This is an optimization exercise on Yosys and OpenROAD, whose aim is small area, not a production implementation. The RTL was checked by simulation tests, not by an equivalence proof against the original design. Not every run is shown, and edits may drop behaviour that the tests do not exercise.

$ cat flow/design.v
`timescale 1ns / 1ps
module helper_bcd_to_7seg(
    input wire [3:0] bcd_in,
    output reg [6:0] seg_out
);
    always @(*) begin
        case (bcd_in)
            4'd0: seg_out = 7'b1000000;
            4'd1: seg_out = 7'b1111001;
            4'd2: seg_out = 7'b0100100;
            4'd3: seg_out = 7'b0110000;
            4'd4: seg_out = 7'b0011001;
            4'd5: seg_out = 7'b0010010;
            4'd6: seg_out = 7'b0000010;
            4'd7: seg_out = 7'b1111000;
            4'd8: seg_out = 7'b0000000;
            4'd9: seg_out = 7'b0010000;
            4'd10: seg_out = 7'b0111111;  
            default: seg_out = 7'b1111111;  
        endcase
    end
endmodule
`timescale 1ns / 1ps
module seven_seg_display(
    input wire clk,
    input wire reset,  
    input wire [15:0] bcd_digit,   
    output wire [6:0] seg,  
    output wire [3:0] an            
);
    reg [2:0] digit_index;
    reg [3:0] current_bcd;
    reg [19:0] refresh_counter;
    wire [6:0] seg_out;
    helper_bcd_to_7seg d5 (.bcd_in(current_bcd),.seg_out(seg_out));
    always @(posedge clk or posedge reset) begin
        if (reset) begin
            refresh_counter <= 0;
            digit_index <= 0;
        end else begin
            refresh_counter <= refresh_counter + 1;
            if (refresh_counter == 10) begin
                refresh_counter <= 0;
                digit_index <= digit_index + 1;
                if (digit_index == 3'd3)  
                    digit_index <= 0;
            end
        end
    end
    always @(*) begin
        case (digit_index)
            3'd0: current_bcd = bcd_digit[3:0];      
            3'd1: current_bcd = bcd_digit[7:4];      
            3'd2: current_bcd = bcd_digit[11:8];     
            3'd3: current_bcd = bcd_digit[15:12];    
            default: current_bcd = 4'd15;            
        endcase
    end 
    assign seg = seg_out;
reg [3:0] an_reg;
always @(*) begin
    case (digit_index)
        3'd0: an_reg = 4'b1110;  
        3'd1: an_reg = 4'b1101;  
        3'd2: an_reg = 4'b1011;  
        3'd3: an_reg = 4'b0111;  
        default: an_reg = 4'b1111;
    endcase
end
assign an = an_reg;
endmodule
`timescale 1ns / 1ps
module bin_to_bcd #( parameter W = 18)   
  ( input [W-1:0] bin,   
    output reg [W+(W-4)/3:0] bcd);  
  integer i,j;
  always @(bin) begin
    for(i = 0; i <= W+(W-4)/3; i = i+1) bcd[i] = 0;      
    bcd[W-1:0] = bin;                                    
    for(i = 0; i <= W-4; i = i+1)                        
      for(j = 0; j <= i/3; j = j+1)                      
        if (bcd[W-i+4*j -: 4] > 4)                       
          bcd[W-i+4*j -: 4] = bcd[W-i+4*j -: 4] + 4'd3;  
  end
endmodule
`timescale 1ns / 1ps
  module serial_parallel_multiplier(
    input clk, rst,
    input start,
    input [7:0] x, y,
    output reg [15:0] P,
    output reg flag
    );
     reg state;
    reg [7:0] x_reg;
    reg [7:0] y_reg;
    reg s;
    reg [3:0] counter;
    always @(posedge clk , posedge rst) begin
        if (rst) begin
            flag <= 0;
            x_reg <= 0;
            y_reg <= 0;
            P <= 0;
            counter <= 0;
            state <= 0;
        end
        else if (start && state == 0) begin
            state <= 1;
            flag <= 0;
               s <= x[7] ^ y[7];
            y_reg <= y[7] ? (~y + 1) : y;
            x_reg <= x[7] ? (~x + 1) : x;
                P <= 0;
           counter <= 8;
        end
        else if (state) begin
            if (counter > 0) begin
                P <= P + (y_reg[0] ? ({8'b0, x_reg} << (8 - counter)) : 0);
                y_reg <= {y_reg[7], y_reg[7:1]};
                counter <= counter - 1;
            end
            else begin
                P <= s ? (~P + 1) : P;
                flag <= 1;
                state <= 0;
            end
        end
    end
endmodule
`timescale 1ns / 1ps
module top_control_unit(
    input wire clk,
    input wire reset,
    input wire btnL,
    input wire btnR,
    input wire btnC,
    input wire [7:0] multiplicand,
    input wire [7:0] multiplier,
    output wire [6:0] seg,
    output wire [3:0] an,
    output led
);
    wire left_pressed, right_pressed, start_pressed;
    pushbutton_detector pb_left (
        .clk(clk),
        .reset(reset),
        .x(btnL),
        .z(left_pressed)
    );
    pushbutton_detector pb_right (
        .clk(clk),
        .reset(reset),
        .x(btnR),
        .z(right_pressed)
    );
    pushbutton_detector pb_center (
        .clk(clk),
        .reset(reset),
        .x(btnC),
        .z(start_pressed)
    );
    wire [15:0] product;
    wire done;
    serial_parallel_multiplier spm (
        .clk(clk),
        .rst(reset),
        .start(start_pressed),
        .x(multiplicand),
        .y(multiplier),
        .P(product),
        .flag(done)
    );
    assign led = done;
    wire [19:0] bcd_unsigned;
    wire sign_bit = product[15];
    wire [15:0] productabs = sign_bit ? (~product + 1) : product;
    bin_to_bcd #(.W(16)) converter (
        .bin(productabs),
        .bcd(bcd_unsigned)
    );
    reg [1:0] state;
    wire [3:0] d0 = bcd_unsigned[3:0];
    wire [3:0] d1 = bcd_unsigned[7:4];
    wire [3:0] d2 = bcd_unsigned[11:8];
    wire [3:0] d3 = bcd_unsigned[15:12];
    wire [3:0] d4 = bcd_unsigned[19:16];
    wire [3:0] d5 = sign_bit ? 4'd10 : 4'd15;
    reg [15:0] active_digits;   
    wire tick;
    clockDivider #(50) divide (clk,reset,tick);
   always @(posedge clk or posedge reset) begin
    if (reset)
        state <= 0;
    else if (tick) begin
        case (state)
            2'd0: if (right_pressed) state <= 1;
            2'd1: begin
                if (right_pressed) state <= 2;
                else if (left_pressed) state <= 0;
            end
            2'd2: if (left_pressed) state <= 1;
            default: state <= 0;
        endcase
    end
end
    always @(*) begin
        case (state)
            2'd0: active_digits = {d5, d4, d3, d2};  
            2'd1: active_digits = {d5, d3, d2, d1};  
            2'd2: active_digits = {d5, d2, d1, d0};  
            default: active_digits = {d5, d4, d3, d2};
        endcase
    end
    seven_seg_display display_unit (
        .clk(clk),
        .reset(reset),
        .bcd_digit(active_digits),  
        .seg(seg),
        .an(an)
    );
endmodule
module pushbutton_detector(
input clk,reset,x,
output z
    );
wire tick;
clockDivider #(50) divide (clk,reset,tick);
wire out;
debouncer deb(clk,tick,reset,x,out);
wire out2;
synchronizer sync(clk,tick,reset,out,out2);
wire out3;
rising_edge rizz(clk,tick,reset,out2,out3);
assign z = out3;     
endmodule
module rising_edge(
input clk, en, reset, x,
output reg z
    );
    reg x_prev;
    always @(posedge clk or posedge reset) begin
        if (reset) begin
            x_prev <= 0;
            z <= 0;
        end else if (en) begin
            z <= x & ~x_prev;   
            x_prev <= x;
        end
    end
endmodule
module debouncer(input clk, en, rst, in, output out);
reg q1,q2,q3;
always@(posedge clk, posedge rst) begin
if(rst == 1'b1) begin
q1 <= 0;
q2 <= 0;
q3 <= 0;
end
else if (en) begin
q1 <= in;
q2 <= q1;
q3 <= q2;
end
end
assign out = (rst) ? 0 : q1&q2&q3;
endmodule
module synchronizer ( input wire clk, en, rst, sig, output reg sig1 );
 reg meta;
 always @(posedge clk, posedge rst) begin
 if (rst) begin
 meta <= 0;
 sig1 <= 0;
 end
 else if (en) begin
 meta <= sig;
 sig1 <= meta;
 end
 end
endmodule
module clockDivider #(parameter n = 50000000)
(input clk, rst, output tick);
wire [31:0] count;
reg clk_out;
counter_x_bit #(32,n) counterMod
(.clk(clk), .reset(rst),.en(1'b1), .count(count));
assign tick = (count == n-1) && !clk_out;
always @ (posedge clk, posedge rst) begin
if (rst)  
clk_out <= 0;
else if (count == n-1)
clk_out <= ~ clk_out;
end
endmodule
module counter_x_bit #(parameter x = 3, n = 6)
(input clk, reset, en, output reg [x-1:0] count);
always @(posedge clk, posedge reset) begin
if (reset == 1)
    count <= 0; 
else if(!en)
    count <= count; 
else if(count == n-1)
    count <= 0; 
else
    count <= count + 1;
end
endmodule
$ cat flow/run.sh
#!/bin/bash
# synth_recipe.tcl (not shown) runs the flow's synth.tcl, then flattens the netlist and writes it again
# the make line also repeats each setting of config.mk as NAME=value (left out here)
make -C /OpenROAD-flow-scripts/flow DESIGN_CONFIG=/design/flow/config.mk WORK_HOME=/design/flow/orfs CLKGATE_MAP_FILE= SYNTH_SCRIPT=/design/flow/synth_recipe.tcl finish
$ cat flow/config.mk
export PLATFORM = sky130hd
export DESIGN_NAME = top_control_unit
export DESIGN_NICKNAME = top_control_unit
export VERILOG_FILES = /design/flow/design.v
export SDC_FILE = /design/flow/constraint.sdc
export NUM_CORES = 4
export LEC_CHECK = 0
export CAP_MARGIN = 20
export CORE_MARGIN = 2
export CORE_UTILIZATION = 40
export SLEW_MARGIN = 20
$ cat flow/constraint.sdc
create_clock -name core_clock -period 30.0 [get_ports {clk}]
set_input_delay 6.0000 -clock core_clock [delete_from_list [all_inputs] [get_ports {clk}]]
set_output_delay 6.0000 -clock core_clock [all_outputs]
set_load 0.01 [all_outputs]
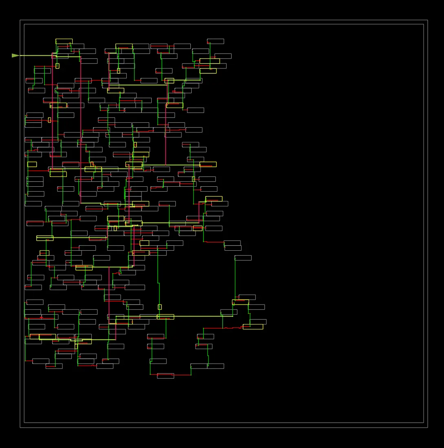
(run_1/clocks.png)
skew final: 0.00810 ns
number of clock buffers in the layout: 36

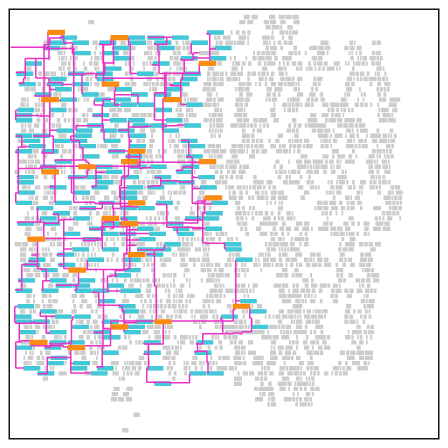
(run_1/clk_routes.png)
magenta -> clock wires  # length 2,870 um
orange -> clock drivers  # count 23
cyan -> flip-flops  # count 217
routed clock nets = 24

==> notes.md, run 1 <==
status=complete, no violations; post-route cell area=21,100 um^2; CP Data Required Time=24.00 ns; setup_tns=0 ns; fraction of layout cells with a size suffix above 1=0.0798; met3 layer usage reported by global route=0.0145; Die ar.=50,800 um^2; largest net degree at the start of global routing=95; CP Class=reg2out; FFs w/ async S/R, synth=0.995; Clock Path Buffers=3; worst hold start=spm.y_reg[7]$_DFFE_PP0P_; most frequent cell after synthesis=dfrtp_1; CP max-delay cell=or4_1; port bufs=32; CP delay by family, top=simple AND/OR/NAND/NOR gates; Post-synth EDFFs=1; Netlist Area Pre-Place=19,600 um^2; Critical Path Source Type=flop; detailed-route DRC error count=0; RSZ-0062 raised after global routing=false; Die W=225 um; ANT nets after route=0; worst reg-to-reg setup slack=24.61 ns; CTS Root Buffer Type=clkbuf_16; part of the Yosys area used for sequential elements=0.277; Hold Fails Final Rpt=0; Critical R2R Launch=spm.counter[0]$_DFFE_PP0P_; Yosys top cell area share=0.276; DP Area=20,300 um^2; H-tree levels=1; RR Endpoint=spm.P[15]$_DFFE_PP0P_; number of CTS-inserted buffers=23; Synth Instances=2,323; via count=17,300; Crit Path Max Fanout=12; pre-CTS WS=7.69 ns; final hold slack=0.466 ns; Avg WL per Cell=15.3 um; met2 usage=0.299; antenna cell count=0; Worst setup endpoint=seg[3]; fin util=0.434; Data arrival, critical path=16.96 ns; CTS clock-pin slew for the worst setup and hold paths=0.06 ns; core area=48,600 um^2; busiest grt layer=met2; detailed placer's ending HPWL=33.5 mm; Rows=81; Placed Cells=2,899; CP Launch Point=spm.P[6]$_DFFE_PP0P_; Final setup violation count=0; CP max stage delay=0.71 ns; Worst Hold Class=reg2reg; MaxCap Viol Count=0; Max Fclk=0.0436 GHz; most common cell after layout, fill and taps aside=dfrtp_1; die height=225 um; vias in the first global route=16,300; Worst Hold Endpoint=spm.y_reg[7]$_DFFE_PP0P_; I/O pin cnt=33; worst skew pair latency=0.50 ns; DR iter-0 viols=1,087; r2r worst-path depth=23; initial antenna violation count=1; Worst path most repeated cell=ha_1; WL final=44.9 mm
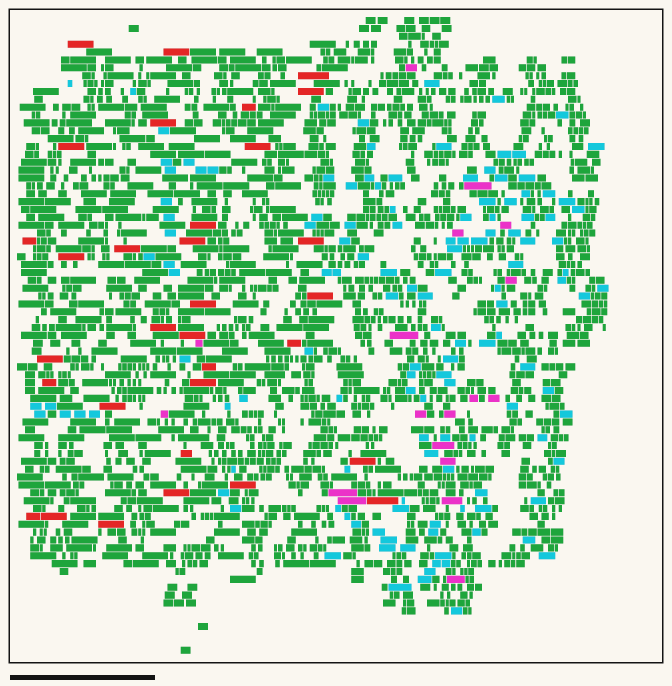
(run_1/sizes.png)
The bar under the picture is 50 um long.
magenta -> _3 and _4 cells  # cells 18
red -> _6 and larger  # cells 32
cyan -> _2 cells  # cells 135
green -> _0 and _1 cells  # cells 2,133

## run 1: cells by family (layout without fill, tap and decap cells)
group	count (synthesis)	after routing	share of synthesized area
DFF	217	217	0.277
adders and majority gates	87	87	0.0559
and+or+nand+nor	895	895	0.232
AOI/OAI and AO/OA	617	617	0.234
buffers and inverters	172	167	0.0365
muxes	102	102	0.0568
xor gates and xnor gates	233	233	0.107
## run 1: routing by layer
layer | vias to the layer above | part of all wire
li1 | 8601 | -
met1 | 8319 | 0.48
met2 | 339 | 0.47
met3 | 54 | 0.033
met4 | 2 | 0.016
met5 | - | 0.00029
## run 1: layout make-up
cell class	instances	area (um^2)	share of cell area
multi-input combinational	1934	13500	0.637
sequential	217	5440	0.257
tap	622	778	0.0368
clock buffer	36	684	0.0324
inverter	92	353	0.0167
timing repair buffer	35	340	0.0161
clock inverter	4	70.1	0.00332
--- run 2 (changed files replaced; the others as in run 1) ---
==> flow/design.v <==
`timescale 1ns / 1ps
module helper_bcd_to_7seg(
    input wire [3:0] bcd_in,
    output reg [6:0] seg_out
);
    always @(*) begin
        case (bcd_in)
            4'd0: seg_out = 7'b1000000;
            4'd1: seg_out = 7'b1111001;
            4'd2: seg_out = 7'b0100100;
            4'd3: seg_out = 7'b0110000;
            4'd4: seg_out = 7'b0011001;
            4'd5: seg_out = 7'b0010010;
            4'd6: seg_out = 7'b0000010;
            4'd7: seg_out = 7'b1111000;
            4'd8: seg_out = 7'b0000000;
            4'd9: seg_out = 7'b0010000;
            4'd10: seg_out = 7'b0111111;  
            default: seg_out = 7'b1111111;  
        endcase
    end
endmodule
`timescale 1ns / 1ps
module seven_seg_display(
    input wire [1:0] digit_index,
    input wire [1:0] state,
    input wire neg,
    input wire [19:0] bcd,
    output wire [6:0] seg,
    output reg [3:0] an
);
    reg [3:0] cur;
    always @(*) begin
        case ({state, digit_index})
            4'b00_00: cur = bcd[11:8];
            4'b00_01: cur = bcd[15:12];
            4'b00_10: cur = bcd[19:16];
            4'b01_00: cur = bcd[7:4];
            4'b01_01: cur = bcd[11:8];
            4'b01_10: cur = bcd[15:12];
            4'b10_00: cur = bcd[3:0];
            4'b10_01: cur = bcd[7:4];
            4'b10_10: cur = bcd[11:8];
            default:  cur = neg ? 4'd10 : 4'd15;
        endcase
    end
    helper_bcd_to_7seg d5 (.bcd_in(cur), .seg_out(seg));
    always @(*) begin
        case (digit_index)
            2'd0: an = 4'b1110;
            2'd1: an = 4'b1101;
            2'd2: an = 4'b1011;
            default: an = 4'b0111;
        endcase
    end
endmodule
`timescale 1ns / 1ps
module bin_to_bcd(
    input [7:0] x,
    output h,
    output [3:0] t, u
);
    wire [7:0] m = x[7] ? (~x + 1'b1) : x;
    assign h = (m >= 8'd100);
    wire [6:0] r = h ? m - 8'd100 : m;
    assign t = r / 7'd10;
    assign u = r % 7'd10;
endmodule
`timescale 1ns / 1ps
module serial_parallel_multiplier(
    input clk, rst,
    input start,
    input [7:0] x, y,
    output [19:0] bcd,
    output neg,
    output flag
);
    reg [3:0] cnt;
    reg [7:0] xr;      
    reg [7:0] yr;      
    reg s;             
    reg [16:0] p;      
    wire idle = (cnt == 4'd0) || (cnt == 4'd10);
    wire step = (cnt != 4'd0) && (cnt <= 4'd8);
    assign flag = (cnt == 4'd10);
    wire y7 = s ^ xr[7];
    wire ybit = yr[7] ^ (y7 & (|yr[6:0]));
    wire [3:0] xu, xt;
    wire xh;
    bin_to_bcd conv (.x(xr), .h(xh), .t(xt), .u(xu));
    wire [4:0] v0 = {p[3:0], 1'b0} + (ybit ? xu : 4'd0);
    wire [1:0] c1 = (v0 >= 5'd20) ? 2'd2 : (v0 >= 5'd10) ? 2'd1 : 2'd0;
    wire [3:0] n0 = v0 - (c1 == 2'd2 ? 5'd20 : c1 == 2'd1 ? 5'd10 : 5'd0);
    wire [4:0] v1 = {p[7:4], 1'b0} + (ybit ? xt : 4'd0) + c1;
    wire [1:0] c2 = (v1 >= 5'd20) ? 2'd2 : (v1 >= 5'd10) ? 2'd1 : 2'd0;
    wire [3:0] n1 = v1 - (c2 == 2'd2 ? 5'd20 : c2 == 2'd1 ? 5'd10 : 5'd0);
    wire [4:0] v2 = {p[11:8], 1'b0} + (ybit & xh) + c2;
    wire [1:0] c3 = (v2 >= 5'd20) ? 2'd2 : (v2 >= 5'd10) ? 2'd1 : 2'd0;
    wire [3:0] n2 = v2 - (c3 == 2'd2 ? 5'd20 : c3 == 2'd1 ? 5'd10 : 5'd0);
    wire [4:0] v3 = {p[15:12], 1'b0} + c3;
    wire c4 = (v3 >= 5'd10);
    wire [3:0] n3 = v3 - (c4 ? 5'd10 : 5'd0);
    always @(posedge clk or posedge rst) begin
        if (rst)
            cnt <= 0;
        else if (start && idle)
            cnt <= 1;
        else if (!idle)
            cnt <= cnt + 1'b1;
    end
    always @(posedge clk) begin
        if (start && idle) begin
            xr <= x;
            yr <= y;
            s <= x[7] ^ y[7];
            p <= 17'd0;
        end else if (step) begin
            yr <= {yr[6:0], 1'b0};
            p <= {c4, n3, n2, n1, n0};
        end
    end
    assign bcd = {3'd0, p};
    assign neg = s & (|p);
endmodule
`timescale 1ns / 1ps
module top_control_unit(
    input wire clk,
    input wire reset,
    input wire btnL,
    input wire btnR,
    input wire btnC,
    input wire [7:0] multiplicand,
    input wire [7:0] multiplier,
    output wire [6:0] seg,
    output wire [3:0] an,
    output led
);
    reg [1:0] c4;
    reg [4:0] c25;
    reg [3:0] c11;
    always @(posedge clk or posedge reset) begin
        if (reset) begin
            c4 <= 0;
            c25 <= 0;
            c11 <= 0;
        end else begin
            c4 <= c4 + 1'b1;
            c25 <= (c25 == 5'd24) ? 5'd0 : c25 + 1'b1;
            c11 <= (c11 == 4'd10) ? 4'd0 : c11 + 1'b1;
        end
    end
    wire tick = (c4 == 2'd1) && (c25 == 5'd24);
    wire [1:0] digit_index = c11[1:0] - c4;
    wire left_pressed, right_pressed, start_pressed;
    pushbutton_detector pb_left  (.clk(clk), .reset(reset), .en(tick), .x(btnL), .z(left_pressed));
    pushbutton_detector pb_right (.clk(clk), .reset(reset), .en(tick), .x(btnR), .z(right_pressed));
    pushbutton_detector pb_center(.clk(clk), .reset(reset), .en(tick), .x(btnC), .z(start_pressed));
    wire [19:0] bcd;
    wire neg;
    serial_parallel_multiplier spm (
        .clk(clk), .rst(reset), .start(start_pressed),
        .x(multiplicand), .y(multiplier),
        .bcd(bcd), .neg(neg), .flag(led)
    );
    reg [1:0] state;
    always @(posedge clk or posedge reset) begin
        if (reset)
            state <= 0;
        else if (tick) begin
            case (state)
                2'd0: if (right_pressed) state <= 1;
                2'd1: begin
                    if (right_pressed) state <= 2;
                    else if (left_pressed) state <= 0;
                end
                2'd2: if (left_pressed) state <= 1;
                default: state <= 0;
            endcase
        end
    end
    seven_seg_display display_unit (
        .digit_index(digit_index),
        .state(state),
        .neg(neg),
        .bcd(bcd),
        .seg(seg),
        .an(an)
    );
endmodule
module pushbutton_detector(
    input clk, reset, en, x,
    output reg z
);
    reg q1, q2, q3, meta, sig1, x_prev;
    always @(posedge clk or posedge reset) begin
        if (reset) begin
            q1 <= 0; q2 <= 0; q3 <= 0;
            meta <= 0; sig1 <= 0;
            x_prev <= 0; z <= 0;
        end else if (en) begin
            q1 <= x; q2 <= q1; q3 <= q2;
            meta <= q1 & q2 & q3;
            sig1 <= meta;
            z <= sig1 & ~x_prev;
            x_prev <= sig1;
        end
    end
endmodule
==> flow/config.mk <==
export PLATFORM = sky130hd
export DESIGN_NAME = top_control_unit
export DESIGN_NICKNAME = top_control_unit
export VERILOG_FILES = /design/flow/design.v
export SDC_FILE = /design/flow/constraint.sdc
export NUM_CORES = 4
export LEC_CHECK = 0
export ABC_AREA = 1
export CAP_MARGIN = 20
export CORE_MARGIN = 2
export CORE_UTILIZATION = 40
export CTS_BUF_LIST = sky130_fd_sc_hd__clkbuf_8
export SLEW_MARGIN = 20
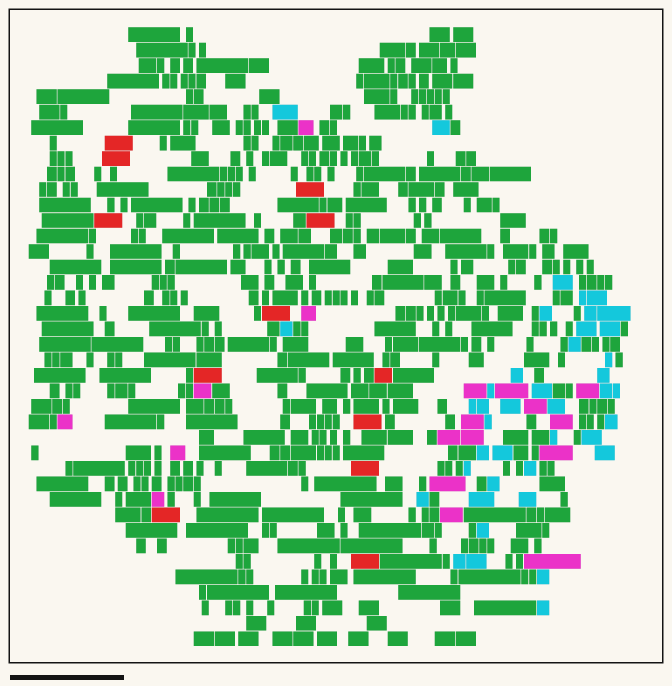
(run_2/sizes.png)
The bar under the picture is 20 um long.
red -> _6 and larger  # cells 12
green -> _0 and _1 cells  # cells 578
magenta -> _3 and _4 cells  # cells 18
cyan -> _2 cells  # cells 41

==> notes.md, run 2 <==
CTS Root Buffer Type=clkbuf_8; RSZ-0062 raised after global routing=false; multi-input combinational area share=0.477 (-0.161); H-tree levels=3 (+2); part of the Yosys area used for sequential elements=0.369 (+0.0917); seq_cells=72 (-67%); top sig layer=met4; Avg WL per Cell=12.2 um (-20%); Seq area share=0.325 (+0.0673); Sequential Area=1800 um^2 (-67%); fin util=0.464 (+0.0297); CP Class=reg2out; r2r worst-path depth=58 (+150%); signal buffers share of area=0.0604 (+0.0443); Netlist Area Pre-Place=4880 um^2 (-75%); invs w/o clock=105 (+14%); core area=12,000 um^2 (-75%); skew final=0.0153 ns (+0.00719 ns); Critical R2R Launch=spm.xr[0]$_DFFE_PP_; die height=114 um (-49%); CTS clock-pin slew for the worst setup and hold paths=0.08 ns (+0.02 ns); metal2 WL=4.86 mm (-77%); largest net degree at the start of global routing=39 (-59%); Clock Path Buffers=2 (-1); Non-CTS buffers=34 (-2.9%); Max Fclk=0.105 GHz (+140%); pre-CTS WS=20.86 ns (+13.17 ns); DR iter-0 viols=136 (-87%); Simple-Gate Fraction of Synth Area=0.257 (+0.0251); Worst Hold Class=reg2reg; Multi-Input Combinational=422 (-78%); number of clock buffers in the layout=11 (-69%); post-route cell area=5550 um^2 (-74%); post-synthesis mux area share=0 (-0.0568); WL final=9.70 mm (-78%); Synth Instances=608 (-74%); vias in the first global route=3,819 (-77%); via count=3,907 (-77%); Worst Hold Endpoint=pb_left.z$_DFFE_PP0P_; Placed Cells=780 (-73%); most common cell after layout, fill and taps aside=nand2_1; worst skew pair latency=0.36 ns (-0.14 ns); initial antenna violation count=0 (-1); Worst path most repeated cell=inv_1; Yosys top cell area share=0.195 (-0.0811); fraction of layout cells with a size suffix above 1=0.109 (+0.0296); Die ar.=13,100 um^2 (-74%); Critical Path Source Type=flop; detailed-route DRC error count=0 (unchanged); CP max stage delay=0.56 ns (-0.15 ns); Data arrival, critical path=3.50 ns (-13.46 ns); WL met3=249 um (-83%); Final setup violation count=0 (unchanged); largest class=multi-input combinational cells; number of CTS-inserted buffers=9 (-61%); DP Area=5360 um^2 (-74%); I/O pin cnt=33 (unchanged); Compound-Gate Fraction of Synth Area=0.111 (-0.123); final hold slack=0.459 ns (-0.00644 ns); xor-xnor portion of the synthesized cell area=0.0520 (-0.0552); RR Endpoint=spm.p[15]$_SDFFE_PP0P_; status=complete, no violations; Hold Fails Final Rpt=0 (unchanged); MaxCap Viol Count=0 (unchanged); post-synthesis adder-cell area fraction=0.121 (+0.0650); FFs w/ async S/R, synth=0.528 (-0.468); Well-Tap Cells=147 (-76%); Clock-cell share=0.0343 (-0.00145); Post-synth EDFFs=17 (+16)
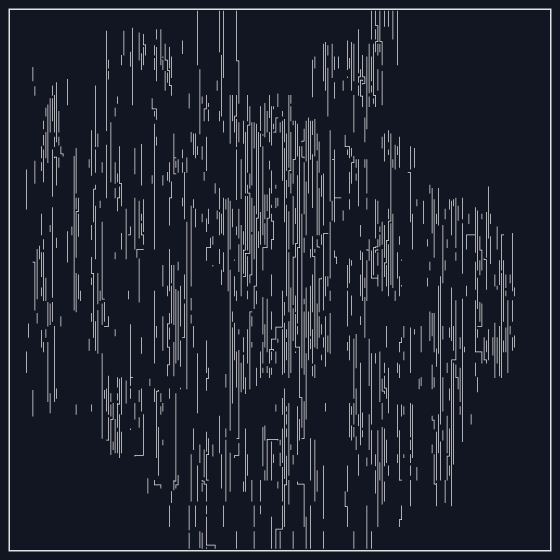
(run_2/layer_met2.png)
longest straight run = 35.4 um
wire length on this layer = 4,860 um
nets with wire on the layer = 579

run 2: layer usage:
metal  vias to the layer above  GRT usage
met5                         -          0
met1                      1826      0.200
li1                       2027          -
met2                        39      0.280
met3                        15     0.0334
met4                         0     0.0537
run 2: worst reg2reg max path, delay by kind of cell (launching register included):
| kind | cells | cell delay [ns] |
|---|---|---|
| DFF | 1 | 0.38 |
| buffers and inverters | 10 | 0.82 |
| adders and majority gates | 14 | 3.65 |
| AOI/OAI and AO/OA | 3 | 0.39 |
| xor gates and xnor gates | 6 | 1.29 |
| and+or+nand+nor | 25 | 2.48 |
run 2: worst max path at each step:
| stage | from | end | slack, ns | cells after the start |
|---|---|---|---|---|
| floorplan | c11[0]$_DFF_PP0_ | seg[3] | 21.46 | 13 |
| global placement | c11[0]$_DFF_PP0_ | seg[3] | 20.94 | 16 |
| detailed placement | c11[0]$_DFF_PP0_ | seg[4] | 20.86 | 17 |
| CTS | c11[0]$_DFF_PP0_ | seg[4] | 20.46 | 17 |
| global route | c11[0]$_DFF_PP0_ | seg[3] | 20.04 | 16 |
| finish | c11[0]$_DFF_PP0_ | seg[3] | 20.50 | 16 |
==> inputs of run 3 (changes only) <==
==> flow/flow/run.sh (new file) <==
#!/bin/bash
bash standard.sh > standard.log 2>&1
==> flow/standard.sh (new file) <==
#!/bin/bash
# synth_recipe.tcl (not shown) runs the flow's synth.tcl, then flattens the netlist and writes it again
# the make line also repeats each setting of config.mk as NAME=value (left out here)
make -C /OpenROAD-flow-scripts/flow DESIGN_CONFIG=/design/flow/config.mk WORK_HOME=/design/flow/orfs CLKGATE_MAP_FILE= SYNTH_SCRIPT=/design/flow/synth_recipe.tcl "${@:-finish}"
removed: flow/run.sh
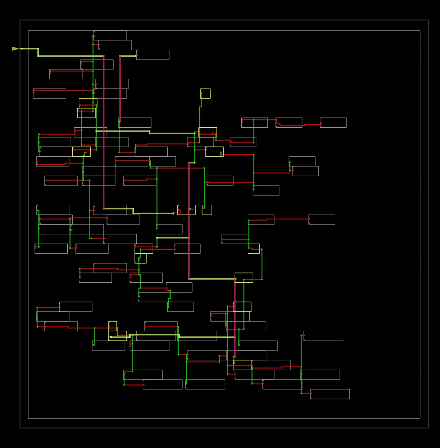
(run_3/clocks.png)
skew final: 0.0153 ns
number of clock buffers in the layout: 11
Clock Sinks: 72
number of CTS-inserted buffers: 9

==> notes.md, run 3 <==
Area Growth Syn to Fin=13.7%; fin util=0.464 (unchanged); commonest cells after routing, fill and taps aside=nand2_1, inv_1, dfrtp_1; antenna cell count=0; H-tree levels=3 (unchanged); final hold slack=0.459 ns (unchanged); Synth Instances=608 (unchanged); Resize count post-CTS=0; xor-xnor portion of the synthesized cell area=0.0520 (unchanged); CP max stage delay=0.56 ns (about the same); most frequent cell after synthesis=nand2_1; WL final=9.70 mm (unchanged); CP max-delay cell=clkdlybuf4s50_1; Final setup violation count=0 (unchanged); metal2 WL=4.86 mm (unchanged); post-route cell area=5550 um^2 (unchanged); part of the Yosys area used for sequential elements=0.369 (unchanged); Yosys cell types=52; most flop-heavy register=spm.p; Max Fclk=0.105 GHz (unchanged); Worst path most repeated cell=inv_1; wire length on met1=4.43 mm; CTS clock-pin slew for the worst setup and hold paths=0.08 ns (about the same); endpoint class of the critical path=output pin; Crit Path Max Fanout=4; WL met3=249 um (unchanged); ANT nets after route=0; Hold Fails Final Rpt=0 (unchanged); period utilization=0.317; met3 layer usage reported by global route=0.0334 (unchanged); met1 GRT Util=0.200 (unchanged); CTS Root Buffer Type=clkbuf_8; nets=708; Critical Path Source Type=flop; top sig layer=met4; Pins Over Slew Limit=0; gpl congestion=0.848; largest net degree at the start of global routing=39 (unchanged); post-synthesis mux area share=0 (unchanged); Rows=40; max reg flops=17; Data arrival, critical path=3.50 ns (about the same); post-synthesis adder-cell area fraction=0.121 (unchanged); most common cell after layout, fill and taps aside=nand2_1; worst skew pair latency=0.36 ns (about the same); CP delay by family, top=buffers and inverters; top_reg_cell synth=dfrtp_1; DP Area=5360 um^2 (unchanged); most frequent cells after synthesis=nand2_1, inv_1, dfrtp_1; starting density of the core=0.408; top cells by area, synth=dfrtp_1, nand2_1, edfxtp_1; Netlist Area Pre-Place=4880 um^2 (unchanged); CP Data Required Time=24.00 ns; non-filler cells, final=796; Synth area leader=dfrtp_1; synthesized area per cell=8.03 um^2; initial antenna violation count=0 (unchanged); die height=114 um (unchanged); I/O pin cnt=33 (unchanged); Clock Path Buffers=2 (unchanged); Die W=114 um; drt via density=4.91; first-pass iteration count of the detailed router=4; worst reg-to-reg setup slack=20.91 ns; pre-CTS WS=20.86 ns (unchanged); gr ovfl total=0; core area=12,000 um^2 (unchanged); DR iter-0 viols=136 (unchanged); Yosys top cell area share=0.195 (unchanged); detailed-route DRC error count=0 (unchanged); fraction of layout cells with a size suffix above 1=0.109 (unchanged); Simple-Gate Fraction of Synth Area=0.257 (unchanged); Worst Hold Class=reg2reg; vias in the first global route=3,819 (unchanged); largest family of logic cells by synthesized area=simple AND/OR/NAND/NOR gates; Compound-Gate Fraction of Synth Area=0.111 (unchanged); Post-Syn Nets=672; FFs w/ async S/R, synth=0.528 (unchanged); CP Class=reg2out; synth warn=5; via count=3,907 (unchanged); minimum setup slack in the final design=20.50 ns; status=complete, no violations; number of synthesized register bits=72; Placed Cells=780 (unchanged); Avg WL per Cell=12.2 um (unchanged); port bufs=32; Total GRT Usage=0.161; Worst-Margin Slew=0.595 ns; MaxCap Viol Count=0 (unchanged); setup_tns=0 ns; final critical-path required period=9.50 ns; crit-path cells=inv_1, ha_1, xor2_1, xor2_1, inv_1, nor2_1, inv_1, o22ai_2, inv_1, o2111ai_1, and2_1, inv_1, ha_1, nor2_1, o21ai_0, clkdlybuf4s50_1; Die ar.=13,100 um^2 (unchanged); TritonCTS clock tree=done; RSZ-0062 raised after global routing=false; Post-synth EDFFs=17 (unchanged); met2 usage=0.280 (unchanged); detailed placer's ending HPWL=7.47 mm; hold-fix buffer count after cts=0; busiest grt layer=met2
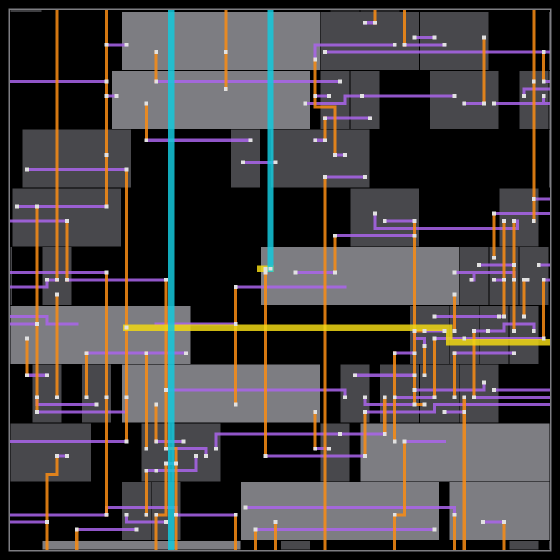
(run_3/detail.png)
Window x 16 to 41, y 73 to 98 um. Cells in gray, sequential cells in the stronger gray; small squares are vias.
orange -> metal 2
yellow -> metal 3
cyan -> metal 4
purple -> metal 1
sequential cells in the window = 8
most frequent = nand2_1 (8), inv_1 (7), dfrtp_1 (7)
cells with their middle in the window = 40
netlist names of flops here include = `c4` (2), `state` (2)

[run 3: cell counts after synthesis]
No cell type changed its count.
[run 3: layout make-up]
| type | count | area, um^2 |
|---|---|---|
| clock buffer | 11 | 151 |
| clock inverter | 5 | 38.8 |
| fill | 1169 | 6410 |
| inverter | 105 | 394 |
| multi-input combinational | 422 | 2650 |
| sequential | 72 | 1800 |
| tap | 147 | 184 |
| timing repair buffer | 34 | 335 |
[run 3: path summary, 6_finish.rpt]
check	start	end	cells after the start
worst max-delay path	c11[0]$_DFF_PP0_	seg[3]	16
worst min-delay path	pb_left.x_prev$_DFFE_PP0P_	pb_left.z$_DFFE_PP0P_	1
worst max register to register	spm.xr[0]$_DFFE_PP_	spm.p[15]$_SDFFE_PP0P_	58
worst min register to register	pb_left.x_prev$_DFFE_PP0P_	pb_left.z$_DFFE_PP0P_	1
max in group asynchronous	reset	c25[3]$_DFF_PP0_	3
min in group asynchronous	reset	spm.cnt[3]$_DFFE_PP0P_	3
[run 3: worst register-to-register path: cells and delay by family (launching register included)]
family / cells / cell delay, ns
fa+ha+maj: 14 / 3.65
simple gates: 25 / 2.48
xor+xnor: 6 / 1.29
buf+inv: 10 / 0.82
compound gates: 3 / 0.39
flops: 1 / 0.38
==> inputs of run 4 (changes only) <==
==> flow/run.sh (new file) <==
#!/bin/bash
# synth_recipe.tcl (not shown) runs the flow's synth.tcl, then flattens the netlist and writes it again
# the make line also repeats each setting of config.mk as NAME=value (left out here)
make -C /OpenROAD-flow-scripts/flow DESIGN_CONFIG=/design/flow/config.mk WORK_HOME=/design/flow/orfs CLKGATE_MAP_FILE= SYNTH_SCRIPT=/design/flow/synth_recipe.tcl finish
--- a/flow/config.mk
+++ b/flow/config.mk
@@ -6,8 +6,6 @@
 export NUM_CORES = 4
 export LEC_CHECK = 0
-export ABC_AREA = 1
 export CAP_MARGIN = 20
 export CORE_MARGIN = 2
 export CORE_UTILIZATION = 40
-export CTS_BUF_LIST = sky130_fd_sc_hd__clkbuf_8
 export SLEW_MARGIN = 20
removed: flow/flow/run.sh
removed: flow/standard.sh
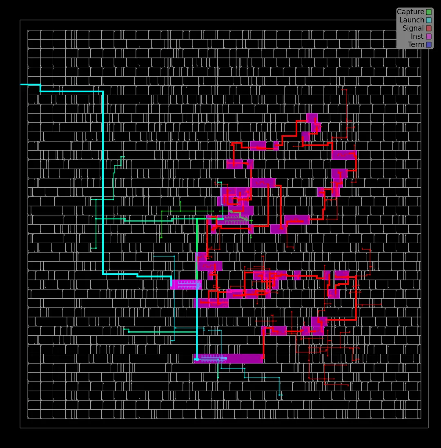
(run_4/worst_path.png)
fin util: 0.463
final critical-path required period: 10.78 ns
non-filler cells, final: 803

==> notes.md, run 4 <==
period utilization=0.359 (+0.0427); Die W=120 um (+4.8%); minimum setup slack in the final design=19.22 ns (-1.28 ns); Seq area share=0.295 (-0.0296); Multi-Input Combinational=457 (+8.3%); top sig layer=met4; wire length on met1=5.24 mm (+18%); detailed placer's ending HPWL=8.43 mm (+13%); Worst path most repeated cell=ha_1; largest class=multi-input combinational cells; Synth Instances=605 (-0.49%); Data arrival, critical path=10.97 ns (+7.47 ns); Avg WL per Cell=14.0 um (+15%); busiest grt layer=met2; filler instances=1,251 (+7.0%); WL met3=359 um (+44%); Pins Over Slew Limit=0 (unchanged); port bufs=32 (unchanged); Non-CTS buffers=37 (+8.8%); Resize count post-CTS=0 (unchanged); post-route cell area=6110 um^2 (+10%); final hold slack=0.454 ns (-0.00505 ns); worst skew pair latency=0.33 ns (-0.03 ns); Sequential Area=1800 um^2 (unchanged); most frequent cells after synthesis=nand2_1, nor2_1, inv_1; met1 GRT Util=0.213 (+0.0132); skew final=0.00886 ns (-0.00642 ns); Compound-Gate Fraction of Synth Area=0.186 (+0.0745); multi-input logic area=3280 um^2 (+24%); Yosys top cell area share=0.177 (-0.0179); DP Area=5820 um^2 (+8.7%); invs w/o clock=45 (-57%); metal2 WL=5.39 mm (+11%); status=complete, no violations; signal buffers share of area=0.0586 (-0.00182); DR iter-0 viols=401 (+190%); commonest cells after routing, fill and taps aside=nand2_1, nor2_1, inv_1; detailed-route DRC error count=0 (unchanged); Well-Tap Cells=176 (+20%); Hold Fails Final Rpt=0 (unchanged); Post-Syn Nets=669 (-0.45%); Clock Sinks=72 (unchanged); Placed Cells=787 (+0.90%); die height=120 um (+4.8%); part of the Yosys area used for sequential elements=0.335 (-0.0339); multi-input combinational area share=0.536 (+0.0598); CP max stage delay=0.55 ns (about the same); max reg flops=17 (unchanged); I/O pin cnt=33 (unchanged); seq_cells=72 (unchanged); most flop-heavy register=spm.p; pre-CTS WS=19.34 ns (-1.52 ns); fraction of layout cells with a size suffix above 1=0.108 (-0.000946); H-tree levels=3 (unchanged); Die ar.=14,400 um^2 (+9.8%); number of clock buffers in the layout=11 (unchanged); most frequent cell after synthesis=nand2_1; TritonCTS clock tree=done; RSZ-0062 raised after global routing=false; CP max-delay cell=fa_1; WL final=11.3 mm (+16%); Critical Path Source Type=flop; synth warn=5 (unchanged); Final setup violation count=0 (unchanged); Clock-cell share=0.0463 (+0.0120); most common cell after layout, fill and taps aside=nand2_1; initial antenna violation count=0 (unchanged); post-synthesis mux area share=0.0742 (+0.0742); CP Data Required Time=30.19 ns (+6.19 ns); Crit Path Max Fanout=12 (+8); first-pass iteration count of the detailed router=8 (+4); nets=686 (-3.1%); CTS Root Buffer Type=clkbuf_16; drt via density=5.50 (+12%)
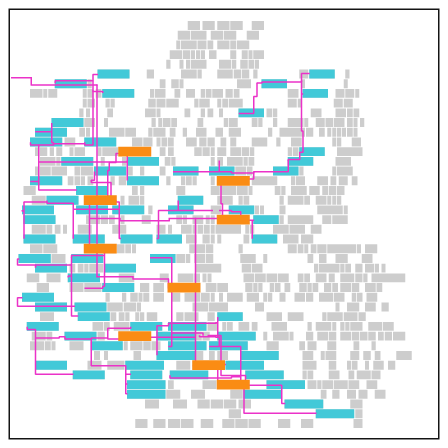
(run_4/clk_routes.png)
magenta -> clock wires  # length 982 um
orange -> clock drivers  # count 9
cyan -> flip-flops  # count 72
routed clock nets = 10

[run 4: final timing paths]
check / startpoint / slack [ns] / cells after the start / to
min in group asynchronous: reset / 6.08 / 3 / c11[3]$_DFF_PP0_
hold / removal: c4[0]$_DFF_PP0_ / 0.45 / 1 / c4[0]$_DFF_PP0_
setup reg to reg: spm.xr[0]$_DFFE_PP_ / 19.22 / 45 / spm.p[15]$_SDFFE_PP0P_
setup / recovery: spm.xr[0]$_DFFE_PP_ / 19.22 / 45 / spm.p[15]$_SDFFE_PP0P_
hold reg to reg: c4[0]$_DFF_PP0_ / 0.45 / 1 / c4[0]$_DFF_PP0_
max in group asynchronous: reset / 23.58 / 3 / pb_left.sig1$_DFFE_PP0P_
==> inputs of run 5 (changes only) <==
==> flow/flow/run.sh (new file) <==
#!/bin/bash
# Standard synthesis, then the combinational logic re-mapped for area with
# yosys/abc (registers untouched), then the standard layout with small port
# buffers and a lighter clock tree.
set -euo pipefail
W=$(pwd)
R=$W/orfs/results/sky130hd/top_control_unit/base
LIB=$FLOW_HOME/platforms/sky130hd/lib/sky130_fd_sc_hd__tt_025C_1v80.lib

bash standard.sh $R/1_2_yosys.v > synth.log 2>&1
cp $R/1_2_yosys.v synth_std.v
cp $LIB lib.lib
python3 flow/splitlib.py lib.lib comb.lib seq.lib > splitlib.log 2>&1
yosys -s flow/resyn.ys > resyn.log 2>&1
cp synth_resyn.v $R/1_2_yosys.v
rm -f lib.lib comb.lib seq.lib

bash standard.sh \
  "BUFFER_PORTS_ARGS=-buffer_cell sky130_fd_sc_hd__buf_1" \
  "CTS_ARGS=-sink_clustering_enable -repair_clock_nets -buf_list sky130_fd_sc_hd__clkbuf_8 -dont_use_dummy_load" \
  finish > layout.log 2>&1
==> flow/flow/resyn.abc (new file) <==
strash
dch -f
map -a
strash
dch -f
map -a
strash
dch -f
map -a
topo
==> flow/flow/resyn.ys (new file) <==
# Re-map the combinational logic of the standard synthesis for area.
# Registers are read as black boxes, so they keep their cells and names.
read_liberty -lib seq.lib
read_liberty -ignore_miss_func comb.lib
read_verilog -defer synth_std.v
hierarchy -top top_control_unit
flatten
delete t:$scopeinfo
opt_clean
tee -o stat_before.txt stat
abc -liberty lib.lib -dont_use *probe* -dont_use *lpflow* -dont_use *clkbuf* -dont_use *clkinv* -dont_use *dly* -script flow/resyn.abc
opt_clean -purge
hilomap -singleton -hicell sky130_fd_sc_hd__conb_1 HI -locell sky130_fd_sc_hd__conb_1 LO
splitnets
opt_clean -purge
tee -o stat_after.txt stat -liberty lib.lib
write_verilog -noattr -nohex -nodec synth_resyn.v
==> flow/flow/splitlib.py (new file) <==
import re,sys
src=open(sys.argv[1]).read()
# find cell groups by brace matching
out_comb=[];out_seq=[]
i=0
m=re.search(r'\n\s*cell\s*\(',src)
header=src[:m.start()]
pos=m.start()
cells=[]
while True:
    m=re.compile(r'\n\s*cell\s*\(\s*"?([\w]+)"?\s*\)\s*\{').search(src,pos)
    if not m: break
    j=m.end(); depth=1
    while depth:
        c=src[j]
        if c=='{': depth+=1
        elif c=='}': depth-=1
        j+=1
    body=src[m.start():j]
    seq=bool(re.search(r'\n\s*(ff|latch|statetable|ff_bank)\s*\(',body))
    cells.append((m.group(1),seq,body))
    pos=j
tail='\n}\n'
open(sys.argv[2],'w').write(header+''.join(b for n,s,b in cells if not s)+tail)
open(sys.argv[3],'w').write(header+''.join(b for n,s,b in cells if s)+tail)
print(len(cells), sum(s for n,s,b in cells))
==> flow/standard.sh (new file) <==
#!/bin/bash
# synth_recipe.tcl (not shown) runs the flow's synth.tcl, then flattens the netlist and writes it again
# the make line also repeats each setting of config.mk as NAME=value (left out here)
make -C /OpenROAD-flow-scripts/flow DESIGN_CONFIG=/design/flow/config.mk WORK_HOME=/design/flow/orfs CLKGATE_MAP_FILE= SYNTH_SCRIPT=/design/flow/synth_recipe.tcl "${@:-finish}"
--- a/flow/config.mk
+++ b/flow/config.mk
@@ -6,4 +6,5 @@
 export NUM_CORES = 4
 export LEC_CHECK = 0
+export ABC_AREA = 1
 export CAP_MARGIN = 20
 export CORE_MARGIN = 2
removed: flow/run.sh
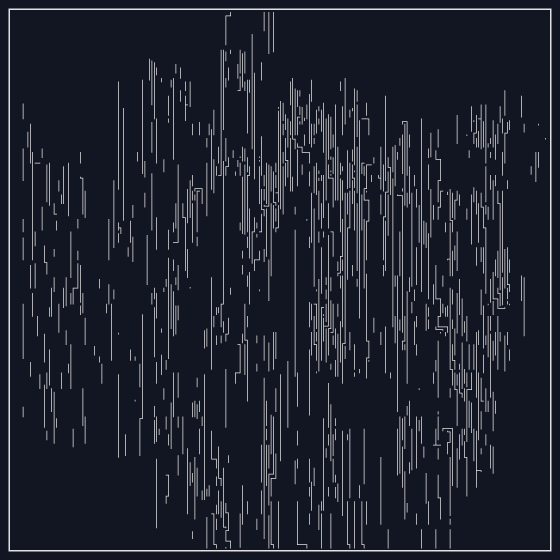
(run_5/layer_met2.png)
met2 usage: 0.284
via count: 3,559
WL final: 8.56 mm

==> notes.md, run 5 <==
antenna cell count=0; fin util=0.455 (-0.00781); r2r worst-path depth=66 (+47%); Resize count post-CTS=0 (unchanged); period utilization=0.300 (-0.0590); max reg flops=17 (unchanged); MaxCap Viol Count=0; DP Area=4330 um^2 (-26%); status=complete, no violations; worst reg-to-reg setup slack=21.02 ns (+1.80 ns); CP Launch Point=c11[1]$_DFF_PP0_; Total GRT Usage=0.169; busiest grt layer=met2; gpl congestion=0.923; Netlist Area Pre-Place=4010 um^2; CTS clock-pin slew for the worst setup and hold paths=0.06 ns; final critical-path required period=9.01 ns (-1.77 ns); Worst path most repeated cell=inv_1; hold-fix buffer count after cts=0; Rows=36; CP max-delay cell=dfrtp_1; detailed-route DRC error count=0 (unchanged); CTS Root Buffer Type=clkbuf_8; Final setup violation count=0 (unchanged); Crit path buffers/inverters=7; TritonCTS clock tree=done; top sig layer=met4; Die W=104 um (-13%); filler instances=1,001 (-20%); core area=9770 um^2; Avg WL per Cell=11.9 um (-15%); RR Endpoint=spm.p[14]$_SDFFE_PP0P_; starting density of the core=0.410; commonest cells after routing, fill and taps aside=inv_1, nand2_1, nor2_1; Die ar.=10,800 um^2 (-25%); RSZ-0062 raised after global routing=false; Pins Over Slew Limit=0 (unchanged); drt via density=4.94 (-10%); global-route wire length before repair=15.1 mm; most common cell after layout, fill and taps aside=inv_1; vias in the first global route=3,474; Hold Fails Final Rpt=0 (unchanged); metal2 WL=4.09 mm (-24%); fraction of layout cells with a size suffix above 1=0.0341 (-0.0744); Worst setup endpoint=seg[3]; ANT nets after route=0; Area Growth Syn to Fin=10.9%; met1 GRT Util=0.210 (-0.00329); synth warn=5 (unchanged); Critical Path Source Type=flop; first-pass iteration count of the detailed router=5 (-3); Setup Buffers After CTS=0; crit-path cells=inv_1, nor2_1, nor2_1, xor2_1, inv_1, nor2_1, inv_1, o22ai_1, inv_1, o2111ai_1, nand2_1, nor2_1, inv_1, nand2_1, inv_1, o21ai_0, buf_1; Post-Syn Nets=564 (-16%); wire length on met1=4.01 mm (-23%); nets=610 (-11%); Worst Hold Class=reg2reg; final hold slack=0.443 ns (-0.0115 ns); WL met3=314 um (-13%); Clock Path Buffers=2; Data arrival, critical path=3.01 ns (-7.96 ns); die height=104 um (-13%); Placed Cells=711 (-9.7%); post-route cell area=4450 um^2 (-27%); CP max stage delay=0.40 ns (-0.15 ns); initial antenna violation count=0 (unchanged); DR iter-0 viols=211 (-47%); Clock Sinks=72 (unchanged); synthesized area per cell=7.39 um^2; H-tree levels=3 (unchanged); endpoint class of the critical path=output pin; Synth Instances=543 (-10%); Worst-Margin Slew=0.869 ns; CP delay by family, top=simple AND/OR/NAND/NOR gates; non-filler cells, final=720 (-10%); CP Class=reg2out; met3 layer usage reported by global route=0.0332; Critical R2R Launch=spm.xr[1]$_DFFE_PP_; biggest regs=spm.p (17), spm.xr (8), spm.yr (8); Critical Path Stages=17 (-62%); Slew Limit Headroom=0.420; setup_tns=0 ns; gr ovfl total=0; pre-CTS WS=21.18 ns (+1.85 ns); minimum setup slack in the final design=20.99 ns (+1.77 ns); I/O pin cnt=33 (unchanged); CP Data Required Time=24.00 ns (-6.19 ns); Crit Path Max Fanout=4 (-8); largest net degree at the start of global routing=39; number of CTS-inserted buffers=9; detailed placer's ending HPWL=6.54 mm (-22%); port bufs=32 (unchanged); worst hold start=c25[0]$_DFF_PP0_; Max Fclk=0.111 GHz; most flop-heavy register=spm.p
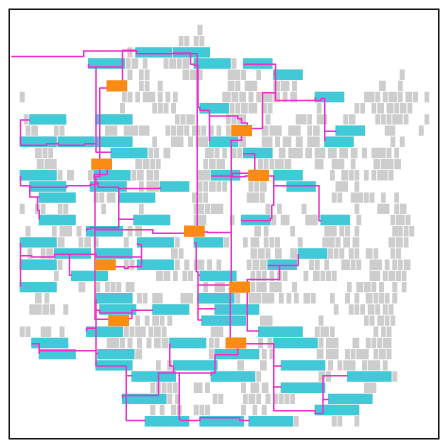
(run_5/clk_routes.png)
skew final: 0.0291 ns
worst skew pair latency: 0.34 ns

==> run 5: cell types whose count changed in the layout (fill, tap and decap cells not counted), sizes merged, moves of 7 or more <==
cell,before,now
mux2i,9,0
nand2b,9,0
a21oi,40,26
nand2,64,97
buf,5,35
clkdlybuf4s50,32,0
nor2,47,96
xnor2,17,5
inv,46,109
nand3,19,9
mux2,26,0
ha,36,0
fa,7,0
==> run 5: how the worst min path moves through the flow <==
stage                                  end  slack, ns  cells past startpoint
floorplan                 c25[0]$_DFF_PP0_       0.41                      1
detailed placement        c25[0]$_DFF_PP0_       0.44                      1
global route        pb_right.z$_DFFE_PP0P_       0.45                      1
finish                    c25[0]$_DFF_PP0_       0.44                      1
CTS                       c25[0]$_DFF_PP0_       0.45                      1
global placement          c25[0]$_DFF_PP0_       0.43                      1
==> run 5: cell type report <==
cell class	count	area, um^2	share of cell area
Timing Repair Buffer	35	143	0.0321
Inverter	109	409	0.0920
Tap cell	133	166	0.0374
Clock buffer	9	124	0.0278
Multi-Input combinational cell	362	1810	0.406
Sequential cell	72	1800	0.405
==> inputs of run 6 (changes only) <==
--- a/flow/design.v
+++ b/flow/design.v
@@ -57,13 +57,19 @@
 `timescale 1ns / 1ps
 module bin_to_bcd(
-    input [7:0] x,
+    input [6:0] m,
     output h,
     output [3:0] t, u
 );
-    wire [7:0] m = x[7] ? (~x + 1'b1) : x;
-    assign h = (m >= 8'd100);
-    wire [6:0] r = h ? m - 8'd100 : m;
-    assign t = r / 7'd10;
-    assign u = r % 7'd10;
+    function [3:0] add3(input [3:0] v);
+        add3 = (v >= 4'd5) ? v + 4'd3 : v;
+    endfunction
+    wire [3:0] a1 = add3({1'b0, m[6:4]});
+    wire [3:0] a2 = add3({a1[2:0], m[3]});
+    wire [3:0] a3 = add3({a2[2:0], m[2]});
+    wire [3:0] a4 = add3({1'b0, a1[3], a2[3], a3[3]});
+    wire [3:0] a5 = add3({a3[2:0], m[1]});
+    assign u = {a5[2:0], m[0]};
+    assign t = {a4[2:0], a5[3]};
+    assign h = a4[3];
 endmodule
 `timescale 1ns / 1ps
@@ -83,4 +89,5 @@
     wire idle = (cnt == 4'd0) || (cnt == 4'd10);
     wire step = (cnt != 4'd0) && (cnt <= 4'd8);
+    wire cap = start && idle;
     assign flag = (cnt == 4'd10);
     wire y7 = s ^ xr[7];
@@ -88,21 +95,16 @@
     wire [3:0] xu, xt;
     wire xh;
-    bin_to_bcd conv (.x(xr), .h(xh), .t(xt), .u(xu));
-    wire [4:0] v0 = {p[3:0], 1'b0} + (ybit ? xu : 4'd0);
-    wire [1:0] c1 = (v0 >= 5'd20) ? 2'd2 : (v0 >= 5'd10) ? 2'd1 : 2'd0;
-    wire [3:0] n0 = v0 - (c1 == 2'd2 ? 5'd20 : c1 == 2'd1 ? 5'd10 : 5'd0);
-    wire [4:0] v1 = {p[7:4], 1'b0} + (ybit ? xt : 4'd0) + c1;
-    wire [1:0] c2 = (v1 >= 5'd20) ? 2'd2 : (v1 >= 5'd10) ? 2'd1 : 2'd0;
-    wire [3:0] n1 = v1 - (c2 == 2'd2 ? 5'd20 : c2 == 2'd1 ? 5'd10 : 5'd0);
-    wire [4:0] v2 = {p[11:8], 1'b0} + (ybit & xh) + c2;
-    wire [1:0] c3 = (v2 >= 5'd20) ? 2'd2 : (v2 >= 5'd10) ? 2'd1 : 2'd0;
-    wire [3:0] n2 = v2 - (c3 == 2'd2 ? 5'd20 : c3 == 2'd1 ? 5'd10 : 5'd0);
-    wire [4:0] v3 = {p[15:12], 1'b0} + c3;
-    wire c4 = (v3 >= 5'd10);
-    wire [3:0] n3 = v3 - (c4 ? 5'd10 : 5'd0);
+    bin_to_bcd conv (.m(xr[6:0] ^ {7{xr[7]}}), .h(xh), .t(xt), .u(xu));
+    wire k0, k1, k2, k3, c0, c1, c2, c3, k4, c4;
+    wire [3:0] n0, n1, n2, n3, n4;
+    bcd_step_digit s0 (.p(p[3:0]),   .kin(1'b0), .a(ybit ? xu : 4'd0),   .cin(ybit & xr[7]), .kout(k0), .cout(c0), .q(n0));
+    bcd_step_digit s1 (.p(p[7:4]),   .kin(k0),   .a(ybit ? xt : 4'd0),   .cin(c0), .kout(k1), .cout(c1), .q(n1));
+    bcd_step_digit s2 (.p(p[11:8]),  .kin(k1),   .a({3'd0, ybit & xh}), .cin(c1), .kout(k2), .cout(c2), .q(n2));
+    bcd_step_digit s3 (.p(p[15:12]), .kin(k2),   .a(4'd0),               .cin(c2), .kout(k3), .cout(c3), .q(n3));
+    wire n4b = k3 | c3;
     always @(posedge clk or posedge rst) begin
         if (rst)
             cnt <= 0;
-        else if (start && idle)
+        else if (cap)
             cnt <= 1;
         else if (!idle)
@@ -110,16 +112,32 @@
     end
     always @(posedge clk) begin
-        if (start && idle) begin
+        if (cap) begin
             xr <= x;
             yr <= y;
             s <= x[7] ^ y[7];
+        end else
+            yr <= {yr[6:0], 1'b0};
+        if (cap)
             p <= 17'd0;
-        end else if (step) begin
-            yr <= {yr[6:0], 1'b0};
-            p <= {c4, n3, n2, n1, n0};
-        end
+        else if (step)
+            p <= {n4b, n3, n2, n1, n0};
     end
     assign bcd = {3'd0, p};
     assign neg = s & (|p);
+endmodule
+module bcd_step_digit(
+    input [3:0] p,
+    input kin,
+    input [3:0] a,
+    input cin,
+    output kout,
+    output cout,
+    output [3:0] q
+);
+    assign kout = p[3] | (p[2] & (p[1] | p[0]));
+    wire [3:0] pc = p + {1'b0, kout, kout};    
+    wire [4:0] sm = {1'b0, pc[2:0], kin} + {1'b0, a} + cin;
+    assign cout = sm[4] | (sm[3] & (sm[2] | sm[1]));
+    assign q = {sm[3] ^ (cout & (sm[2] | sm[1])), sm[2] ^ (cout & ~sm[1]), sm[1] ^ cout, sm[0]};
 endmodule
 `timescale 1ns / 1ps
--- a/flow/flow/splitlib.py
+++ b/flow/flow/splitlib.py
@@ -1,3 +1,4 @@
-import re,sys
+import re,sys,os
+KEEPFA=os.environ.get('KEEPFA','0')=='1'
 src=open(sys.argv[1]).read()
 # find cell groups by brace matching
@@ -18,5 +19,5 @@
         j+=1
     body=src[m.start():j]
-    seq=bool(re.search(r'\n\s*(ff|latch|statetable|ff_bank)\s*\(',body))
+    seq=bool(re.search(r'\n\s*(ff|latch|statetable|ff_bank)\s*\(',body)) or (KEEPFA and re.match(r'sky130_fd_sc_hd__(fa|ha)_\d',m.group(1)) is not None)
     cells.append((m.group(1),seq,body))
     pos=j
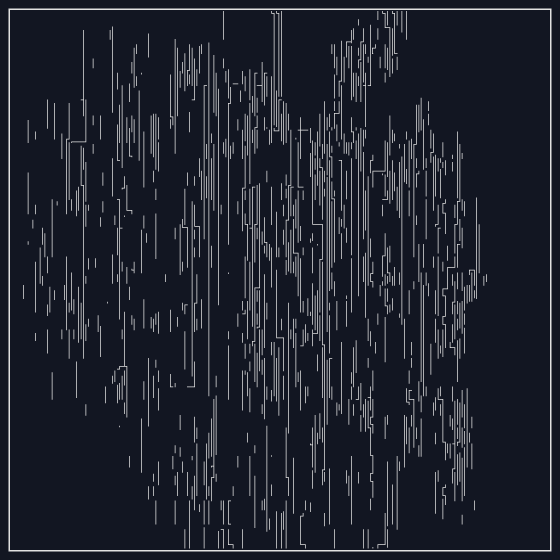
(run_6/layer_met2.png)
share of all routed wire = 49%
wire length on this layer = 4,060 um
main direction = vertical

==> notes.md, run 6 <==
port bufs=32 (unchanged); first-pass iteration count of the detailed router=5 (unchanged); Worst path most repeated cell=nand2_1; CP Data Required Time=24.00 ns (about the same); hold-fix buffer count after cts=0 (unchanged); synth warn=6 (+1); drt via density=4.88 (-1.2%); Worst Hold Endpoint=spm.yr[1]$_DFF_P_; fin util=0.452 (-0.00361); DR iter-0 viols=198 (-6.2%); largest net degree at the start of global routing=39 (unchanged); WL final=8.35 mm (-2.4%); biggest regs=spm.p (17), spm.xr (8), spm.yr (8); Resize count post-CTS=0 (unchanged); Clock Path Buffers=2 (unchanged); Clock Sinks=72 (unchanged); global-route wire length before repair=14.0 mm (-7.2%); Area Growth Syn to Fin=11.0%; Critical Path Stages=13 (-4); antenna cell count=0 (unchanged); number of CTS-inserted buffers=9 (unchanged); worst skew pair latency=0.35 ns (about the same); Synth Instances=547 (+0.74%); Critical R2R Launch=spm.xr[7]$_DFFE_PP_; Die W=103 um (-1.1%); Critical Path Source Type=flop; Rows=36 (unchanged); CP max-delay cell=dfrtp_1; gpl congestion=0.858 (-7.0%); Pins Over Slew Limit=0 (unchanged); MaxCap Viol Count=0 (unchanged); Worst Hold Class=reg2reg; Post-Syn Nets=568 (+0.71%); CTS clock-pin slew for the worst setup and hold paths=0.07 ns (about the same); commonest cells after routing, fill and taps aside=nand2_1, nor2_1, inv_1; CTS Root Buffer Type=clkbuf_8; Slew Limit Headroom=0.468 (+0.0483); crit-path cells=xnor2_1, xnor2_1, nor2_1, inv_1, o22ai_1, a221oi_1, nand3_1, inv_1, nand2_1, o21ai_0, nand2_1, nand2_1, buf_1; Netlist Area Pre-Place=3920 um^2 (-2.3%); RSZ-0062 raised after global routing=false; r2r worst-path depth=52 (-21%); setup_tns=0 ns (unchanged); gr ovfl total=0 (unchanged); max reg flops=17 (unchanged); ANT nets after route=0 (unchanged); detailed-route DRC error count=0 (unchanged); skew final=0.0172 ns (-0.0119 ns); Final setup violation count=0 (unchanged); initial antenna violation count=0 (unchanged); Die ar.=10,600 um^2 (-2.2%); pre-CTS WS=21.70 ns (+0.515 ns); Total GRT Usage=0.168 (-0.000274); final critical-path required period=8.70 ns (-0.312 ns); CP Launch Point=c11[1]$_DFF_PP0_; Setup Buffers After CTS=0 (unchanged); endpoint class of the critical path=output pin; CP delay by family, top=compound AO/OA/AOI/OAI gates; core area=9640 um^2 (-1.4%); most flop-heavy register=spm.p; Hold Fails Final Rpt=0 (unchanged); status=complete, no violations; starting density of the core=0.407 (-0.00372); vias in the first global route=3,239 (-6.8%); H-tree levels=3 (unchanged); fraction of layout cells with a size suffix above 1=0.0288 (-0.00531); Crit Path Max Fanout=5 (+1); nets=614 (+0.66%); worst hold start=spm.yr[0]$_SDFF_PN0_; RR Endpoint=spm.p[14]$_SDFFE_PP0P_; CP max stage delay=0.41 ns (about the same); Avg WL per Cell=11.5 um (-2.9%); Worst setup endpoint=seg[0]; period utilization=0.290 (-0.0104); CP Class=reg2out; worst reg-to-reg setup slack=22.87 ns (+1.85 ns); synthesized area per cell=7.17 um^2 (-3.0%); Max Fclk=0.115 GHz (+3.6%); TritonCTS clock tree=done; I/O pin cnt=33 (unchanged); most common cell after layout, fill and taps aside=nand2_1; via count=3,535 (-0.67%); die height=103 um (-1.1%); detailed placer's ending HPWL=6.25 mm (-4.3%)
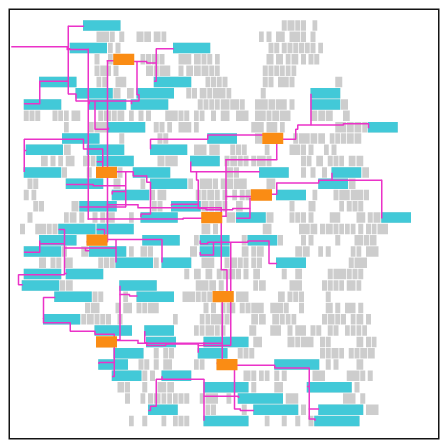
(run_6/clk_routes.png)
cyan -> flip-flops  # count 72
orange -> clock drivers  # count 9
magenta -> clock wires  # length 972 um
flops lie = widely spread
routed clock nets = 10

run 6: cell count changes in the layout (fill, tap and decap cells not counted), moves of 3 or more:
cell,previous run,this run
a21oi_1,26,34
a221oi_1,2,5
o21ai_0,40,37
o32ai_1,8,1
dfxtp_1,17,25
nand2_1,97,115
inv_1,109,92
edfxtp_1,17,9
xor2_1,21,11
xnor2_1,5,13
run 6: metrics by stage:
step / instance area (um^2) / hold WS [ns] / std cells
floorplan: 3920 / 0.419 / 547
global placement: 4230 / 0.431 / 715
detailed placement: 4230 / 0.437 / 715
CTS: 4350 / 0.455 / 724
global route: 4350 / 0.476 / 724
finish: 4350 / 0.452 / 724
run 6: metal layers:
metal | up-vias | global-route usage | wire length [um]
met3 | 14 | 0.0312 | 260
li1 | 1866 | - | -
met5 | - | 0 | 0
met2 | 35 | 0.294 | 4060
met4 | 0 | 0.0789 | 134
met1 | 1620 | 0.200 | 3900
run 6: cell type report:
cell class,instances,area (um^2)
fill,995,5290
clock buffer,9,124
inverter,92,345
sequential,72,1720
tap,133,166
multi-input combinational,383,1850
timing repair buffer,35,143
==> inputs of run 7 (changes only) <==
--- a/flow/design.v
+++ b/flow/design.v
@@ -26,23 +26,21 @@
     input wire [1:0] state,
     input wire neg,
-    input wire [19:0] bcd,
+    input wire [14:0] prod,       
     output wire [6:0] seg,
     output reg [3:0] an
 );
-    reg [3:0] cur;
+    wire [2:0] k = {1'b0, digit_index} + 3'd2 - {1'b0, state};
+    reg [6:0] v;
     always @(*) begin
-        case ({state, digit_index})
-            4'b00_00: cur = bcd[11:8];
-            4'b00_01: cur = bcd[15:12];
-            4'b00_10: cur = bcd[19:16];
-            4'b01_00: cur = bcd[7:4];
-            4'b01_01: cur = bcd[11:8];
-            4'b01_10: cur = bcd[15:12];
-            4'b10_00: cur = bcd[3:0];
-            4'b10_01: cur = bcd[7:4];
-            4'b10_10: cur = bcd[11:8];
-            default:  cur = neg ? 4'd10 : 4'd15;
+        case (k[2:1])
+            2'd0: v = prod[6:0];
+            2'd1: v = prod[13:7];
+            default: v = {6'd0, prod[14]};
         endcase
     end
+    wire [3:0] tens, units;
+    bin_to_bcd conv (.m(v), .t(tens), .u(units));
+    wire [3:0] cur = (digit_index == 2'd3) ? (neg ? 4'd10 : 4'd15) :
+                     (k[0] ? tens : units);
     helper_bcd_to_7seg d5 (.bcd_in(cur), .seg_out(seg));
     always @(*) begin
@@ -58,5 +56,4 @@
 module bin_to_bcd(
     input [6:0] m,
-    output h,
     output [3:0] t, u
 );
@@ -67,9 +64,7 @@
     wire [3:0] a2 = add3({a1[2:0], m[3]});
     wire [3:0] a3 = add3({a2[2:0], m[2]});
-    wire [3:0] a4 = add3({1'b0, a1[3], a2[3], a3[3]});
     wire [3:0] a5 = add3({a3[2:0], m[1]});
     assign u = {a5[2:0], m[0]};
-    assign t = {a4[2:0], a5[3]};
-    assign h = a4[3];
+    assign t = {a1[3], a2[3], a3[3], a5[3]};
 endmodule
 `timescale 1ns / 1ps
@@ -78,5 +73,5 @@
     input start,
     input [7:0] x, y,
-    output [19:0] bcd,
+    output [14:0] prod,    
     output neg,
     output flag
@@ -86,5 +81,6 @@
     reg [7:0] yr;      
     reg s;             
-    reg [16:0] p;      
+    reg [6:0] d0, d1;
+    reg d2;
     wire idle = (cnt == 4'd0) || (cnt == 4'd10);
     wire step = (cnt != 4'd0) && (cnt <= 4'd8);
@@ -93,14 +89,11 @@
     wire y7 = s ^ xr[7];
     wire ybit = yr[7] ^ (y7 & (|yr[6:0]));
-    wire [3:0] xu, xt;
-    wire xh;
-    bin_to_bcd conv (.m(xr[6:0] ^ {7{xr[7]}}), .h(xh), .t(xt), .u(xu));
-    wire k0, k1, k2, k3, c0, c1, c2, c3, k4, c4;
-    wire [3:0] n0, n1, n2, n3, n4;
-    bcd_step_digit s0 (.p(p[3:0]),   .kin(1'b0), .a(ybit ? xu : 4'd0),   .cin(ybit & xr[7]), .kout(k0), .cout(c0), .q(n0));
-    bcd_step_digit s1 (.p(p[7:4]),   .kin(k0),   .a(ybit ? xt : 4'd0),   .cin(c0), .kout(k1), .cout(c1), .q(n1));
-    bcd_step_digit s2 (.p(p[11:8]),  .kin(k1),   .a({3'd0, ybit & xh}), .cin(c1), .kout(k2), .cout(c2), .q(n2));
-    bcd_step_digit s3 (.p(p[15:12]), .kin(k2),   .a(4'd0),               .cin(c2), .kout(k3), .cout(c3), .q(n3));
-    wire n4b = k3 | c3;
+    wire [6:0] xm = xr[6:0] ^ {7{xr[7]}};
+    wire [8:0] t0 = {1'b0, d0, 1'b0} + (ybit ? {2'b0, xm} : 9'd0) + (ybit & xr[7]);
+    wire [1:0] q0 = (t0 >= 9'd300) ? 2'd3 : (t0 >= 9'd200) ? 2'd2 : (t0 >= 9'd100) ? 2'd1 : 2'd0;
+    wire [6:0] n0 = t0 - q0 * 7'd100;
+    wire [7:0] t1 = {d1, 1'b0} + q0;
+    wire q1 = (t1 >= 8'd100);
+    wire [6:0] n1 = t1 - (q1 ? 8'd100 : 8'd0);
     always @(posedge clk or posedge rst) begin
         if (rst)
@@ -118,26 +111,12 @@
         end else
             yr <= {yr[6:0], 1'b0};
-        if (cap)
-            p <= 17'd0;
-        else if (step)
-            p <= {n4b, n3, n2, n1, n0};
-    end
-    assign bcd = {3'd0, p};
-    assign neg = s & (|p);
-endmodule
-module bcd_step_digit(
-    input [3:0] p,
-    input kin,
-    input [3:0] a,
-    input cin,
-    output kout,
-    output cout,
-    output [3:0] q
-);
-    assign kout = p[3] | (p[2] & (p[1] | p[0]));
-    wire [3:0] pc = p + {1'b0, kout, kout};    
-    wire [4:0] sm = {1'b0, pc[2:0], kin} + {1'b0, a} + cin;
-    assign cout = sm[4] | (sm[3] & (sm[2] | sm[1]));
-    assign q = {sm[3] ^ (cout & (sm[2] | sm[1])), sm[2] ^ (cout & ~sm[1]), sm[1] ^ cout, sm[0]};
+        if (cap) begin
+            d0 <= 0; d1 <= 0; d2 <= 0;
+        end else if (step) begin
+            d0 <= n0; d1 <= n1; d2 <= q1;
+        end
+    end
+    assign prod = {d2, d1, d0};
+    assign neg = s & (|prod);
 endmodule
 `timescale 1ns / 1ps
@@ -174,10 +153,10 @@
     pushbutton_detector pb_right (.clk(clk), .reset(reset), .en(tick), .x(btnR), .z(right_pressed));
     pushbutton_detector pb_center(.clk(clk), .reset(reset), .en(tick), .x(btnC), .z(start_pressed));
-    wire [19:0] bcd;
+    wire [14:0] prod;
     wire neg;
     serial_parallel_multiplier spm (
         .clk(clk), .rst(reset), .start(start_pressed),
         .x(multiplicand), .y(multiplier),
-        .bcd(bcd), .neg(neg), .flag(led)
+        .prod(prod), .neg(neg), .flag(led)
     );
     reg [1:0] state;
@@ -201,5 +180,5 @@
         .state(state),
         .neg(neg),
-        .bcd(bcd),
+        .prod(prod),
         .seg(seg),
         .an(an)
--- a/flow/flow/run.sh
+++ b/flow/flow/run.sh
@@ -18,4 +18,4 @@
 bash standard.sh \
   "BUFFER_PORTS_ARGS=-buffer_cell sky130_fd_sc_hd__buf_1" \
-  "CTS_ARGS=-sink_clustering_enable -repair_clock_nets -buf_list sky130_fd_sc_hd__clkbuf_8 -dont_use_dummy_load" \
+  "CTS_ARGS=-sink_clustering_enable -repair_clock_nets -buf_list sky130_fd_sc_hd__clkbuf_8 -sink_clustering_size 40 -sink_clustering_max_diameter 200 -dont_use_dummy_load" \
   finish > layout.log 2>&1
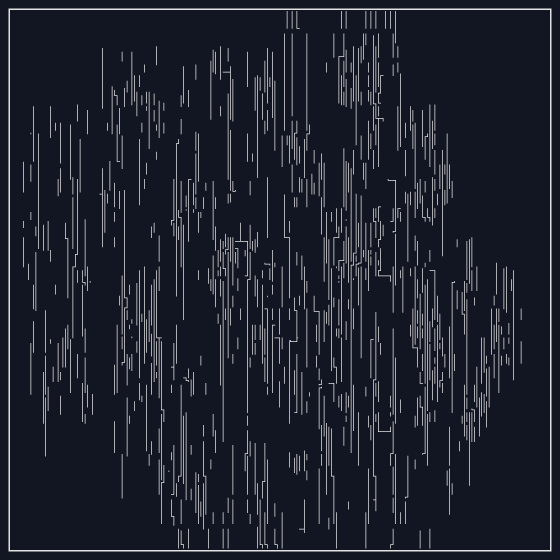
(run_7/layer_met2.png)
longest straight run = 35.0 um
nets with wire on the layer = 479
wire length on this layer = 3,780 um

==> notes.md, run 7 <==
DR iter-0 viols=123 (-38%); Worst setup endpoint=seg[3]; Avg WL per Cell=11.6 um (+0.43%); drt via density=5.00 (+2.4%); commonest cells after routing, fill and taps aside=nand2_1, inv_1, nor2_1; CP Launch Point=c4[0]$_DFF_PP0_; MaxCap Viol Count=0 (unchanged); Slew Limit Headroom=0.539 (+0.0703); wire length on met1=3.66 mm (-6.2%); skew final=0.0218 ns (+0.00462 ns); detailed placer's ending HPWL=5.67 mm (-9.3%); CTS clock-pin slew for the worst setup and hold paths=0.07 ns (about the same); TritonCTS clock tree=done; Pins Over Slew Limit=0 (unchanged); CP Class=reg2out; fraction of layout cells with a size suffix above 1=0.0341 (+0.00535); ANT nets after route=0 (unchanged); Resize count post-CTS=0 (unchanged); worst skew pair latency=0.34 ns (about the same); Synth Instances=515 (-5.9%); Netlist Area Pre-Place=3750 um^2 (-4.3%); largest net degree at the start of global routing=39 (unchanged); final critical-path required period=11.23 ns (+2.53 ns); antenna cell count=0 (unchanged); I/O pin cnt=33 (unchanged); Hold Fails Final Rpt=0 (unchanged); r2r worst-path depth=35 (-33%); Worst Hold Endpoint=pb_left.z$_DFFE_PP0P_; Clock Path Buffers=2 (unchanged); post-route cell area=4150 um^2 (-4.7%); Total GRT Usage=0.165 (-0.00357); number of CTS-inserted buffers=9 (unchanged); initial antenna violation count=0 (unchanged); starting density of the core=0.410 (+0.00317); Area Growth Syn to Fin=10.6%; met2 usage=0.289 (-0.00448); biggest regs=spm.xr (8), spm.yr (8); CP max-delay cell=dfrtp_1; Post-Syn Nets=536 (-5.6%); busiest grt layer=met2; core area=9150 um^2 (-5.0%); CP Data Required Time=24.00 ns (about the same); met1 GRT Util=0.197 (-0.00360); RSZ-0062 raised after global routing=false; Critical Path Source Type=flop; status=complete, no violations; WL final=7.74 mm (-7.3%); detailed-route DRC error count=0 (unchanged); Hold Path Stages=1; worst reg-to-reg setup slack=24.75 ns (+1.88 ns); Critical R2R Launch=spm.xr[7]$_DFFE_PP_; gpl congestion=0.794 (-7.5%); setup_tns=0 ns (unchanged); Final setup violation count=0 (unchanged); endpoint class of the critical path=output pin; Setup Buffers After CTS=0 (unchanged); Die W=101 um (-2.1%); gr ovfl total=0 (unchanged); CTS Root Buffer Type=clkbuf_8; die height=101 um (-2.1%); H-tree levels=3 (unchanged); fin util=0.453 (+0.00173); top sig layer=met4; final hold slack=0.442 ns (-0.0102 ns); Worst-Margin Slew=0.690 ns; port bufs=32 (unchanged); Crit Path Max Fanout=7 (+2); global-route wire length before repair=13.4 mm (-4.2%); hold-fix buffer count after cts=0 (unchanged); vias in the first global route=3,179 (-1.9%); Clock Sinks=70 (-2.8%); met3 layer usage reported by global route=0.0361 (+0.00487); CP max stage delay=0.40 ns (about the same); RR Endpoint=spm.d1[4]$_SDFFE_PP0P_; period utilization=0.374 (+0.0845); Worst path most repeated cell=nand2_1; first-pass iteration count of the detailed router=4 (-1); most common cell after layout, fill and taps aside=nand2_1; Rows=35 (-2.8%); via count=3,339 (-5.5%); WL met3=202 um (-22%); Max Fclk=0.0890 GHz (-23%); Data arrival, critical path=5.23 ns; metal2 WL=3.78 mm (-7.0%); synthesized area per cell=7.28 um^2 (+1.6%); synth warn=6 (unchanged); worst hold start=pb_left.x_prev$_DFFE_PP0P_; DP Area=4020 um^2 (-4.9%); Worst Hold Class=reg2reg; nets=580 (-5.5%); Die ar.=10,200 um^2 (-4.1%)
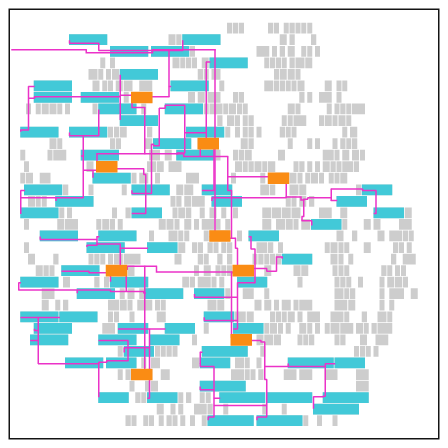
(run_7/clk_routes.png)
cyan -> flip-flops  # count 70
magenta -> clock wires  # length 953 um
orange -> clock drivers  # count 9
flops lie = widely spread
routed clock nets = 10

-- run 7: cell types whose count changed in the layout (fill, tap and decap cells not counted), sizes merged, moves of 3 or more --
cell | before | now
xnor2 | 13 | 6
nand4 | 3 | 6
xor2 | 11 | 17
inv | 92 | 85
a22oi | 6 | 1
nand2 | 115 | 120
nor2 | 98 | 71
o21ai | 37 | 50
a21oi | 34 | 29
nor3 | 12 | 7
-- run 7: worst max-delay path: cells and delay by family (launching register included) --
kind | cells | cell delay [ns]
compound gates | 9 | 1.47
simple gates | 19 | 2.28
flops | 1 | 0.40
buf+inv | 8 | 0.73
-- run 7: area by class of cell --
type,count,area (um^2)
fill,946,5000
multi-input combinational,360,1760
sequential,70,1680
inverter,85,319
tap,111,139
timing repair buffer,33,128
clock buffer,9,124
-- run 7: metrics by stage --
stage / setup WS, ns / cells
floorplan: 19.78 / 515
global placement: 19.44 / 659
detailed placement: 19.12 / 659
CTS: 18.73 / 668
global route: 17.95 / 668
finish: 18.77 / 668
==> inputs of run 8 (changes only) <==
--- a/flow/flow/run.sh
+++ b/flow/flow/run.sh
@@ -18,4 +18,4 @@
 bash standard.sh \
   "BUFFER_PORTS_ARGS=-buffer_cell sky130_fd_sc_hd__buf_1" \
-  "CTS_ARGS=-sink_clustering_enable -repair_clock_nets -buf_list sky130_fd_sc_hd__clkbuf_8 -sink_clustering_size 40 -sink_clustering_max_diameter 200 -dont_use_dummy_load" \
+  "CTS_ARGS=-sink_clustering_enable -repair_clock_nets -buf_list sky130_fd_sc_hd__clkbuf_8 -dont_use_dummy_load" \
   finish > layout.log 2>&1
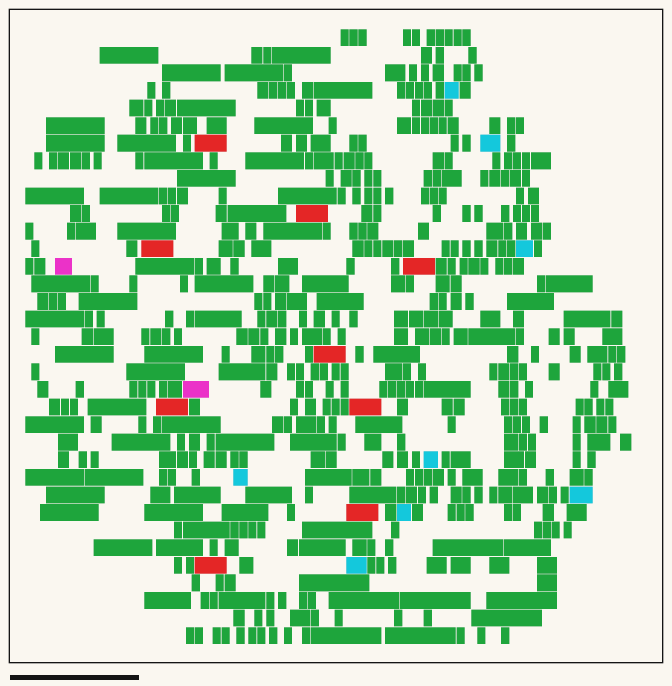
(run_8/sizes.png)
The bar under the picture is 20 um long.
green -> _0 and _1 cells  # cells 538
magenta -> _3 and _4 cells  # cells 2
red -> _6 and larger  # cells 9
cyan -> _2 cells  # cells 8

==> notes.md, run 8 <==
status=complete, no violations; gpl congestion=0.794 (unchanged); Worst setup endpoint=seg[3]; r2r worst-path depth=35 (unchanged); worst skew pair latency=0.34 ns (about the same); met1 GRT Util=0.197 (unchanged); CTS Root Buffer Type=clkbuf_8; DP Area=4020 um^2 (unchanged); CP Class=reg2out; detailed placer's ending HPWL=5.67 mm (unchanged); CTS clock-pin slew for the worst setup and hold paths=0.07 ns (about the same); Worst-Margin Slew=0.690 ns (unchanged); top sig layer=met4; Placed Cells=659 (unchanged); CP Data Required Time=24.00 ns (about the same); TritonCTS clock tree=done; port bufs=32 (unchanged); Avg WL per Cell=11.6 um (unchanged); Die W=101 um (unchanged); starting density of the core=0.410 (unchanged); busiest grt layer=met2; RSZ-0062 raised after global routing=false; Area Growth Syn to Fin=10.6% (unchanged); initial antenna violation count=0 (unchanged); Hold Fails Final Rpt=0 (unchanged); hold-fix buffer count after cts=0 (unchanged); fraction of layout cells with a size suffix above 1=0.0341 (unchanged); gr ovfl total=0 (unchanged); Synth Instances=515 (unchanged); Pins Over Slew Limit=0 (unchanged); largest net degree at the start of global routing=39 (unchanged); RR Endpoint=spm.d1[4]$_SDFFE_PP0P_; filler instances=946 (unchanged); first-pass iteration count of the detailed router=4 (unchanged); commonest cells after routing, fill and taps aside=nand2_1, inv_1, nor2_1; ANT nets after route=0 (unchanged); post-route cell area=4150 um^2 (unchanged); Total GRT Usage=0.165 (unchanged); Slew Limit Headroom=0.539 (unchanged); Worst Hold Class=reg2reg; CP max stage delay=0.40 ns (about the same); nets=580 (unchanged); met2 usage=0.289 (unchanged); metal2 WL=3.78 mm (unchanged); met3 layer usage reported by global route=0.0361 (unchanged); CP max-delay cell=dfrtp_1; antenna cell count=0 (unchanged); Die ar.=10,200 um^2 (unchanged); final hold slack=0.442 ns (unchanged); endpoint class of the critical path=output pin; skew final=0.0218 ns (unchanged); die height=101 um (unchanged); worst hold start=pb_left.x_prev$_DFFE_PP0P_; WL met3=202 um (unchanged); vias in the first global route=3,179 (unchanged); global-route wire length before repair=13.4 mm (unchanged); synth warn=6 (unchanged); DR iter-0 viols=123 (unchanged); most common cell after layout, fill and taps aside=nand2_1; Resize count post-CTS=0 (unchanged); Worst path most repeated cell=nand2_1; via count=3,339 (unchanged); number of CTS-inserted buffers=9 (unchanged); Max Fclk=0.0890 GHz (unchanged); WL final=7.74 mm (unchanged); H-tree levels=3 (unchanged); MaxCap Viol Count=0 (unchanged); Netlist Area Pre-Place=3750 um^2 (unchanged); synthesized area per cell=7.28 um^2 (unchanged); CP Launch Point=c4[0]$_DFF_PP0_; wire length on met1=3.66 mm (unchanged); core area=9150 um^2 (unchanged); Setup Buffers After CTS=0 (unchanged); worst reg-to-reg setup slack=24.75 ns (about the same); detailed-route DRC error count=0 (unchanged); period utilization=0.374 (unchanged); Critical R2R Launch=spm.xr[7]$_DFFE_PP_; Clock Path Buffers=2 (unchanged); Data arrival, critical path=5.23 ns (about the same); Critical Path Source Type=flop; drt via density=5.00 (unchanged); I/O pin cnt=33 (unchanged); pre-CTS WS=19.12 ns (unchanged); Clock Sinks=70 (unchanged)
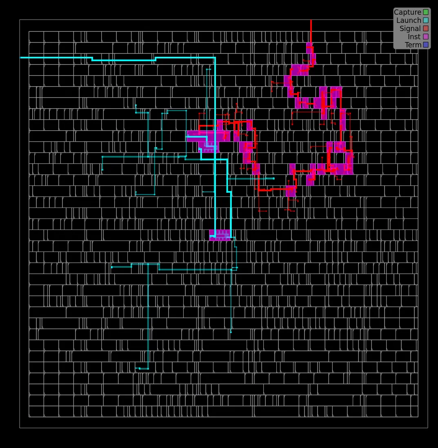
(run_8/worst_path.png)
setup_tns: 0 ns
non-filler cells, final: 668
minimum setup slack in the final design: 18.77 ns
fin util: 0.453

## run 8: how the worst min path moves through the flow
stage                                  endpoint  slack, ns  cells past startpoint
after detailed placement      spm.yr[5]$_DFF_P_       0.43                      2
after global routing      pb_left.z$_DFFE_PP0P_       0.46                      1
final                     pb_left.z$_DFFE_PP0P_       0.44                      1
after global placement        spm.yr[5]$_DFF_P_       0.43                      2
after floorplan               spm.yr[6]$_DFF_P_       0.42                      2
after CTS                 pb_left.z$_DFFE_PP0P_       0.44                      1
## run 8: final cells by class
class	instances	area [um^2]	area share
inverters	85	319	0.0769
multi-input cells	360	1760	0.424
well taps	111	139	0.0335
flip-flops and latches	70	1680	0.405
repair buffers	33	128	0.0308
clock buffers	9	124	0.0299
## run 8: critical path, delay by kind of cell (launching register included)
family                 cells  cell delay, ns
AND/OR/NAND/NOR           19            2.28
AO/OA/AOI/OAI              9            1.47
buffers and inverters      8            0.73
flip-flops                 1            0.40
==> inputs of run 9 (changes only) <==
--- a/flow/flow/run.sh
+++ b/flow/flow/run.sh
@@ -18,4 +18,4 @@
 bash standard.sh \
   "BUFFER_PORTS_ARGS=-buffer_cell sky130_fd_sc_hd__buf_1" \
-  "CTS_ARGS=-sink_clustering_enable -repair_clock_nets -buf_list sky130_fd_sc_hd__clkbuf_8 -dont_use_dummy_load" \
+  "CTS_ARGS=-sink_clustering_enable -repair_clock_nets -buf_list sky130_fd_sc_hd__clkbuf_16 -root_buf sky130_fd_sc_hd__clkbuf_16 -sink_clustering_size 100 -sink_clustering_max_diameter 500 -dont_use_dummy_load" \
   finish > layout.log 2>&1
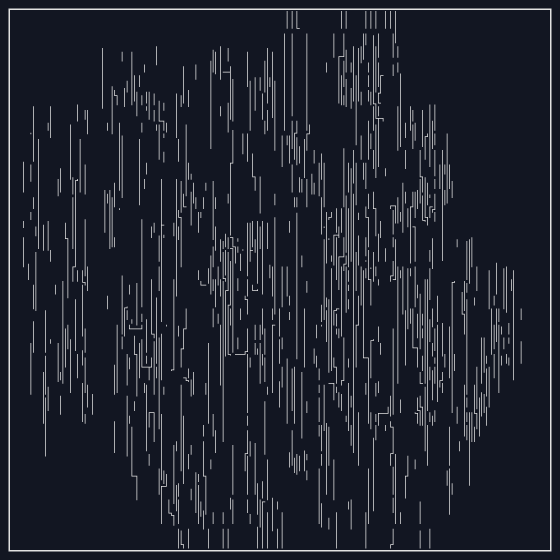
(run_9/layer_met2.png)
share of all routed wire = 49%
main direction = vertical
wire length on this layer = 3,840 um
longest straight run = 48.3 um
nets with wire on the layer = 481

==> notes.md, run 9 <==
DP Area=4020 um^2 (unchanged); Placed Cells=659 (unchanged); Max Fclk=0.0889 GHz (-0.14%); Setup Buffers After CTS=0 (unchanged); setup_tns=0 ns (unchanged); Slew Limit Headroom=0.538 (-0.000615); vias in the first global route=3,209 (+0.94%); Critical R2R Launch=spm.xr[7]$_DFFE_PP_; biggest regs=spm.xr (8), spm.yr (8); worst hold start=spm.yr[4]$_DFF_P_; WL final=7.79 mm (+0.57%); gr ovfl total=0 (unchanged); Worst setup endpoint=seg[3]; Final setup violation count=0; ANT nets after route=0 (unchanged); I/O pin cnt=33 (unchanged); Critical Path Source Type=flop; H-tree levels=3 (unchanged); nets=580 (unchanged); r2r worst-path depth=35 (unchanged); fraction of layout cells with a size suffix above 1=0.0341 (unchanged); number of CTS-inserted buffers=9 (unchanged); detailed-route DRC error count=0 (unchanged); Resize count post-CTS=0 (unchanged); Area Growth Syn to Fin=13.3%; Worst Hold Class=reg2reg; synthesized area per cell=7.28 um^2 (unchanged); drt via density=5.02 (+0.45%); Crit Path Max Fanout=7; synth warn=6 (unchanged); first-pass iteration count of the detailed router=4 (unchanged); Worst path most repeated cell=o21ai_0; pre-CTS WS=19.12 ns (unchanged); Worst Hold Endpoint=spm.yr[5]$_DFF_P_; CP max-delay cell=dfrtp_1; CP Data Required Time=24.00 ns (about the same); Synth Instances=515 (unchanged); status=complete, no violations; largest net degree at the start of global routing=39 (unchanged); Hold Path Stages=2 (+1); worst reg-to-reg setup slack=24.75 ns (about the same); commonest cells after routing, fill and taps aside=nand2_1, inv_1, nor2_1; global-route wire length before repair=13.6 mm (+1.0%); Netlist Area Pre-Place=3750 um^2 (unchanged); gpl congestion=0.794 (unchanged); Hold Fails Final Rpt=0 (unchanged); Die W=101 um (unchanged); Die ar.=10,200 um^2 (unchanged); CP Class=reg2out; RR Endpoint=spm.d1[4]$_SDFFE_PP0P_; minimum setup slack in the final design=18.75 ns (-0.0157 ns); detailed placer's ending HPWL=5.67 mm (unchanged); Pins Over Slew Limit=0 (unchanged); die height=101 um (unchanged); fin util=0.464 (+0.0111); hold-fix buffer count after cts=0 (unchanged); most common cell after layout, fill and taps aside=nand2_1; initial antenna violation count=0 (unchanged); Post-Syn Nets=536; period utilization=0.375 (+0.000523); TritonCTS clock tree=done; Clock Path Buffers=2 (unchanged); Total GRT Usage=0.165 (+0.000489); MaxCap Viol Count=0 (unchanged); final hold slack=0.446 ns (+0.00366 ns); port bufs=32 (unchanged); CTS clock-pin slew for the worst setup and hold paths=0.06 ns (about the same); final critical-path required period=11.25 ns; RSZ-0062 raised after global routing=false; DR iter-0 viols=134 (+8.9%); CP Launch Point=c4[0]$_DFF_PP0_; Worst-Margin Slew=0.691 ns (+0.000920 ns); non-filler cells, final=668 (unchanged); antenna cell count=0 (unchanged); core area=9150 um^2 (unchanged); CP max stage delay=0.39 ns (about the same); Data arrival, critical path=5.25 ns (+0.02 ns); CTS Root Buffer Type=clkbuf_16; Rows=35; endpoint class of the critical path=output pin; via count=3,354 (+0.45%); post-route cell area=4250 um^2 (+2.4%); Avg WL per Cell=11.7 um (+0.57%); starting density of the core=0.410 (unchanged)
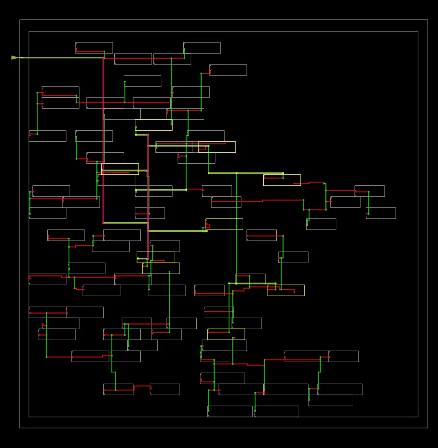
(run_9/clocks.png)
number of clock buffers in the layout: 9
skew final: 0.0177 ns
Clock Sinks: 70
worst skew pair latency: 0.33 ns

## run 9: layout make-up
type	count	area [um^2]
clock buffers	9	225
fillers	941	4900
inverters	85	319
multi-input cells	360	1760
flip-flops and latches	70	1680
well taps	111	139
repair buffers	33	128
## run 9: per-layer routing
layer  up-vias  GRT usage  wire length [um]  share of wire
met5         -          0                 0              0
met4         0     0.0622               102          0.013
met3        10     0.0319               221          0.028
met2        41      0.290              3840           0.49
met1      1543      0.200              3620           0.46
li1       1760          -                 -              -
## run 9: worst max-delay path, delay by kind of cell (launching register included)
kind,cells,cell delay (ns)
xor gates and xnor gates,1,0.20
DFF,1,0.39
buffers and inverters,8,0.73
AOI/OAI and AO/OA,9,1.39
and+or+nand+nor,17,2.25
## Run 10: files that changed since run 9, shown whole
==> flow/design.v <==
`timescale 1ns / 1ps
module helper_bcd_to_7seg(
    input wire [3:0] bcd_in,
    output wire [6:0] seg_out
);
    wire A = bcd_in[3], B = bcd_in[2], C = bcd_in[1], D = bcd_in[0];
    wire a = A | C | (B & D) | (~B & ~D);
    wire b = ~B | (~C & ~D) | (C & D);
    wire c = B | ~C | D;
    wire d = A | (~B & ~D) | (~B & C) | (C & ~D) | (B & ~C & D);
    wire e = (~B & ~D) | (C & ~D);
    wire f = A | (~C & ~D) | (B & ~C) | (B & ~D);
    wire g = A | (~B & C) | (B & ~C) | (C & ~D);
    assign seg_out = ~{g, f, e, d, c, b, a};
endmodule
`timescale 1ns / 1ps
module seven_seg_display(
    input wire [1:0] digit_index,
    input wire [1:0] state,
    input wire neg,
    input wire [14:0] prod,       
    output wire [6:0] seg,
    output reg [3:0] an
);
    wire [2:0] k = {1'b0, digit_index} + 3'd2 - {1'b0, state};
    wire [7:0] v = k[2] | k[1] ? prod[14:7] : {1'b0, prod[6:0]};
    wire [3:0] tens, units;
    wire hund;
    bin_to_bcd conv (.m(v), .hu(hund), .t(tens), .u(units));
    wire [6:0] dseg;
    helper_bcd_to_7seg d5 (.bcd_in(k[2] ? {3'd0, hund} : k[0] ? tens : units), .seg_out(dseg));
    wire sign_digit = (digit_index == 2'd3);
    assign seg = sign_digit ? {~neg, 6'b111111} : dseg;
    always @(*) begin
        case (digit_index)
            2'd0: an = 4'b1110;
            2'd1: an = 4'b1101;
            2'd2: an = 4'b1011;
            default: an = 4'b0111;
        endcase
    end
endmodule
`timescale 1ns / 1ps
module bin_to_bcd(
    input [7:0] m,
    output hu,
    output [3:0] t, u
);
    wire [3:0] a1, a2, a3, a4, a5, a6;
    add3 s1 (.v({1'b0, m[7:5]}), .o(a1));
    add3 s2 (.v({a1[2:0], m[4]}), .o(a2));
    add3 s3 (.v({a2[2:0], m[3]}), .o(a3));
    add3 s4 (.v({a3[2:0], m[2]}), .o(a4));
    add3 s5 (.v({a4[2:0], m[1]}), .o(a5));
    add3 s6 (.v({a1[3], a2[3], a3[3], a4[3]}), .o(a6));
    assign u = {a5[2:0], m[0]};
    assign t = {a6[2:0], a5[3]};
    assign hu = a6[3];
endmodule
module add3(input [3:0] v, output [3:0] o);
    assign o[3] = v[3] | (v[2] & (v[1] | v[0]));
    assign o[2] = (v[3] & v[0]) | (v[2] & ~v[1] & ~v[0]);
    assign o[1] = (v[3] & ~v[0]) | (~v[2] & v[1]) | (v[1] & v[0]);
    assign o[0] = (v[3] & ~v[0]) | (~v[3] & ~v[2] & v[0]) | (v[2] & v[1] & ~v[0]);
endmodule
`timescale 1ns / 1ps
module serial_parallel_multiplier(
    input clk, rst,
    input start,
    input [7:0] x, y,
    output [14:0] prod,    
    output neg,
    output flag
);
    reg [3:0] cnt;
    reg [7:0] xr;      
    reg [7:0] yr;      
    reg s;             
    reg [6:0] d0;
    reg [7:0] d1;
    wire idle = (cnt == 4'd0) || (cnt == 4'd10);
    wire step = (cnt != 4'd0) && (cnt <= 4'd8);
    wire cap = start && idle;
    assign flag = (cnt == 4'd10);
    wire y7 = s ^ xr[7];
    wire ybit = yr[7] ^ (y7 & (|yr[6:0]));
    wire [6:0] xm = xr[6:0] ^ {7{xr[7]}};
    wire [8:0] t0 = {1'b0, d0, 1'b0} + (ybit ? {2'b0, xm} : 9'd0) + (ybit & xr[7]);
    wire [1:0] q0 = (t0 >= 9'd300) ? 2'd3 : (t0 >= 9'd200) ? 2'd2 : (t0 >= 9'd100) ? 2'd1 : 2'd0;
    wire [6:0] n0 = t0 - q0 * 7'd100;
    wire [7:0] n1 = {d1[6:0], 1'b0} + q0;
    always @(posedge clk or posedge rst) begin
        if (rst)
            cnt <= 0;
        else if (cap)
            cnt <= 1;
        else if (!idle)
            cnt <= cnt + 1'b1;
    end
    always @(posedge clk) begin
        if (cap) begin
            xr <= x;
            yr <= y;
            s <= x[7] ^ y[7];
        end else
            yr <= {yr[6:0], 1'b0};
        if (cap) begin
            d0 <= 0; d1 <= 0;
        end else if (step) begin
            d0 <= n0; d1 <= n1;
        end
    end
    assign prod = {d1, d0};
    assign neg = s & (|prod);
endmodule
`timescale 1ns / 1ps
module top_control_unit(
    input wire clk,
    input wire reset,
    input wire btnL,
    input wire btnR,
    input wire btnC,
    input wire [7:0] multiplicand,
    input wire [7:0] multiplier,
    output wire [6:0] seg,
    output wire [3:0] an,
    output led
);
    reg [1:0] a;
    reg [4:0] s;
    reg [1:0] digit_index;
    reg [1:0] h;                        
    wire [1:0] l = digit_index + a;     
    wire wrap = h[1] & (l == 2'd2);     
    wire f = s[4] ? (s[2] & (s[0] | s[3])) : ~s[2];
    always @(posedge clk or posedge reset) begin
        if (reset) begin
            a <= 0;
            s <= 0;
            digit_index <= 0;
            h <= 0;
        end else begin
            a <= a + 1'b1;
            s <= {s[3:0], f};
            if (wrap) begin
                h <= 2'b00;
                digit_index <= digit_index + 1'b1;
            end else if (l == 2'd3)
                h <= {h[0], ~h[0]};
        end
    end
    wire tick = (a == 2'd1) && (s == 5'b10000);
    wire left_pressed, right_pressed, start_pressed;
    pushbutton_detector pb_left  (.clk(clk), .reset(reset), .en(tick), .x(btnL), .z(left_pressed));
    pushbutton_detector pb_right (.clk(clk), .reset(reset), .en(tick), .x(btnR), .z(right_pressed));
    pushbutton_detector pb_center(.clk(clk), .reset(reset), .en(tick), .x(btnC), .z(start_pressed));
    wire [14:0] prod;
    wire neg;
    serial_parallel_multiplier spm (
        .clk(clk), .rst(reset), .start(start_pressed),
        .x(multiplicand), .y(multiplier),
        .prod(prod), .neg(neg), .flag(led)
    );
    reg [1:0] state;
    always @(posedge clk or posedge reset) begin
        if (reset)
            state <= 0;
        else if (tick) begin
            case (state)
                2'd0: if (right_pressed) state <= 1;
                2'd1: begin
                    if (right_pressed) state <= 2;
                    else if (left_pressed) state <= 0;
                end
                2'd2: if (left_pressed) state <= 1;
                default: state <= 0;
            endcase
        end
    end
    seven_seg_display display_unit (
        .digit_index(digit_index),
        .state(state),
        .neg(neg),
        .prod(prod),
        .seg(seg),
        .an(an)
    );
endmodule
module pushbutton_detector(
    input clk, reset, en, x,
    output reg z
);
    reg q1, q2, q3, meta, sig1, x_prev;
    always @(posedge clk or posedge reset) begin
        if (reset) begin
            q1 <= 0; q2 <= 0; q3 <= 0;
            meta <= 0; sig1 <= 0;
            x_prev <= 0; z <= 0;
        end else if (en) begin
            q1 <= x; q2 <= q1; q3 <= q2;
            meta <= q1 & q2 & q3;
            sig1 <= meta;
            z <= sig1 & ~x_prev;
            x_prev <= sig1;
        end
    end
endmodule
==> flow/flow/run.sh <==
#!/bin/bash
# Standard synthesis, then the combinational logic re-mapped for area with
# yosys/abc (registers untouched), then the standard layout with small port
# buffers and a lighter clock tree.
set -euo pipefail
W=$(pwd)
R=$W/orfs/results/sky130hd/top_control_unit/base
LIB=$FLOW_HOME/platforms/sky130hd/lib/sky130_fd_sc_hd__tt_025C_1v80.lib

bash standard.sh $R/1_2_yosys.v > synth.log 2>&1
cp $R/1_2_yosys.v synth_std.v
cp $LIB lib.lib
python3 flow/splitlib.py lib.lib comb.lib seq.lib > splitlib.log 2>&1
yosys -s flow/resyn.ys > resyn.log 2>&1
cp synth_resyn.v $R/1_2_yosys.v
rm -f lib.lib comb.lib seq.lib

bash standard.sh \
  "BUFFER_PORTS_ARGS=-buffer_cell sky130_fd_sc_hd__buf_1" \
  "CTS_ARGS=-sink_clustering_enable -repair_clock_nets -buf_list sky130_fd_sc_hd__clkbuf_8 -dont_use_dummy_load" \
  finish > layout.log 2>&1
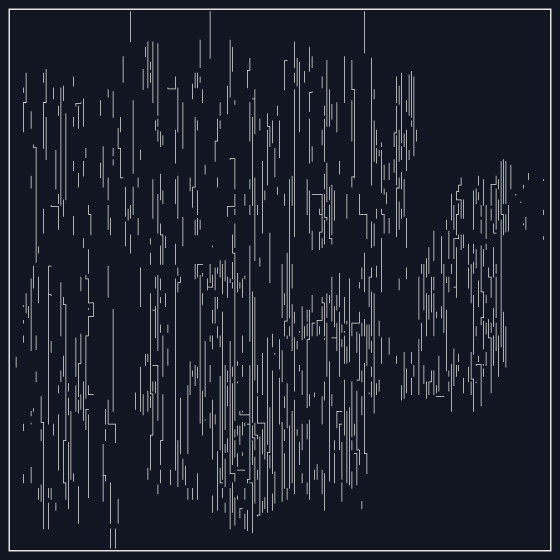
(run_10/layer_met2.png)
met2 usage: 0.260
via count: 3,309

==> notes.md, run 10 <==
starting density of the core=0.418 (+0.00803); H-tree levels=3 (unchanged); CP Launch Point=digit_index[0]$_DFFE_PP0P_; Die W=99.9 um (-0.92%); commonest cells after routing, fill and taps aside=nand2_1, inv_1, nor2_1; worst hold start=s[3]$_DFF_PP0_; Rows=34 (-2.9%); global-route wire length before repair=13.3 mm (-2.3%); Critical Path Stages=26 (-26%); Worst setup endpoint=seg[5]; vias in the first global route=3,032 (-5.5%); setup_tns=0 ns (unchanged); CTS Root Buffer Type=clkbuf_8; Worst Hold Endpoint=s[4]$_DFF_PP0_; Clock Path Buffers=2 (unchanged); Crit Path Max Fanout=14 (+7); number of CTS-inserted buffers=9 (unchanged); Synth Instances=504 (-2.1%); skew final=0.0234 ns (+0.00569 ns); I/O pin cnt=33 (unchanged); Hold Path Stages=0 (-2); Resize count post-CTS=0 (unchanged); biggest regs=spm.d1 (8), spm.xr (8), spm.yr (8); Die ar.=9980 um^2 (-1.8%); largest net degree at the start of global routing=39 (unchanged); Critical Path Source Type=flop; TritonCTS clock tree=done; Total GRT Usage=0.162 (-0.00278); Crit path buffers/inverters=6 (-2); CTS clock-pin slew for the worst setup and hold paths=0.08 ns (+0.02 ns); Setup Buffers After CTS=0 (unchanged); worst reg-to-reg setup slack=25.45 ns (+0.70 ns); Pins Over Slew Limit=0 (unchanged); CP Data Required Time=24.00 ns (about the same); antenna cell count=0 (unchanged); worst skew pair latency=0.34 ns (about the same); Data arrival, critical path=4.76 ns (-0.49 ns); Slew Limit Headroom=0.483 (-0.0547); detailed-route DRC error count=0 (unchanged); gpl congestion=0.873 (+10%); synthesized area per cell=7.30 um^2 (+0.24%); Worst Hold Class=reg2reg; CP max-delay cell=nor2_1; Hold Fails Final Rpt=0 (unchanged); ANT nets after route=0 (unchanged); die height=99.9 um (-0.92%); Post-Syn Nets=525 (-2.1%); Worst-Margin Slew=0.773 ns (+0.0816 ns); r2r worst-path depth=33 (-5.7%); drt via density=5.05 (+0.62%); RSZ-0062 raised after global routing=false; period utilization=0.359 (-0.0162); MaxCap Viol Count=0 (unchanged); core area=8810 um^2 (-3.8%); Max Fclk=0.0929 GHz (+4.5%); first-pass iteration count of the detailed router=4 (unchanged); most common cell after layout, fill and taps aside=nand2_1; gr ovfl total=0 (unchanged); RR Endpoint=spm.d0[6]$_SDFFE_PP0P_; synth warn=4 (-2); Netlist Area Pre-Place=3680 um^2 (-1.9%); final critical-path required period=10.76 ns (-0.487 ns); Clock Sinks=70 (unchanged); detailed placer's ending HPWL=5.69 mm (+0.28%); status=complete, no violations; hold-fix buffer count after cts=0 (unchanged); nets=570 (-1.7%); CP Class=reg2out; Area Growth Syn to Fin=10.7%; Worst path most repeated cell=nand2_1; endpoint class of the critical path=output pin; DR iter-0 viols=133 (-0.75%); Critical R2R Launch=spm.xr[7]$_DFFE_PP_; CP max stage delay=0.50 ns (+0.11 ns); initial antenna violation count=0 (unchanged); Avg WL per Cell=11.6 um (-0.49%); WL final=7.60 mm (-2.4%); Final setup violation count=0 (unchanged); port bufs=32 (unchanged); fraction of layout cells with a size suffix above 1=0.0329 (-0.00120); CP delay by family, top=compound AO/OA/AOI/OAI gates
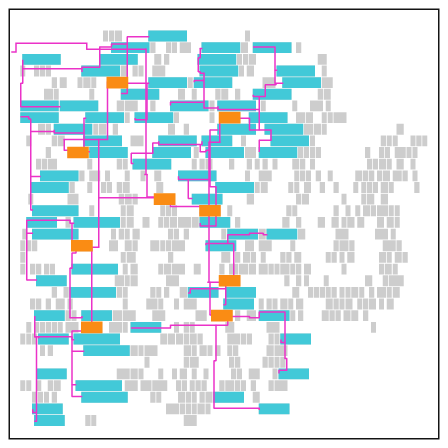
(run_10/clk_routes.png)
orange -> clock drivers  # count 9
magenta -> clock wires  # length 794 um
cyan -> flip-flops  # count 70
routed clock nets = 10

run 10: through the flow:
stage / cell area [um^2] / utilization / hold WS, ns / setup WS (ns) / cells
global placement: 3950 / 0.449 / 0.361 / 19.88 / 646
floorplan: 3680 / - / 0.354 / 20.38 / 504
detailed placement: 3950 / 0.449 / 0.371 / 19.64 / 646
finish: 4070 / 0.463 / 0.384 / 19.24 / 655
global route: 4070 / 0.463 / 0.397 / 18.50 / 655
CTS: 4070 / 0.463 / 0.390 / 19.23 / 655
run 10: metal layers:
metal | wire length (um) | global-route usage | up-vias
met2 | 3530 | 0.260 | 64
met1 | 3720 | 0.218 | 1504
met3 | 264 | 0.0279 | 8
met4 | 87 | 0.0706 | 0
met5 | 0 | 0 | -
li1 | - | - | 1733
run 10: final cells by class:
class | instances | area (um^2)
Timing Repair Buffer | 34 | 135
Sequential cell | 70 | 1680
Inverter | 84 | 315
Clock buffer | 9 | 124
Multi-Input combinational cell | 350 | 1680
Fill cell | 881 | 4730
Tap cell | 108 | 135
==> inputs of run 11 (changes only) <==
--- a/flow/design.v
+++ b/flow/design.v
@@ -189,19 +189,15 @@
 module pushbutton_detector(
     input clk, reset, en, x,
-    output reg z
-);
-    reg q1, q2, q3, meta, sig1, x_prev;
-    always @(posedge clk or posedge reset) begin
-        if (reset) begin
-            q1 <= 0; q2 <= 0; q3 <= 0;
-            meta <= 0; sig1 <= 0;
-            x_prev <= 0; z <= 0;
-        end else if (en) begin
-            q1 <= x; q2 <= q1; q3 <= q2;
-            meta <= q1 & q2 & q3;
-            sig1 <= meta;
-            z <= sig1 & ~x_prev;
-            x_prev <= sig1;
-        end
-    end
-endmodule
+    output z
+);
+    reg [3:0] st;
+    wire [3:0] nx;
+    assign nx[0] = (~st[0] & x) | (st[2] & x);
+    assign nx[1] = (~st[3] & st[1]) | (st[2] & ~st[0] & x);
+    assign nx[2] = (st[0] & x) | (st[2] & st[1] & x);
+    assign nx[3] = st[1] & (st[3] | ~st[0]);
+    assign z = st[3] & ~st[1];
+    always @(posedge clk or posedge reset)
+        if (reset) st <= 4'd0;
+        else if (en) st <= nx;
+endmodule
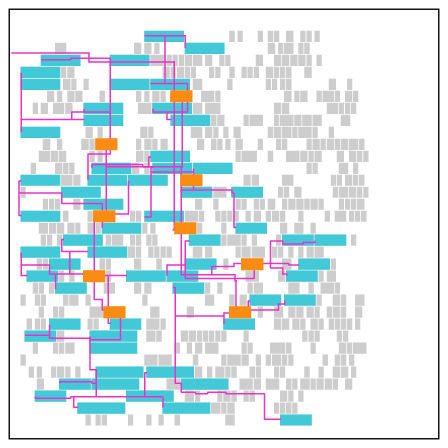
(run_11/clk_routes.png)
orange -> clock drivers  # count 9
magenta -> clock wires  # length 784 um
cyan -> flip-flops  # count 61
routed clock nets = 10

==> notes.md, run 11 <==
status=complete, no violations; Die ar.=9430 um^2 (-5.5%); CP Data Required Time=24.00 ns (about the same); Setup Buffers After CTS=0 (unchanged); endpoint class of the critical path=output pin; core area=8300 um^2 (-5.8%); Worst Hold Endpoint=s[1]$_DFF_PP0_; number of CTS-inserted buffers=9 (unchanged); CP max stage delay=0.57 ns (+0.07 ns); Max Fclk=0.0949 GHz (+2.1%); pre-CTS WS=19.35 ns (-0.286 ns); DP Area=3730 um^2 (-5.6%); Rows=33 (-2.9%); commonest cells after routing, fill and taps aside=nand2_1, inv_1, nor2_1; Placed Cells=631 (-2.3%); final critical-path required period=10.54 ns (-0.218 ns); met1 GRT Util=0.218 (about the same); Netlist Area Pre-Place=3470 um^2 (-5.7%); hold-fix buffer count after cts=0 (unchanged); Hold Fails Final Rpt=0 (unchanged); MaxCap Viol Count=0 (unchanged); RR Endpoint=spm.d1[7]$_SDFFE_PP0P_; Post-Syn Nets=514 (-2.1%); Crit Path Max Fanout=15 (+1); TritonCTS clock tree=done; CTS clock-pin slew for the worst setup and hold paths=0.06 ns (-0.02 ns); busiest grt layer=met2; multi-input logic area=1690 um^2 (+0.22%); worst hold start=s[0]$_DFF_PP0_; Data arrival, critical path=4.54 ns (-0.22 ns); Area Growth Syn to Fin=11.2%; antenna cell count=0 (unchanged); global-route wire length before repair=13.3 mm (unchanged); filler instances=824 (-6.5%); Crit path buffers/inverters=6 (unchanged); I/O pin cnt=33 (unchanged); worst reg-to-reg setup slack=25.52 ns (+0.07 ns); H-tree levels=3 (unchanged); DR iter-0 viols=145 (+9.0%); setup_tns=0 ns (unchanged); first-pass iteration count of the detailed router=5 (+1); CP Class=reg2out; biggest regs=spm.d1 (8), spm.xr (8), spm.yr (8); Avg WL per Cell=11.4 um (-1.6%); CP max-delay cell=nor3_2; vias in the first global route=3,097 (+2.1%); drt via density=5.00 (-1.0%); post-route cell area=3860 um^2 (-5.3%); die height=97.1 um (-2.8%); Worst setup endpoint=seg[3]; Critical Path Source Type=flop; worst skew pair latency=0.33 ns (about the same); r2r worst-path depth=28 (-15%); synthesized area per cell=7.04 um^2 (-3.6%); port bufs=32 (unchanged); most common cell after layout, fill and taps aside=nand2_1; CP Launch Point=state[0]$_DFFE_PP0P_; met3 layer usage reported by global route=0.0266 (-0.00124); Clock Path Buffers=2 (unchanged); Clock Sinks=61 (-13%); detailed placer's ending HPWL=5.67 mm (-0.24%); Final setup violation count=0 (unchanged); ANT nets after route=0 (unchanged); Sequential Area=1460 um^2 (-13%); Synth Instances=493 (-2.2%); nets=558 (-2.1%); Worst-Margin Slew=0.676 ns (-0.0972 ns); met2 usage=0.282 (+0.0216); Total GRT Usage=0.167 (+0.00471); minimum setup slack in the final design=19.46 ns (+0.218 ns); initial antenna violation count=0 (unchanged); non-filler cells, final=640 (-2.3%); RSZ-0062 raised after global routing=false; CP delay by family, top=simple AND/OR/NAND/NOR gates; Slew Limit Headroom=0.547 (+0.0638); Worst Hold Class=reg2reg; Critical R2R Launch=spm.xr[7]$_DFFE_PP_; via count=3,201 (-3.3%); gr ovfl total=0 (unchanged); gpl congestion=0.852 (-2.3%); final hold slack=0.361 ns (-0.0233 ns); skew final=0.0231 ns (-0.000277 ns); fraction of layout cells with a size suffix above 1=0.0486 (+0.0157); Worst path most repeated cell=inv_1; Pins Over Slew Limit=0 (unchanged); CTS Root Buffer Type=clkbuf_8; period utilization=0.351 (-0.00727); detailed-route DRC error count=0 (unchanged); Critical Path Stages=25 (-3.8%); starting density of the core=0.418 (about the same); synth warn=4 (unchanged); Die W=97.1 um (-2.8%); largest net degree at the start of global routing=30 (-23%); Resize count post-CTS=0 (unchanged); WL final=7.30 mm (-3.9%); Hold Path Stages=0 (unchanged)
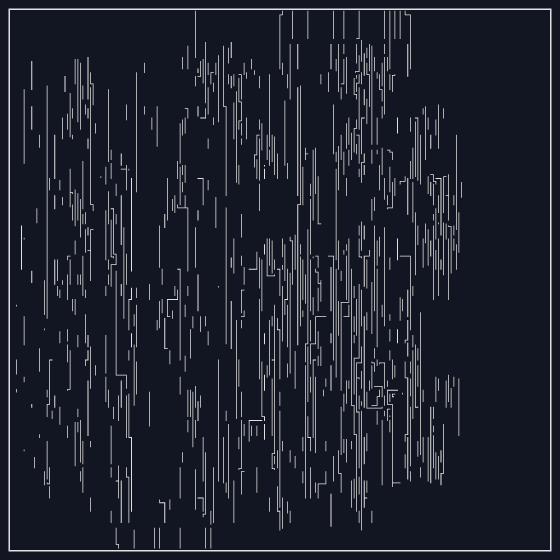
(run_11/layer_met2.png)
main direction = vertical
wire length on this layer = 3,410 um
nets with wire on the layer = 454
longest straight run = 41.8 um

==> run 11: per-stage QoR <==
| step | util |
|---|---|
| 6_report | 0.465 |
| 5_1_grt | 0.465 |
| 4_1_cts | 0.464 |
| 3_5_place_dp | 0.449 |
| 3_3_place_gp | 0.449 |
| 2_1_floorplan | - |
==> run 11: area by class of cell <==
cell class | count | share of cell area
Multi-Input combinational cell | 344 | 0.437
Sequential cell | 61 | 0.378
Inverter | 88 | 0.0857
Tap cell | 105 | 0.0341
Timing Repair Buffer | 33 | 0.0331
Clock buffer | 9 | 0.0321
==> run 11: layer usage <==
| layer | wire [um] | share of wire |
|---|---|---|
| met5 | 0 | 0 |
| met1 | 3640 | 0.50 |
| met3 | 196 | 0.027 |
| met2 | 3410 | 0.47 |
| met4 | 53 | 0.0073 |
==> inputs of run 12 (changes only) <==
--- a/flow/design.v
+++ b/flow/design.v
@@ -75,5 +75,4 @@
     reg [3:0] cnt;
     reg [7:0] xr;      
-    reg [7:0] yr;      
     reg s;             
     reg [6:0] d0;
@@ -83,6 +82,6 @@
     wire cap = start && idle;
     assign flag = (cnt == 4'd10);
-    wire y7 = s ^ xr[7];
-    wire ybit = yr[7] ^ (y7 & (|yr[6:0]));
+    wire [7:0] ym = y[7] ? (~y + 1'b1) : y;
+    wire ybit = d1[7];
     wire [6:0] xm = xr[6:0] ^ {7{xr[7]}};
     wire [8:0] t0 = {1'b0, d0, 1'b0} + (ybit ? {2'b0, xm} : 9'd0) + (ybit & xr[7]);
@@ -101,12 +100,12 @@
         if (cap) begin
             xr <= x;
-            yr <= y;
             s <= x[7] ^ y[7];
-        end else
-            yr <= {yr[6:0], 1'b0};
+        end
         if (cap) begin
-            d0 <= 0; d1 <= 0;
+            d0 <= 0;
+            d1 <= ym;
         end else if (step) begin
-            d0 <= n0; d1 <= n1;
+            d0 <= n0;
+            d1 <= n1;
         end
     end
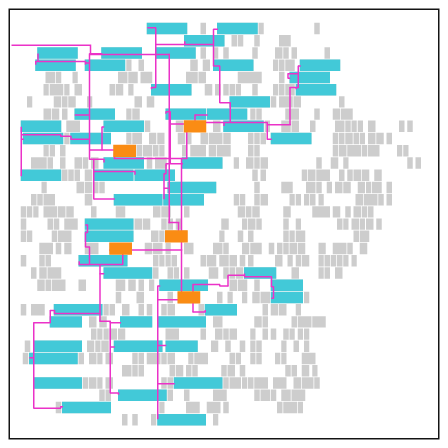
(run_12/clk_routes.png)
skew final: 0.0305 ns
worst skew pair latency: 0.31 ns

==> notes.md, run 12 <==
largest class=multi-input combinational cells; non-filler cells, final=609 (-4.8%); number of clock buffers in the layout=5 (-4); Placed Cells=604 (-4.3%); Crit path buffers/inverters=6 (unchanged); gpl congestion=0.881 (+3.4%); largest net degree at the start of global routing=20 (-33%); most common cell after layout, fill and taps aside=inv_1; Crit Path Max Fanout=10 (-5); status=complete, no violations; initial antenna violation count=0 (unchanged); Seq area share=0.374 (-0.00378); Hold Fails Final Rpt=0 (unchanged); met1 GRT Util=0.249 (+0.0307); I/O pin cnt=33 (unchanged); DR iter-0 viols=154 (+6.2%); fin util=0.453 (-0.0121); CP max-delay cell=nor2_1; Die W=95.3 um (-1.9%); die height=95.3 um (-1.9%); Setup Buffers After CTS=0 (unchanged); minimum setup slack in the final design=19.17 ns (-0.290 ns); CP max stage delay=0.43 ns (-0.14 ns); Non-CTS buffers=35 (+6.1%); Resize count post-CTS=0 (unchanged); nets=527 (-5.6%); filler instances=836 (+1.5%); Area Growth Syn to Fin=10.5%; CTS Root Buffer Type=clkbuf_8; busiest grt layer=met2; first-pass iteration count of the detailed router=4 (-1); drt via density=5.05 (+0.95%); CP Class=reg2out; Netlist Area Pre-Place=3330 um^2 (-4.0%); metal2 WL=3.07 mm (-10%); final hold slack=0.389 ns (+0.0280 ns); post-route cell area=3680 um^2 (-4.5%); TritonCTS clock tree=done; Die ar.=9070 um^2 (-3.8%); core area=8130 um^2 (-2.0%); Rows=33 (unchanged); ANT nets after route=0 (unchanged); r2r worst-path depth=33 (+18%); Sequential Area=1380 um^2 (-5.5%); vias in the first global route=2,833 (-8.5%); Worst Hold Class=reg2reg; port bufs=32 (unchanged); WL final=7.12 mm (-2.4%); CP Data Required Time=24.00 ns (about the same); Pins Over Slew Limit=0 (unchanged); detailed-route DRC error count=0 (unchanged); Total GRT Usage=0.174 (+0.00692); pre-CTS WS=19.57 ns (+0.214 ns); number of CTS-inserted buffers=5 (-4); H-tree levels=2 (-1); met3 layer usage reported by global route=0.0308 (+0.00421); Slew Limit Headroom=0.586 (+0.0387); Final setup violation count=0 (unchanged); final critical-path required period=10.83 ns (+0.290 ns); DP Area=3610 um^2 (-3.1%); RSZ-0062 raised after global routing=false; signal buffers share of area=0.0408 (+0.00769); CP Launch Point=state[0]$_DFFE_PP0P_; invs w/o clock=85 (-3.4%); CP delay by family, top=compound AO/OA/AOI/OAI gates; seq_cells=53 (-13%); fraction of layout cells with a size suffix above 1=0.0298 (-0.0188); Avg WL per Cell=11.7 um (+2.5%); Clock Sinks=53 (-13%); Worst-Margin Slew=0.615 ns (-0.0609 ns); wire length on met1=3.64 mm (-0.11%); worst hold start=s[0]$_DFF_PP0_; top sig layer=met4; Multi-Input Combinational=326 (-5.2%); WL met3=309 um (+58%); Synth Instances=464 (-5.9%); via count=3,075 (-3.9%); Clock-cell share=0.0187 (-0.0134); commonest cells after routing, fill and taps aside=inv_1, nor2_1, nand2_1; hold-fix buffer count after cts=0 (unchanged); Data arrival, critical path=4.83 ns (+0.29 ns); synth warn=4 (unchanged)
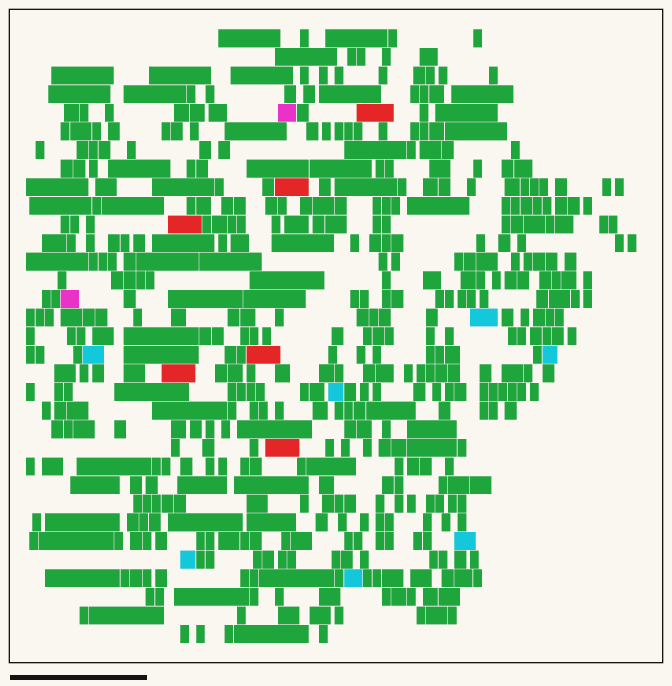
(run_12/sizes.png)
The bar under the picture is 20 um long.
green -> _0 and _1 cells  # cells 489
cyan -> _2 cells  # cells 7
red -> _6 and larger  # cells 6
magenta -> _3 and _4 cells  # cells 2

==> run 12: changes by cell type in the layout (fill, tap and decap cells not counted), sizes merged, moves of 5 or more <==
| cell | change |
|---|---|
| nand2 | -27 |
| dfxtp | -16 |
| nand3 | -12 |
| nor2 | +12 |
| edfxtp | +8 |
| nand4 | -7 |
| o22ai | +7 |
| xor2 | +7 |
| or2 | -6 |
| nor3 | +5 |
| o31ai | +5 |
==> run 12: final timing paths <==
| kind | endpoint | slack (ns) |
|---|---|---|
| worst min-delay path | s[1]$_DFF_PP0_ | 0.39 |
| worst min register to register | s[1]$_DFF_PP0_ | 0.39 |
| worst max-delay path | seg[6] | 19.17 |
| max in group asynchronous | pb_left.st[3]$_DFFE_PP0P_ | 23.87 |
| worst max register to register | spm.d0[6]$_SDFFE_PP0P_ | 25.15 |
| min in group asynchronous | s[0]$_DFF_PP0_ | 5.64 |
==> run 12: worst register-to-register path, delay by kind of cell (launching register included) <==
family	cells	cell delay, ns
flip-flops	1	0.57
AO/OA/AOI/OAI	10	1.52
AND/OR/NAND/NOR	15	1.54
XOR/XNOR	2	0.34
buffers and inverters	6	0.76

==> gallery <==
Layout detail.
(a)
Window x 12 to 37, y 62 to 87 um. Cells in gray, sequential cells in the stronger gray; small squares are vias.
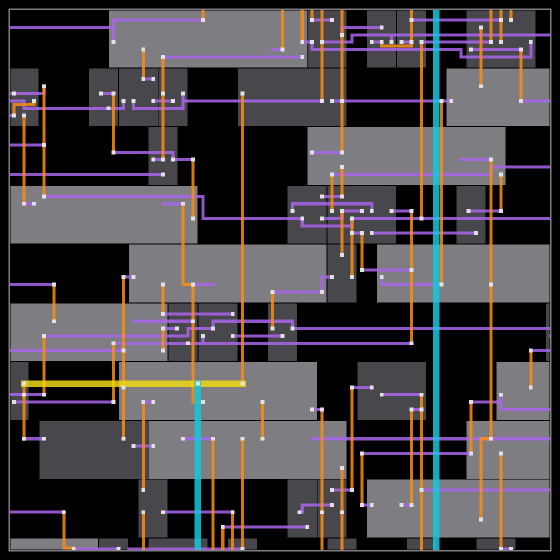
(b)
Window x 13 to 38, y 63 to 88 um. Cells in gray, sequential cells in the stronger gray; small squares are vias.
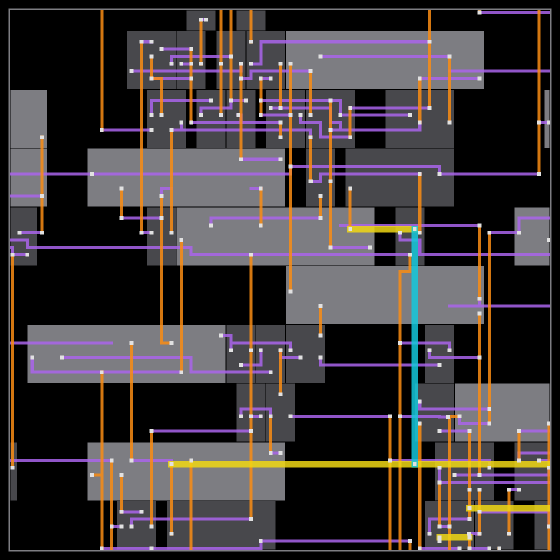
(c)
Window x 12 to 37, y 60 to 85 um. Cells in gray, sequential cells in the stronger gray; small squares are vias.
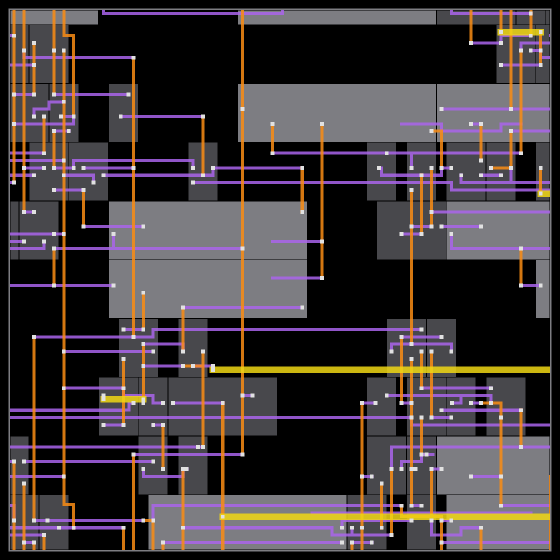
(d)
Window x 11 to 36, y 59 to 84 um. Cells in gray, sequential cells in the stronger gray; small squares are vias.
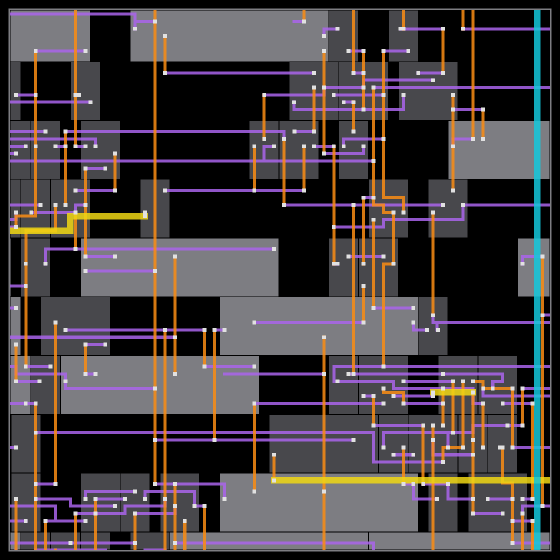
(e)
Window x 17 to 42, y 77 to 102 um. Cells in gray, sequential cells in the stronger gray; small squares are vias.
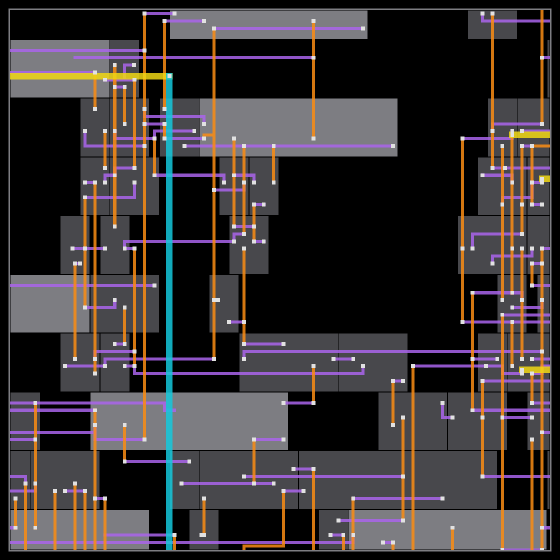
(f)
Window x 44 to 69, y 157 to 182 um. Cells in gray, sequential cells in the stronger gray; small squares are vias.
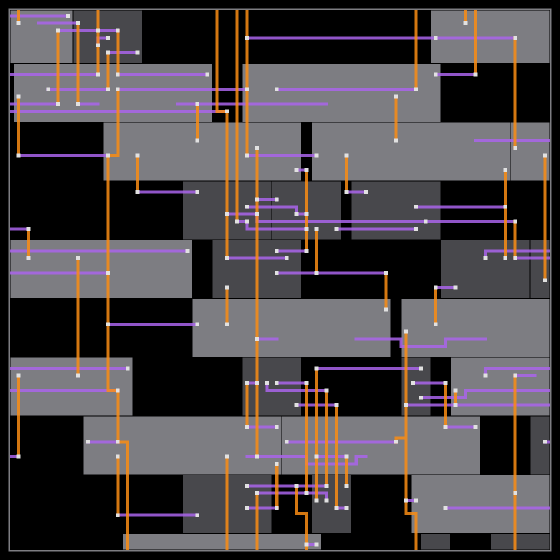
run 10: (a)
run 1: (f)
run 4: (e)
run 8: (b)
run 12: (d)
run 11: (c)

Key to (a):
orange -> metal 2
purple -> metal 1
cyan -> metal 4
yellow -> metal 3
cells with their middle in the window = 32
netlist names of flops here include = `spm.cnt` (3)
most frequent = dfrtp_1 (10), nand2_1 (7), o21ai_0 (5)
sequential cells in the window = 10


## Gallery

Clock nets.
panel A
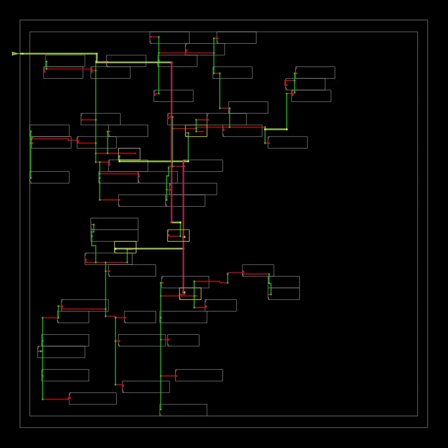
panel B
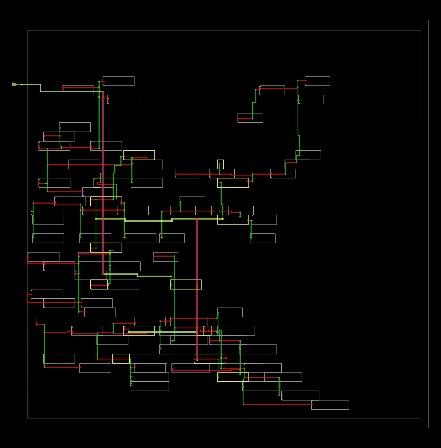
panel C
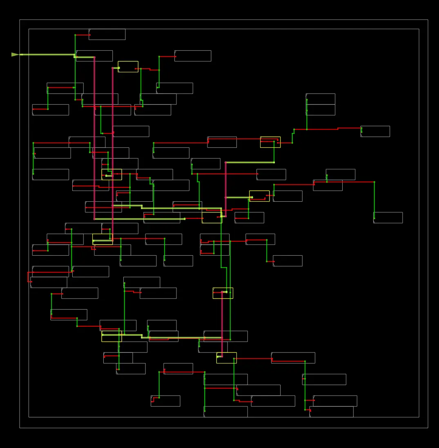
panel D
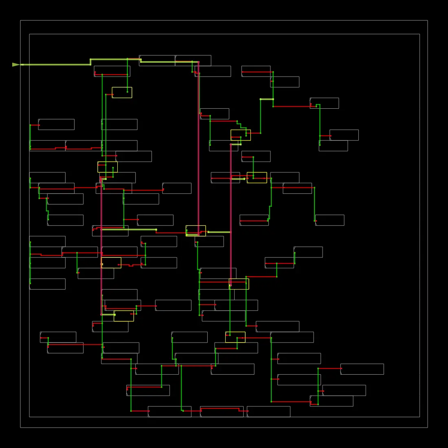
panel E
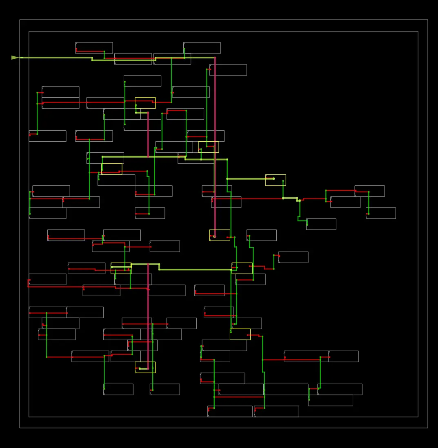
panel F
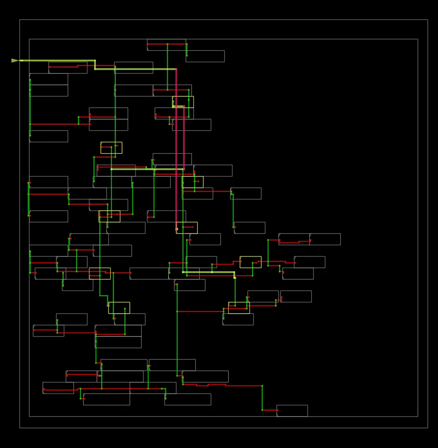
Panel D is run 5.
Panel B is run 4.
Panel A is run 12.
Panel C is run 6.
Panel E is run 8.
Panel F is run 11.

## afterwards: timing with drivers on the ports
Ports are ideal in the flow. The routed layouts listed here were re-timed in OpenROAD.
Step 1: set_driving_cell puts a clkbuf_16 on clk and a buf_2 on each other input, an assumption about the parent block.
Step 2 also shifts input and output timing later by t, the mid clock arrival at the registers, as if the neighbouring blocks saw the same clock.
a / b / c = no drivers / after step 1 / after step 2; a / b = the first two.
| run | t (ns) | setup WS [ns] | worst hold slack (ns) |
|---|---|---|---|
| run 1 | 0.544 | 7.038 / 6.990 / 7.533 | 0.466 / 0.466 / 0.466 |
| run 2 | 0.382 | 20.501 / 20.470 / 20.851 | 0.459 / 0.459 / 0.459 |
| run 3 | 0.382 | 20.501 / 20.470 / 20.851 | 0.459 / 0.459 / 0.459 |
| run 4 | 0.362 | 19.220 / 19.220 / 19.220 | 0.454 / 0.454 / 0.454 |
| run 5 | 0.364 | 20.991 / 20.957 / 21.016 | 0.443 / 0.443 / 0.443 |
| run 6 | 0.368 | 21.304 / 21.273 / 21.641 | 0.452 / 0.452 / 0.452 |
| run 7 | 0.366 | 18.770 / 18.737 / 19.103 | 0.442 / 0.442 / 0.442 |
| run 8 | 0.366 | 18.770 / 18.737 / 19.103 | 0.442 / 0.442 / 0.442 |
| run 9 | 0.356 | 18.754 / 18.716 / 19.072 | 0.446 / 0.446 / 0.446 |
| run 10 | 0.357 | 19.241 / 19.214 / 19.570 | 0.384 / 0.384 / 0.384 |
| run 11 | 0.347 | 19.459 / 19.429 / 19.776 | 0.361 / 0.361 / 0.361 |
| run 12 | 0.324 | 19.170 / 19.139 / 19.463 | 0.389 / 0.389 / 0.389 |
After both steps setup and hold are still met in every run listed.
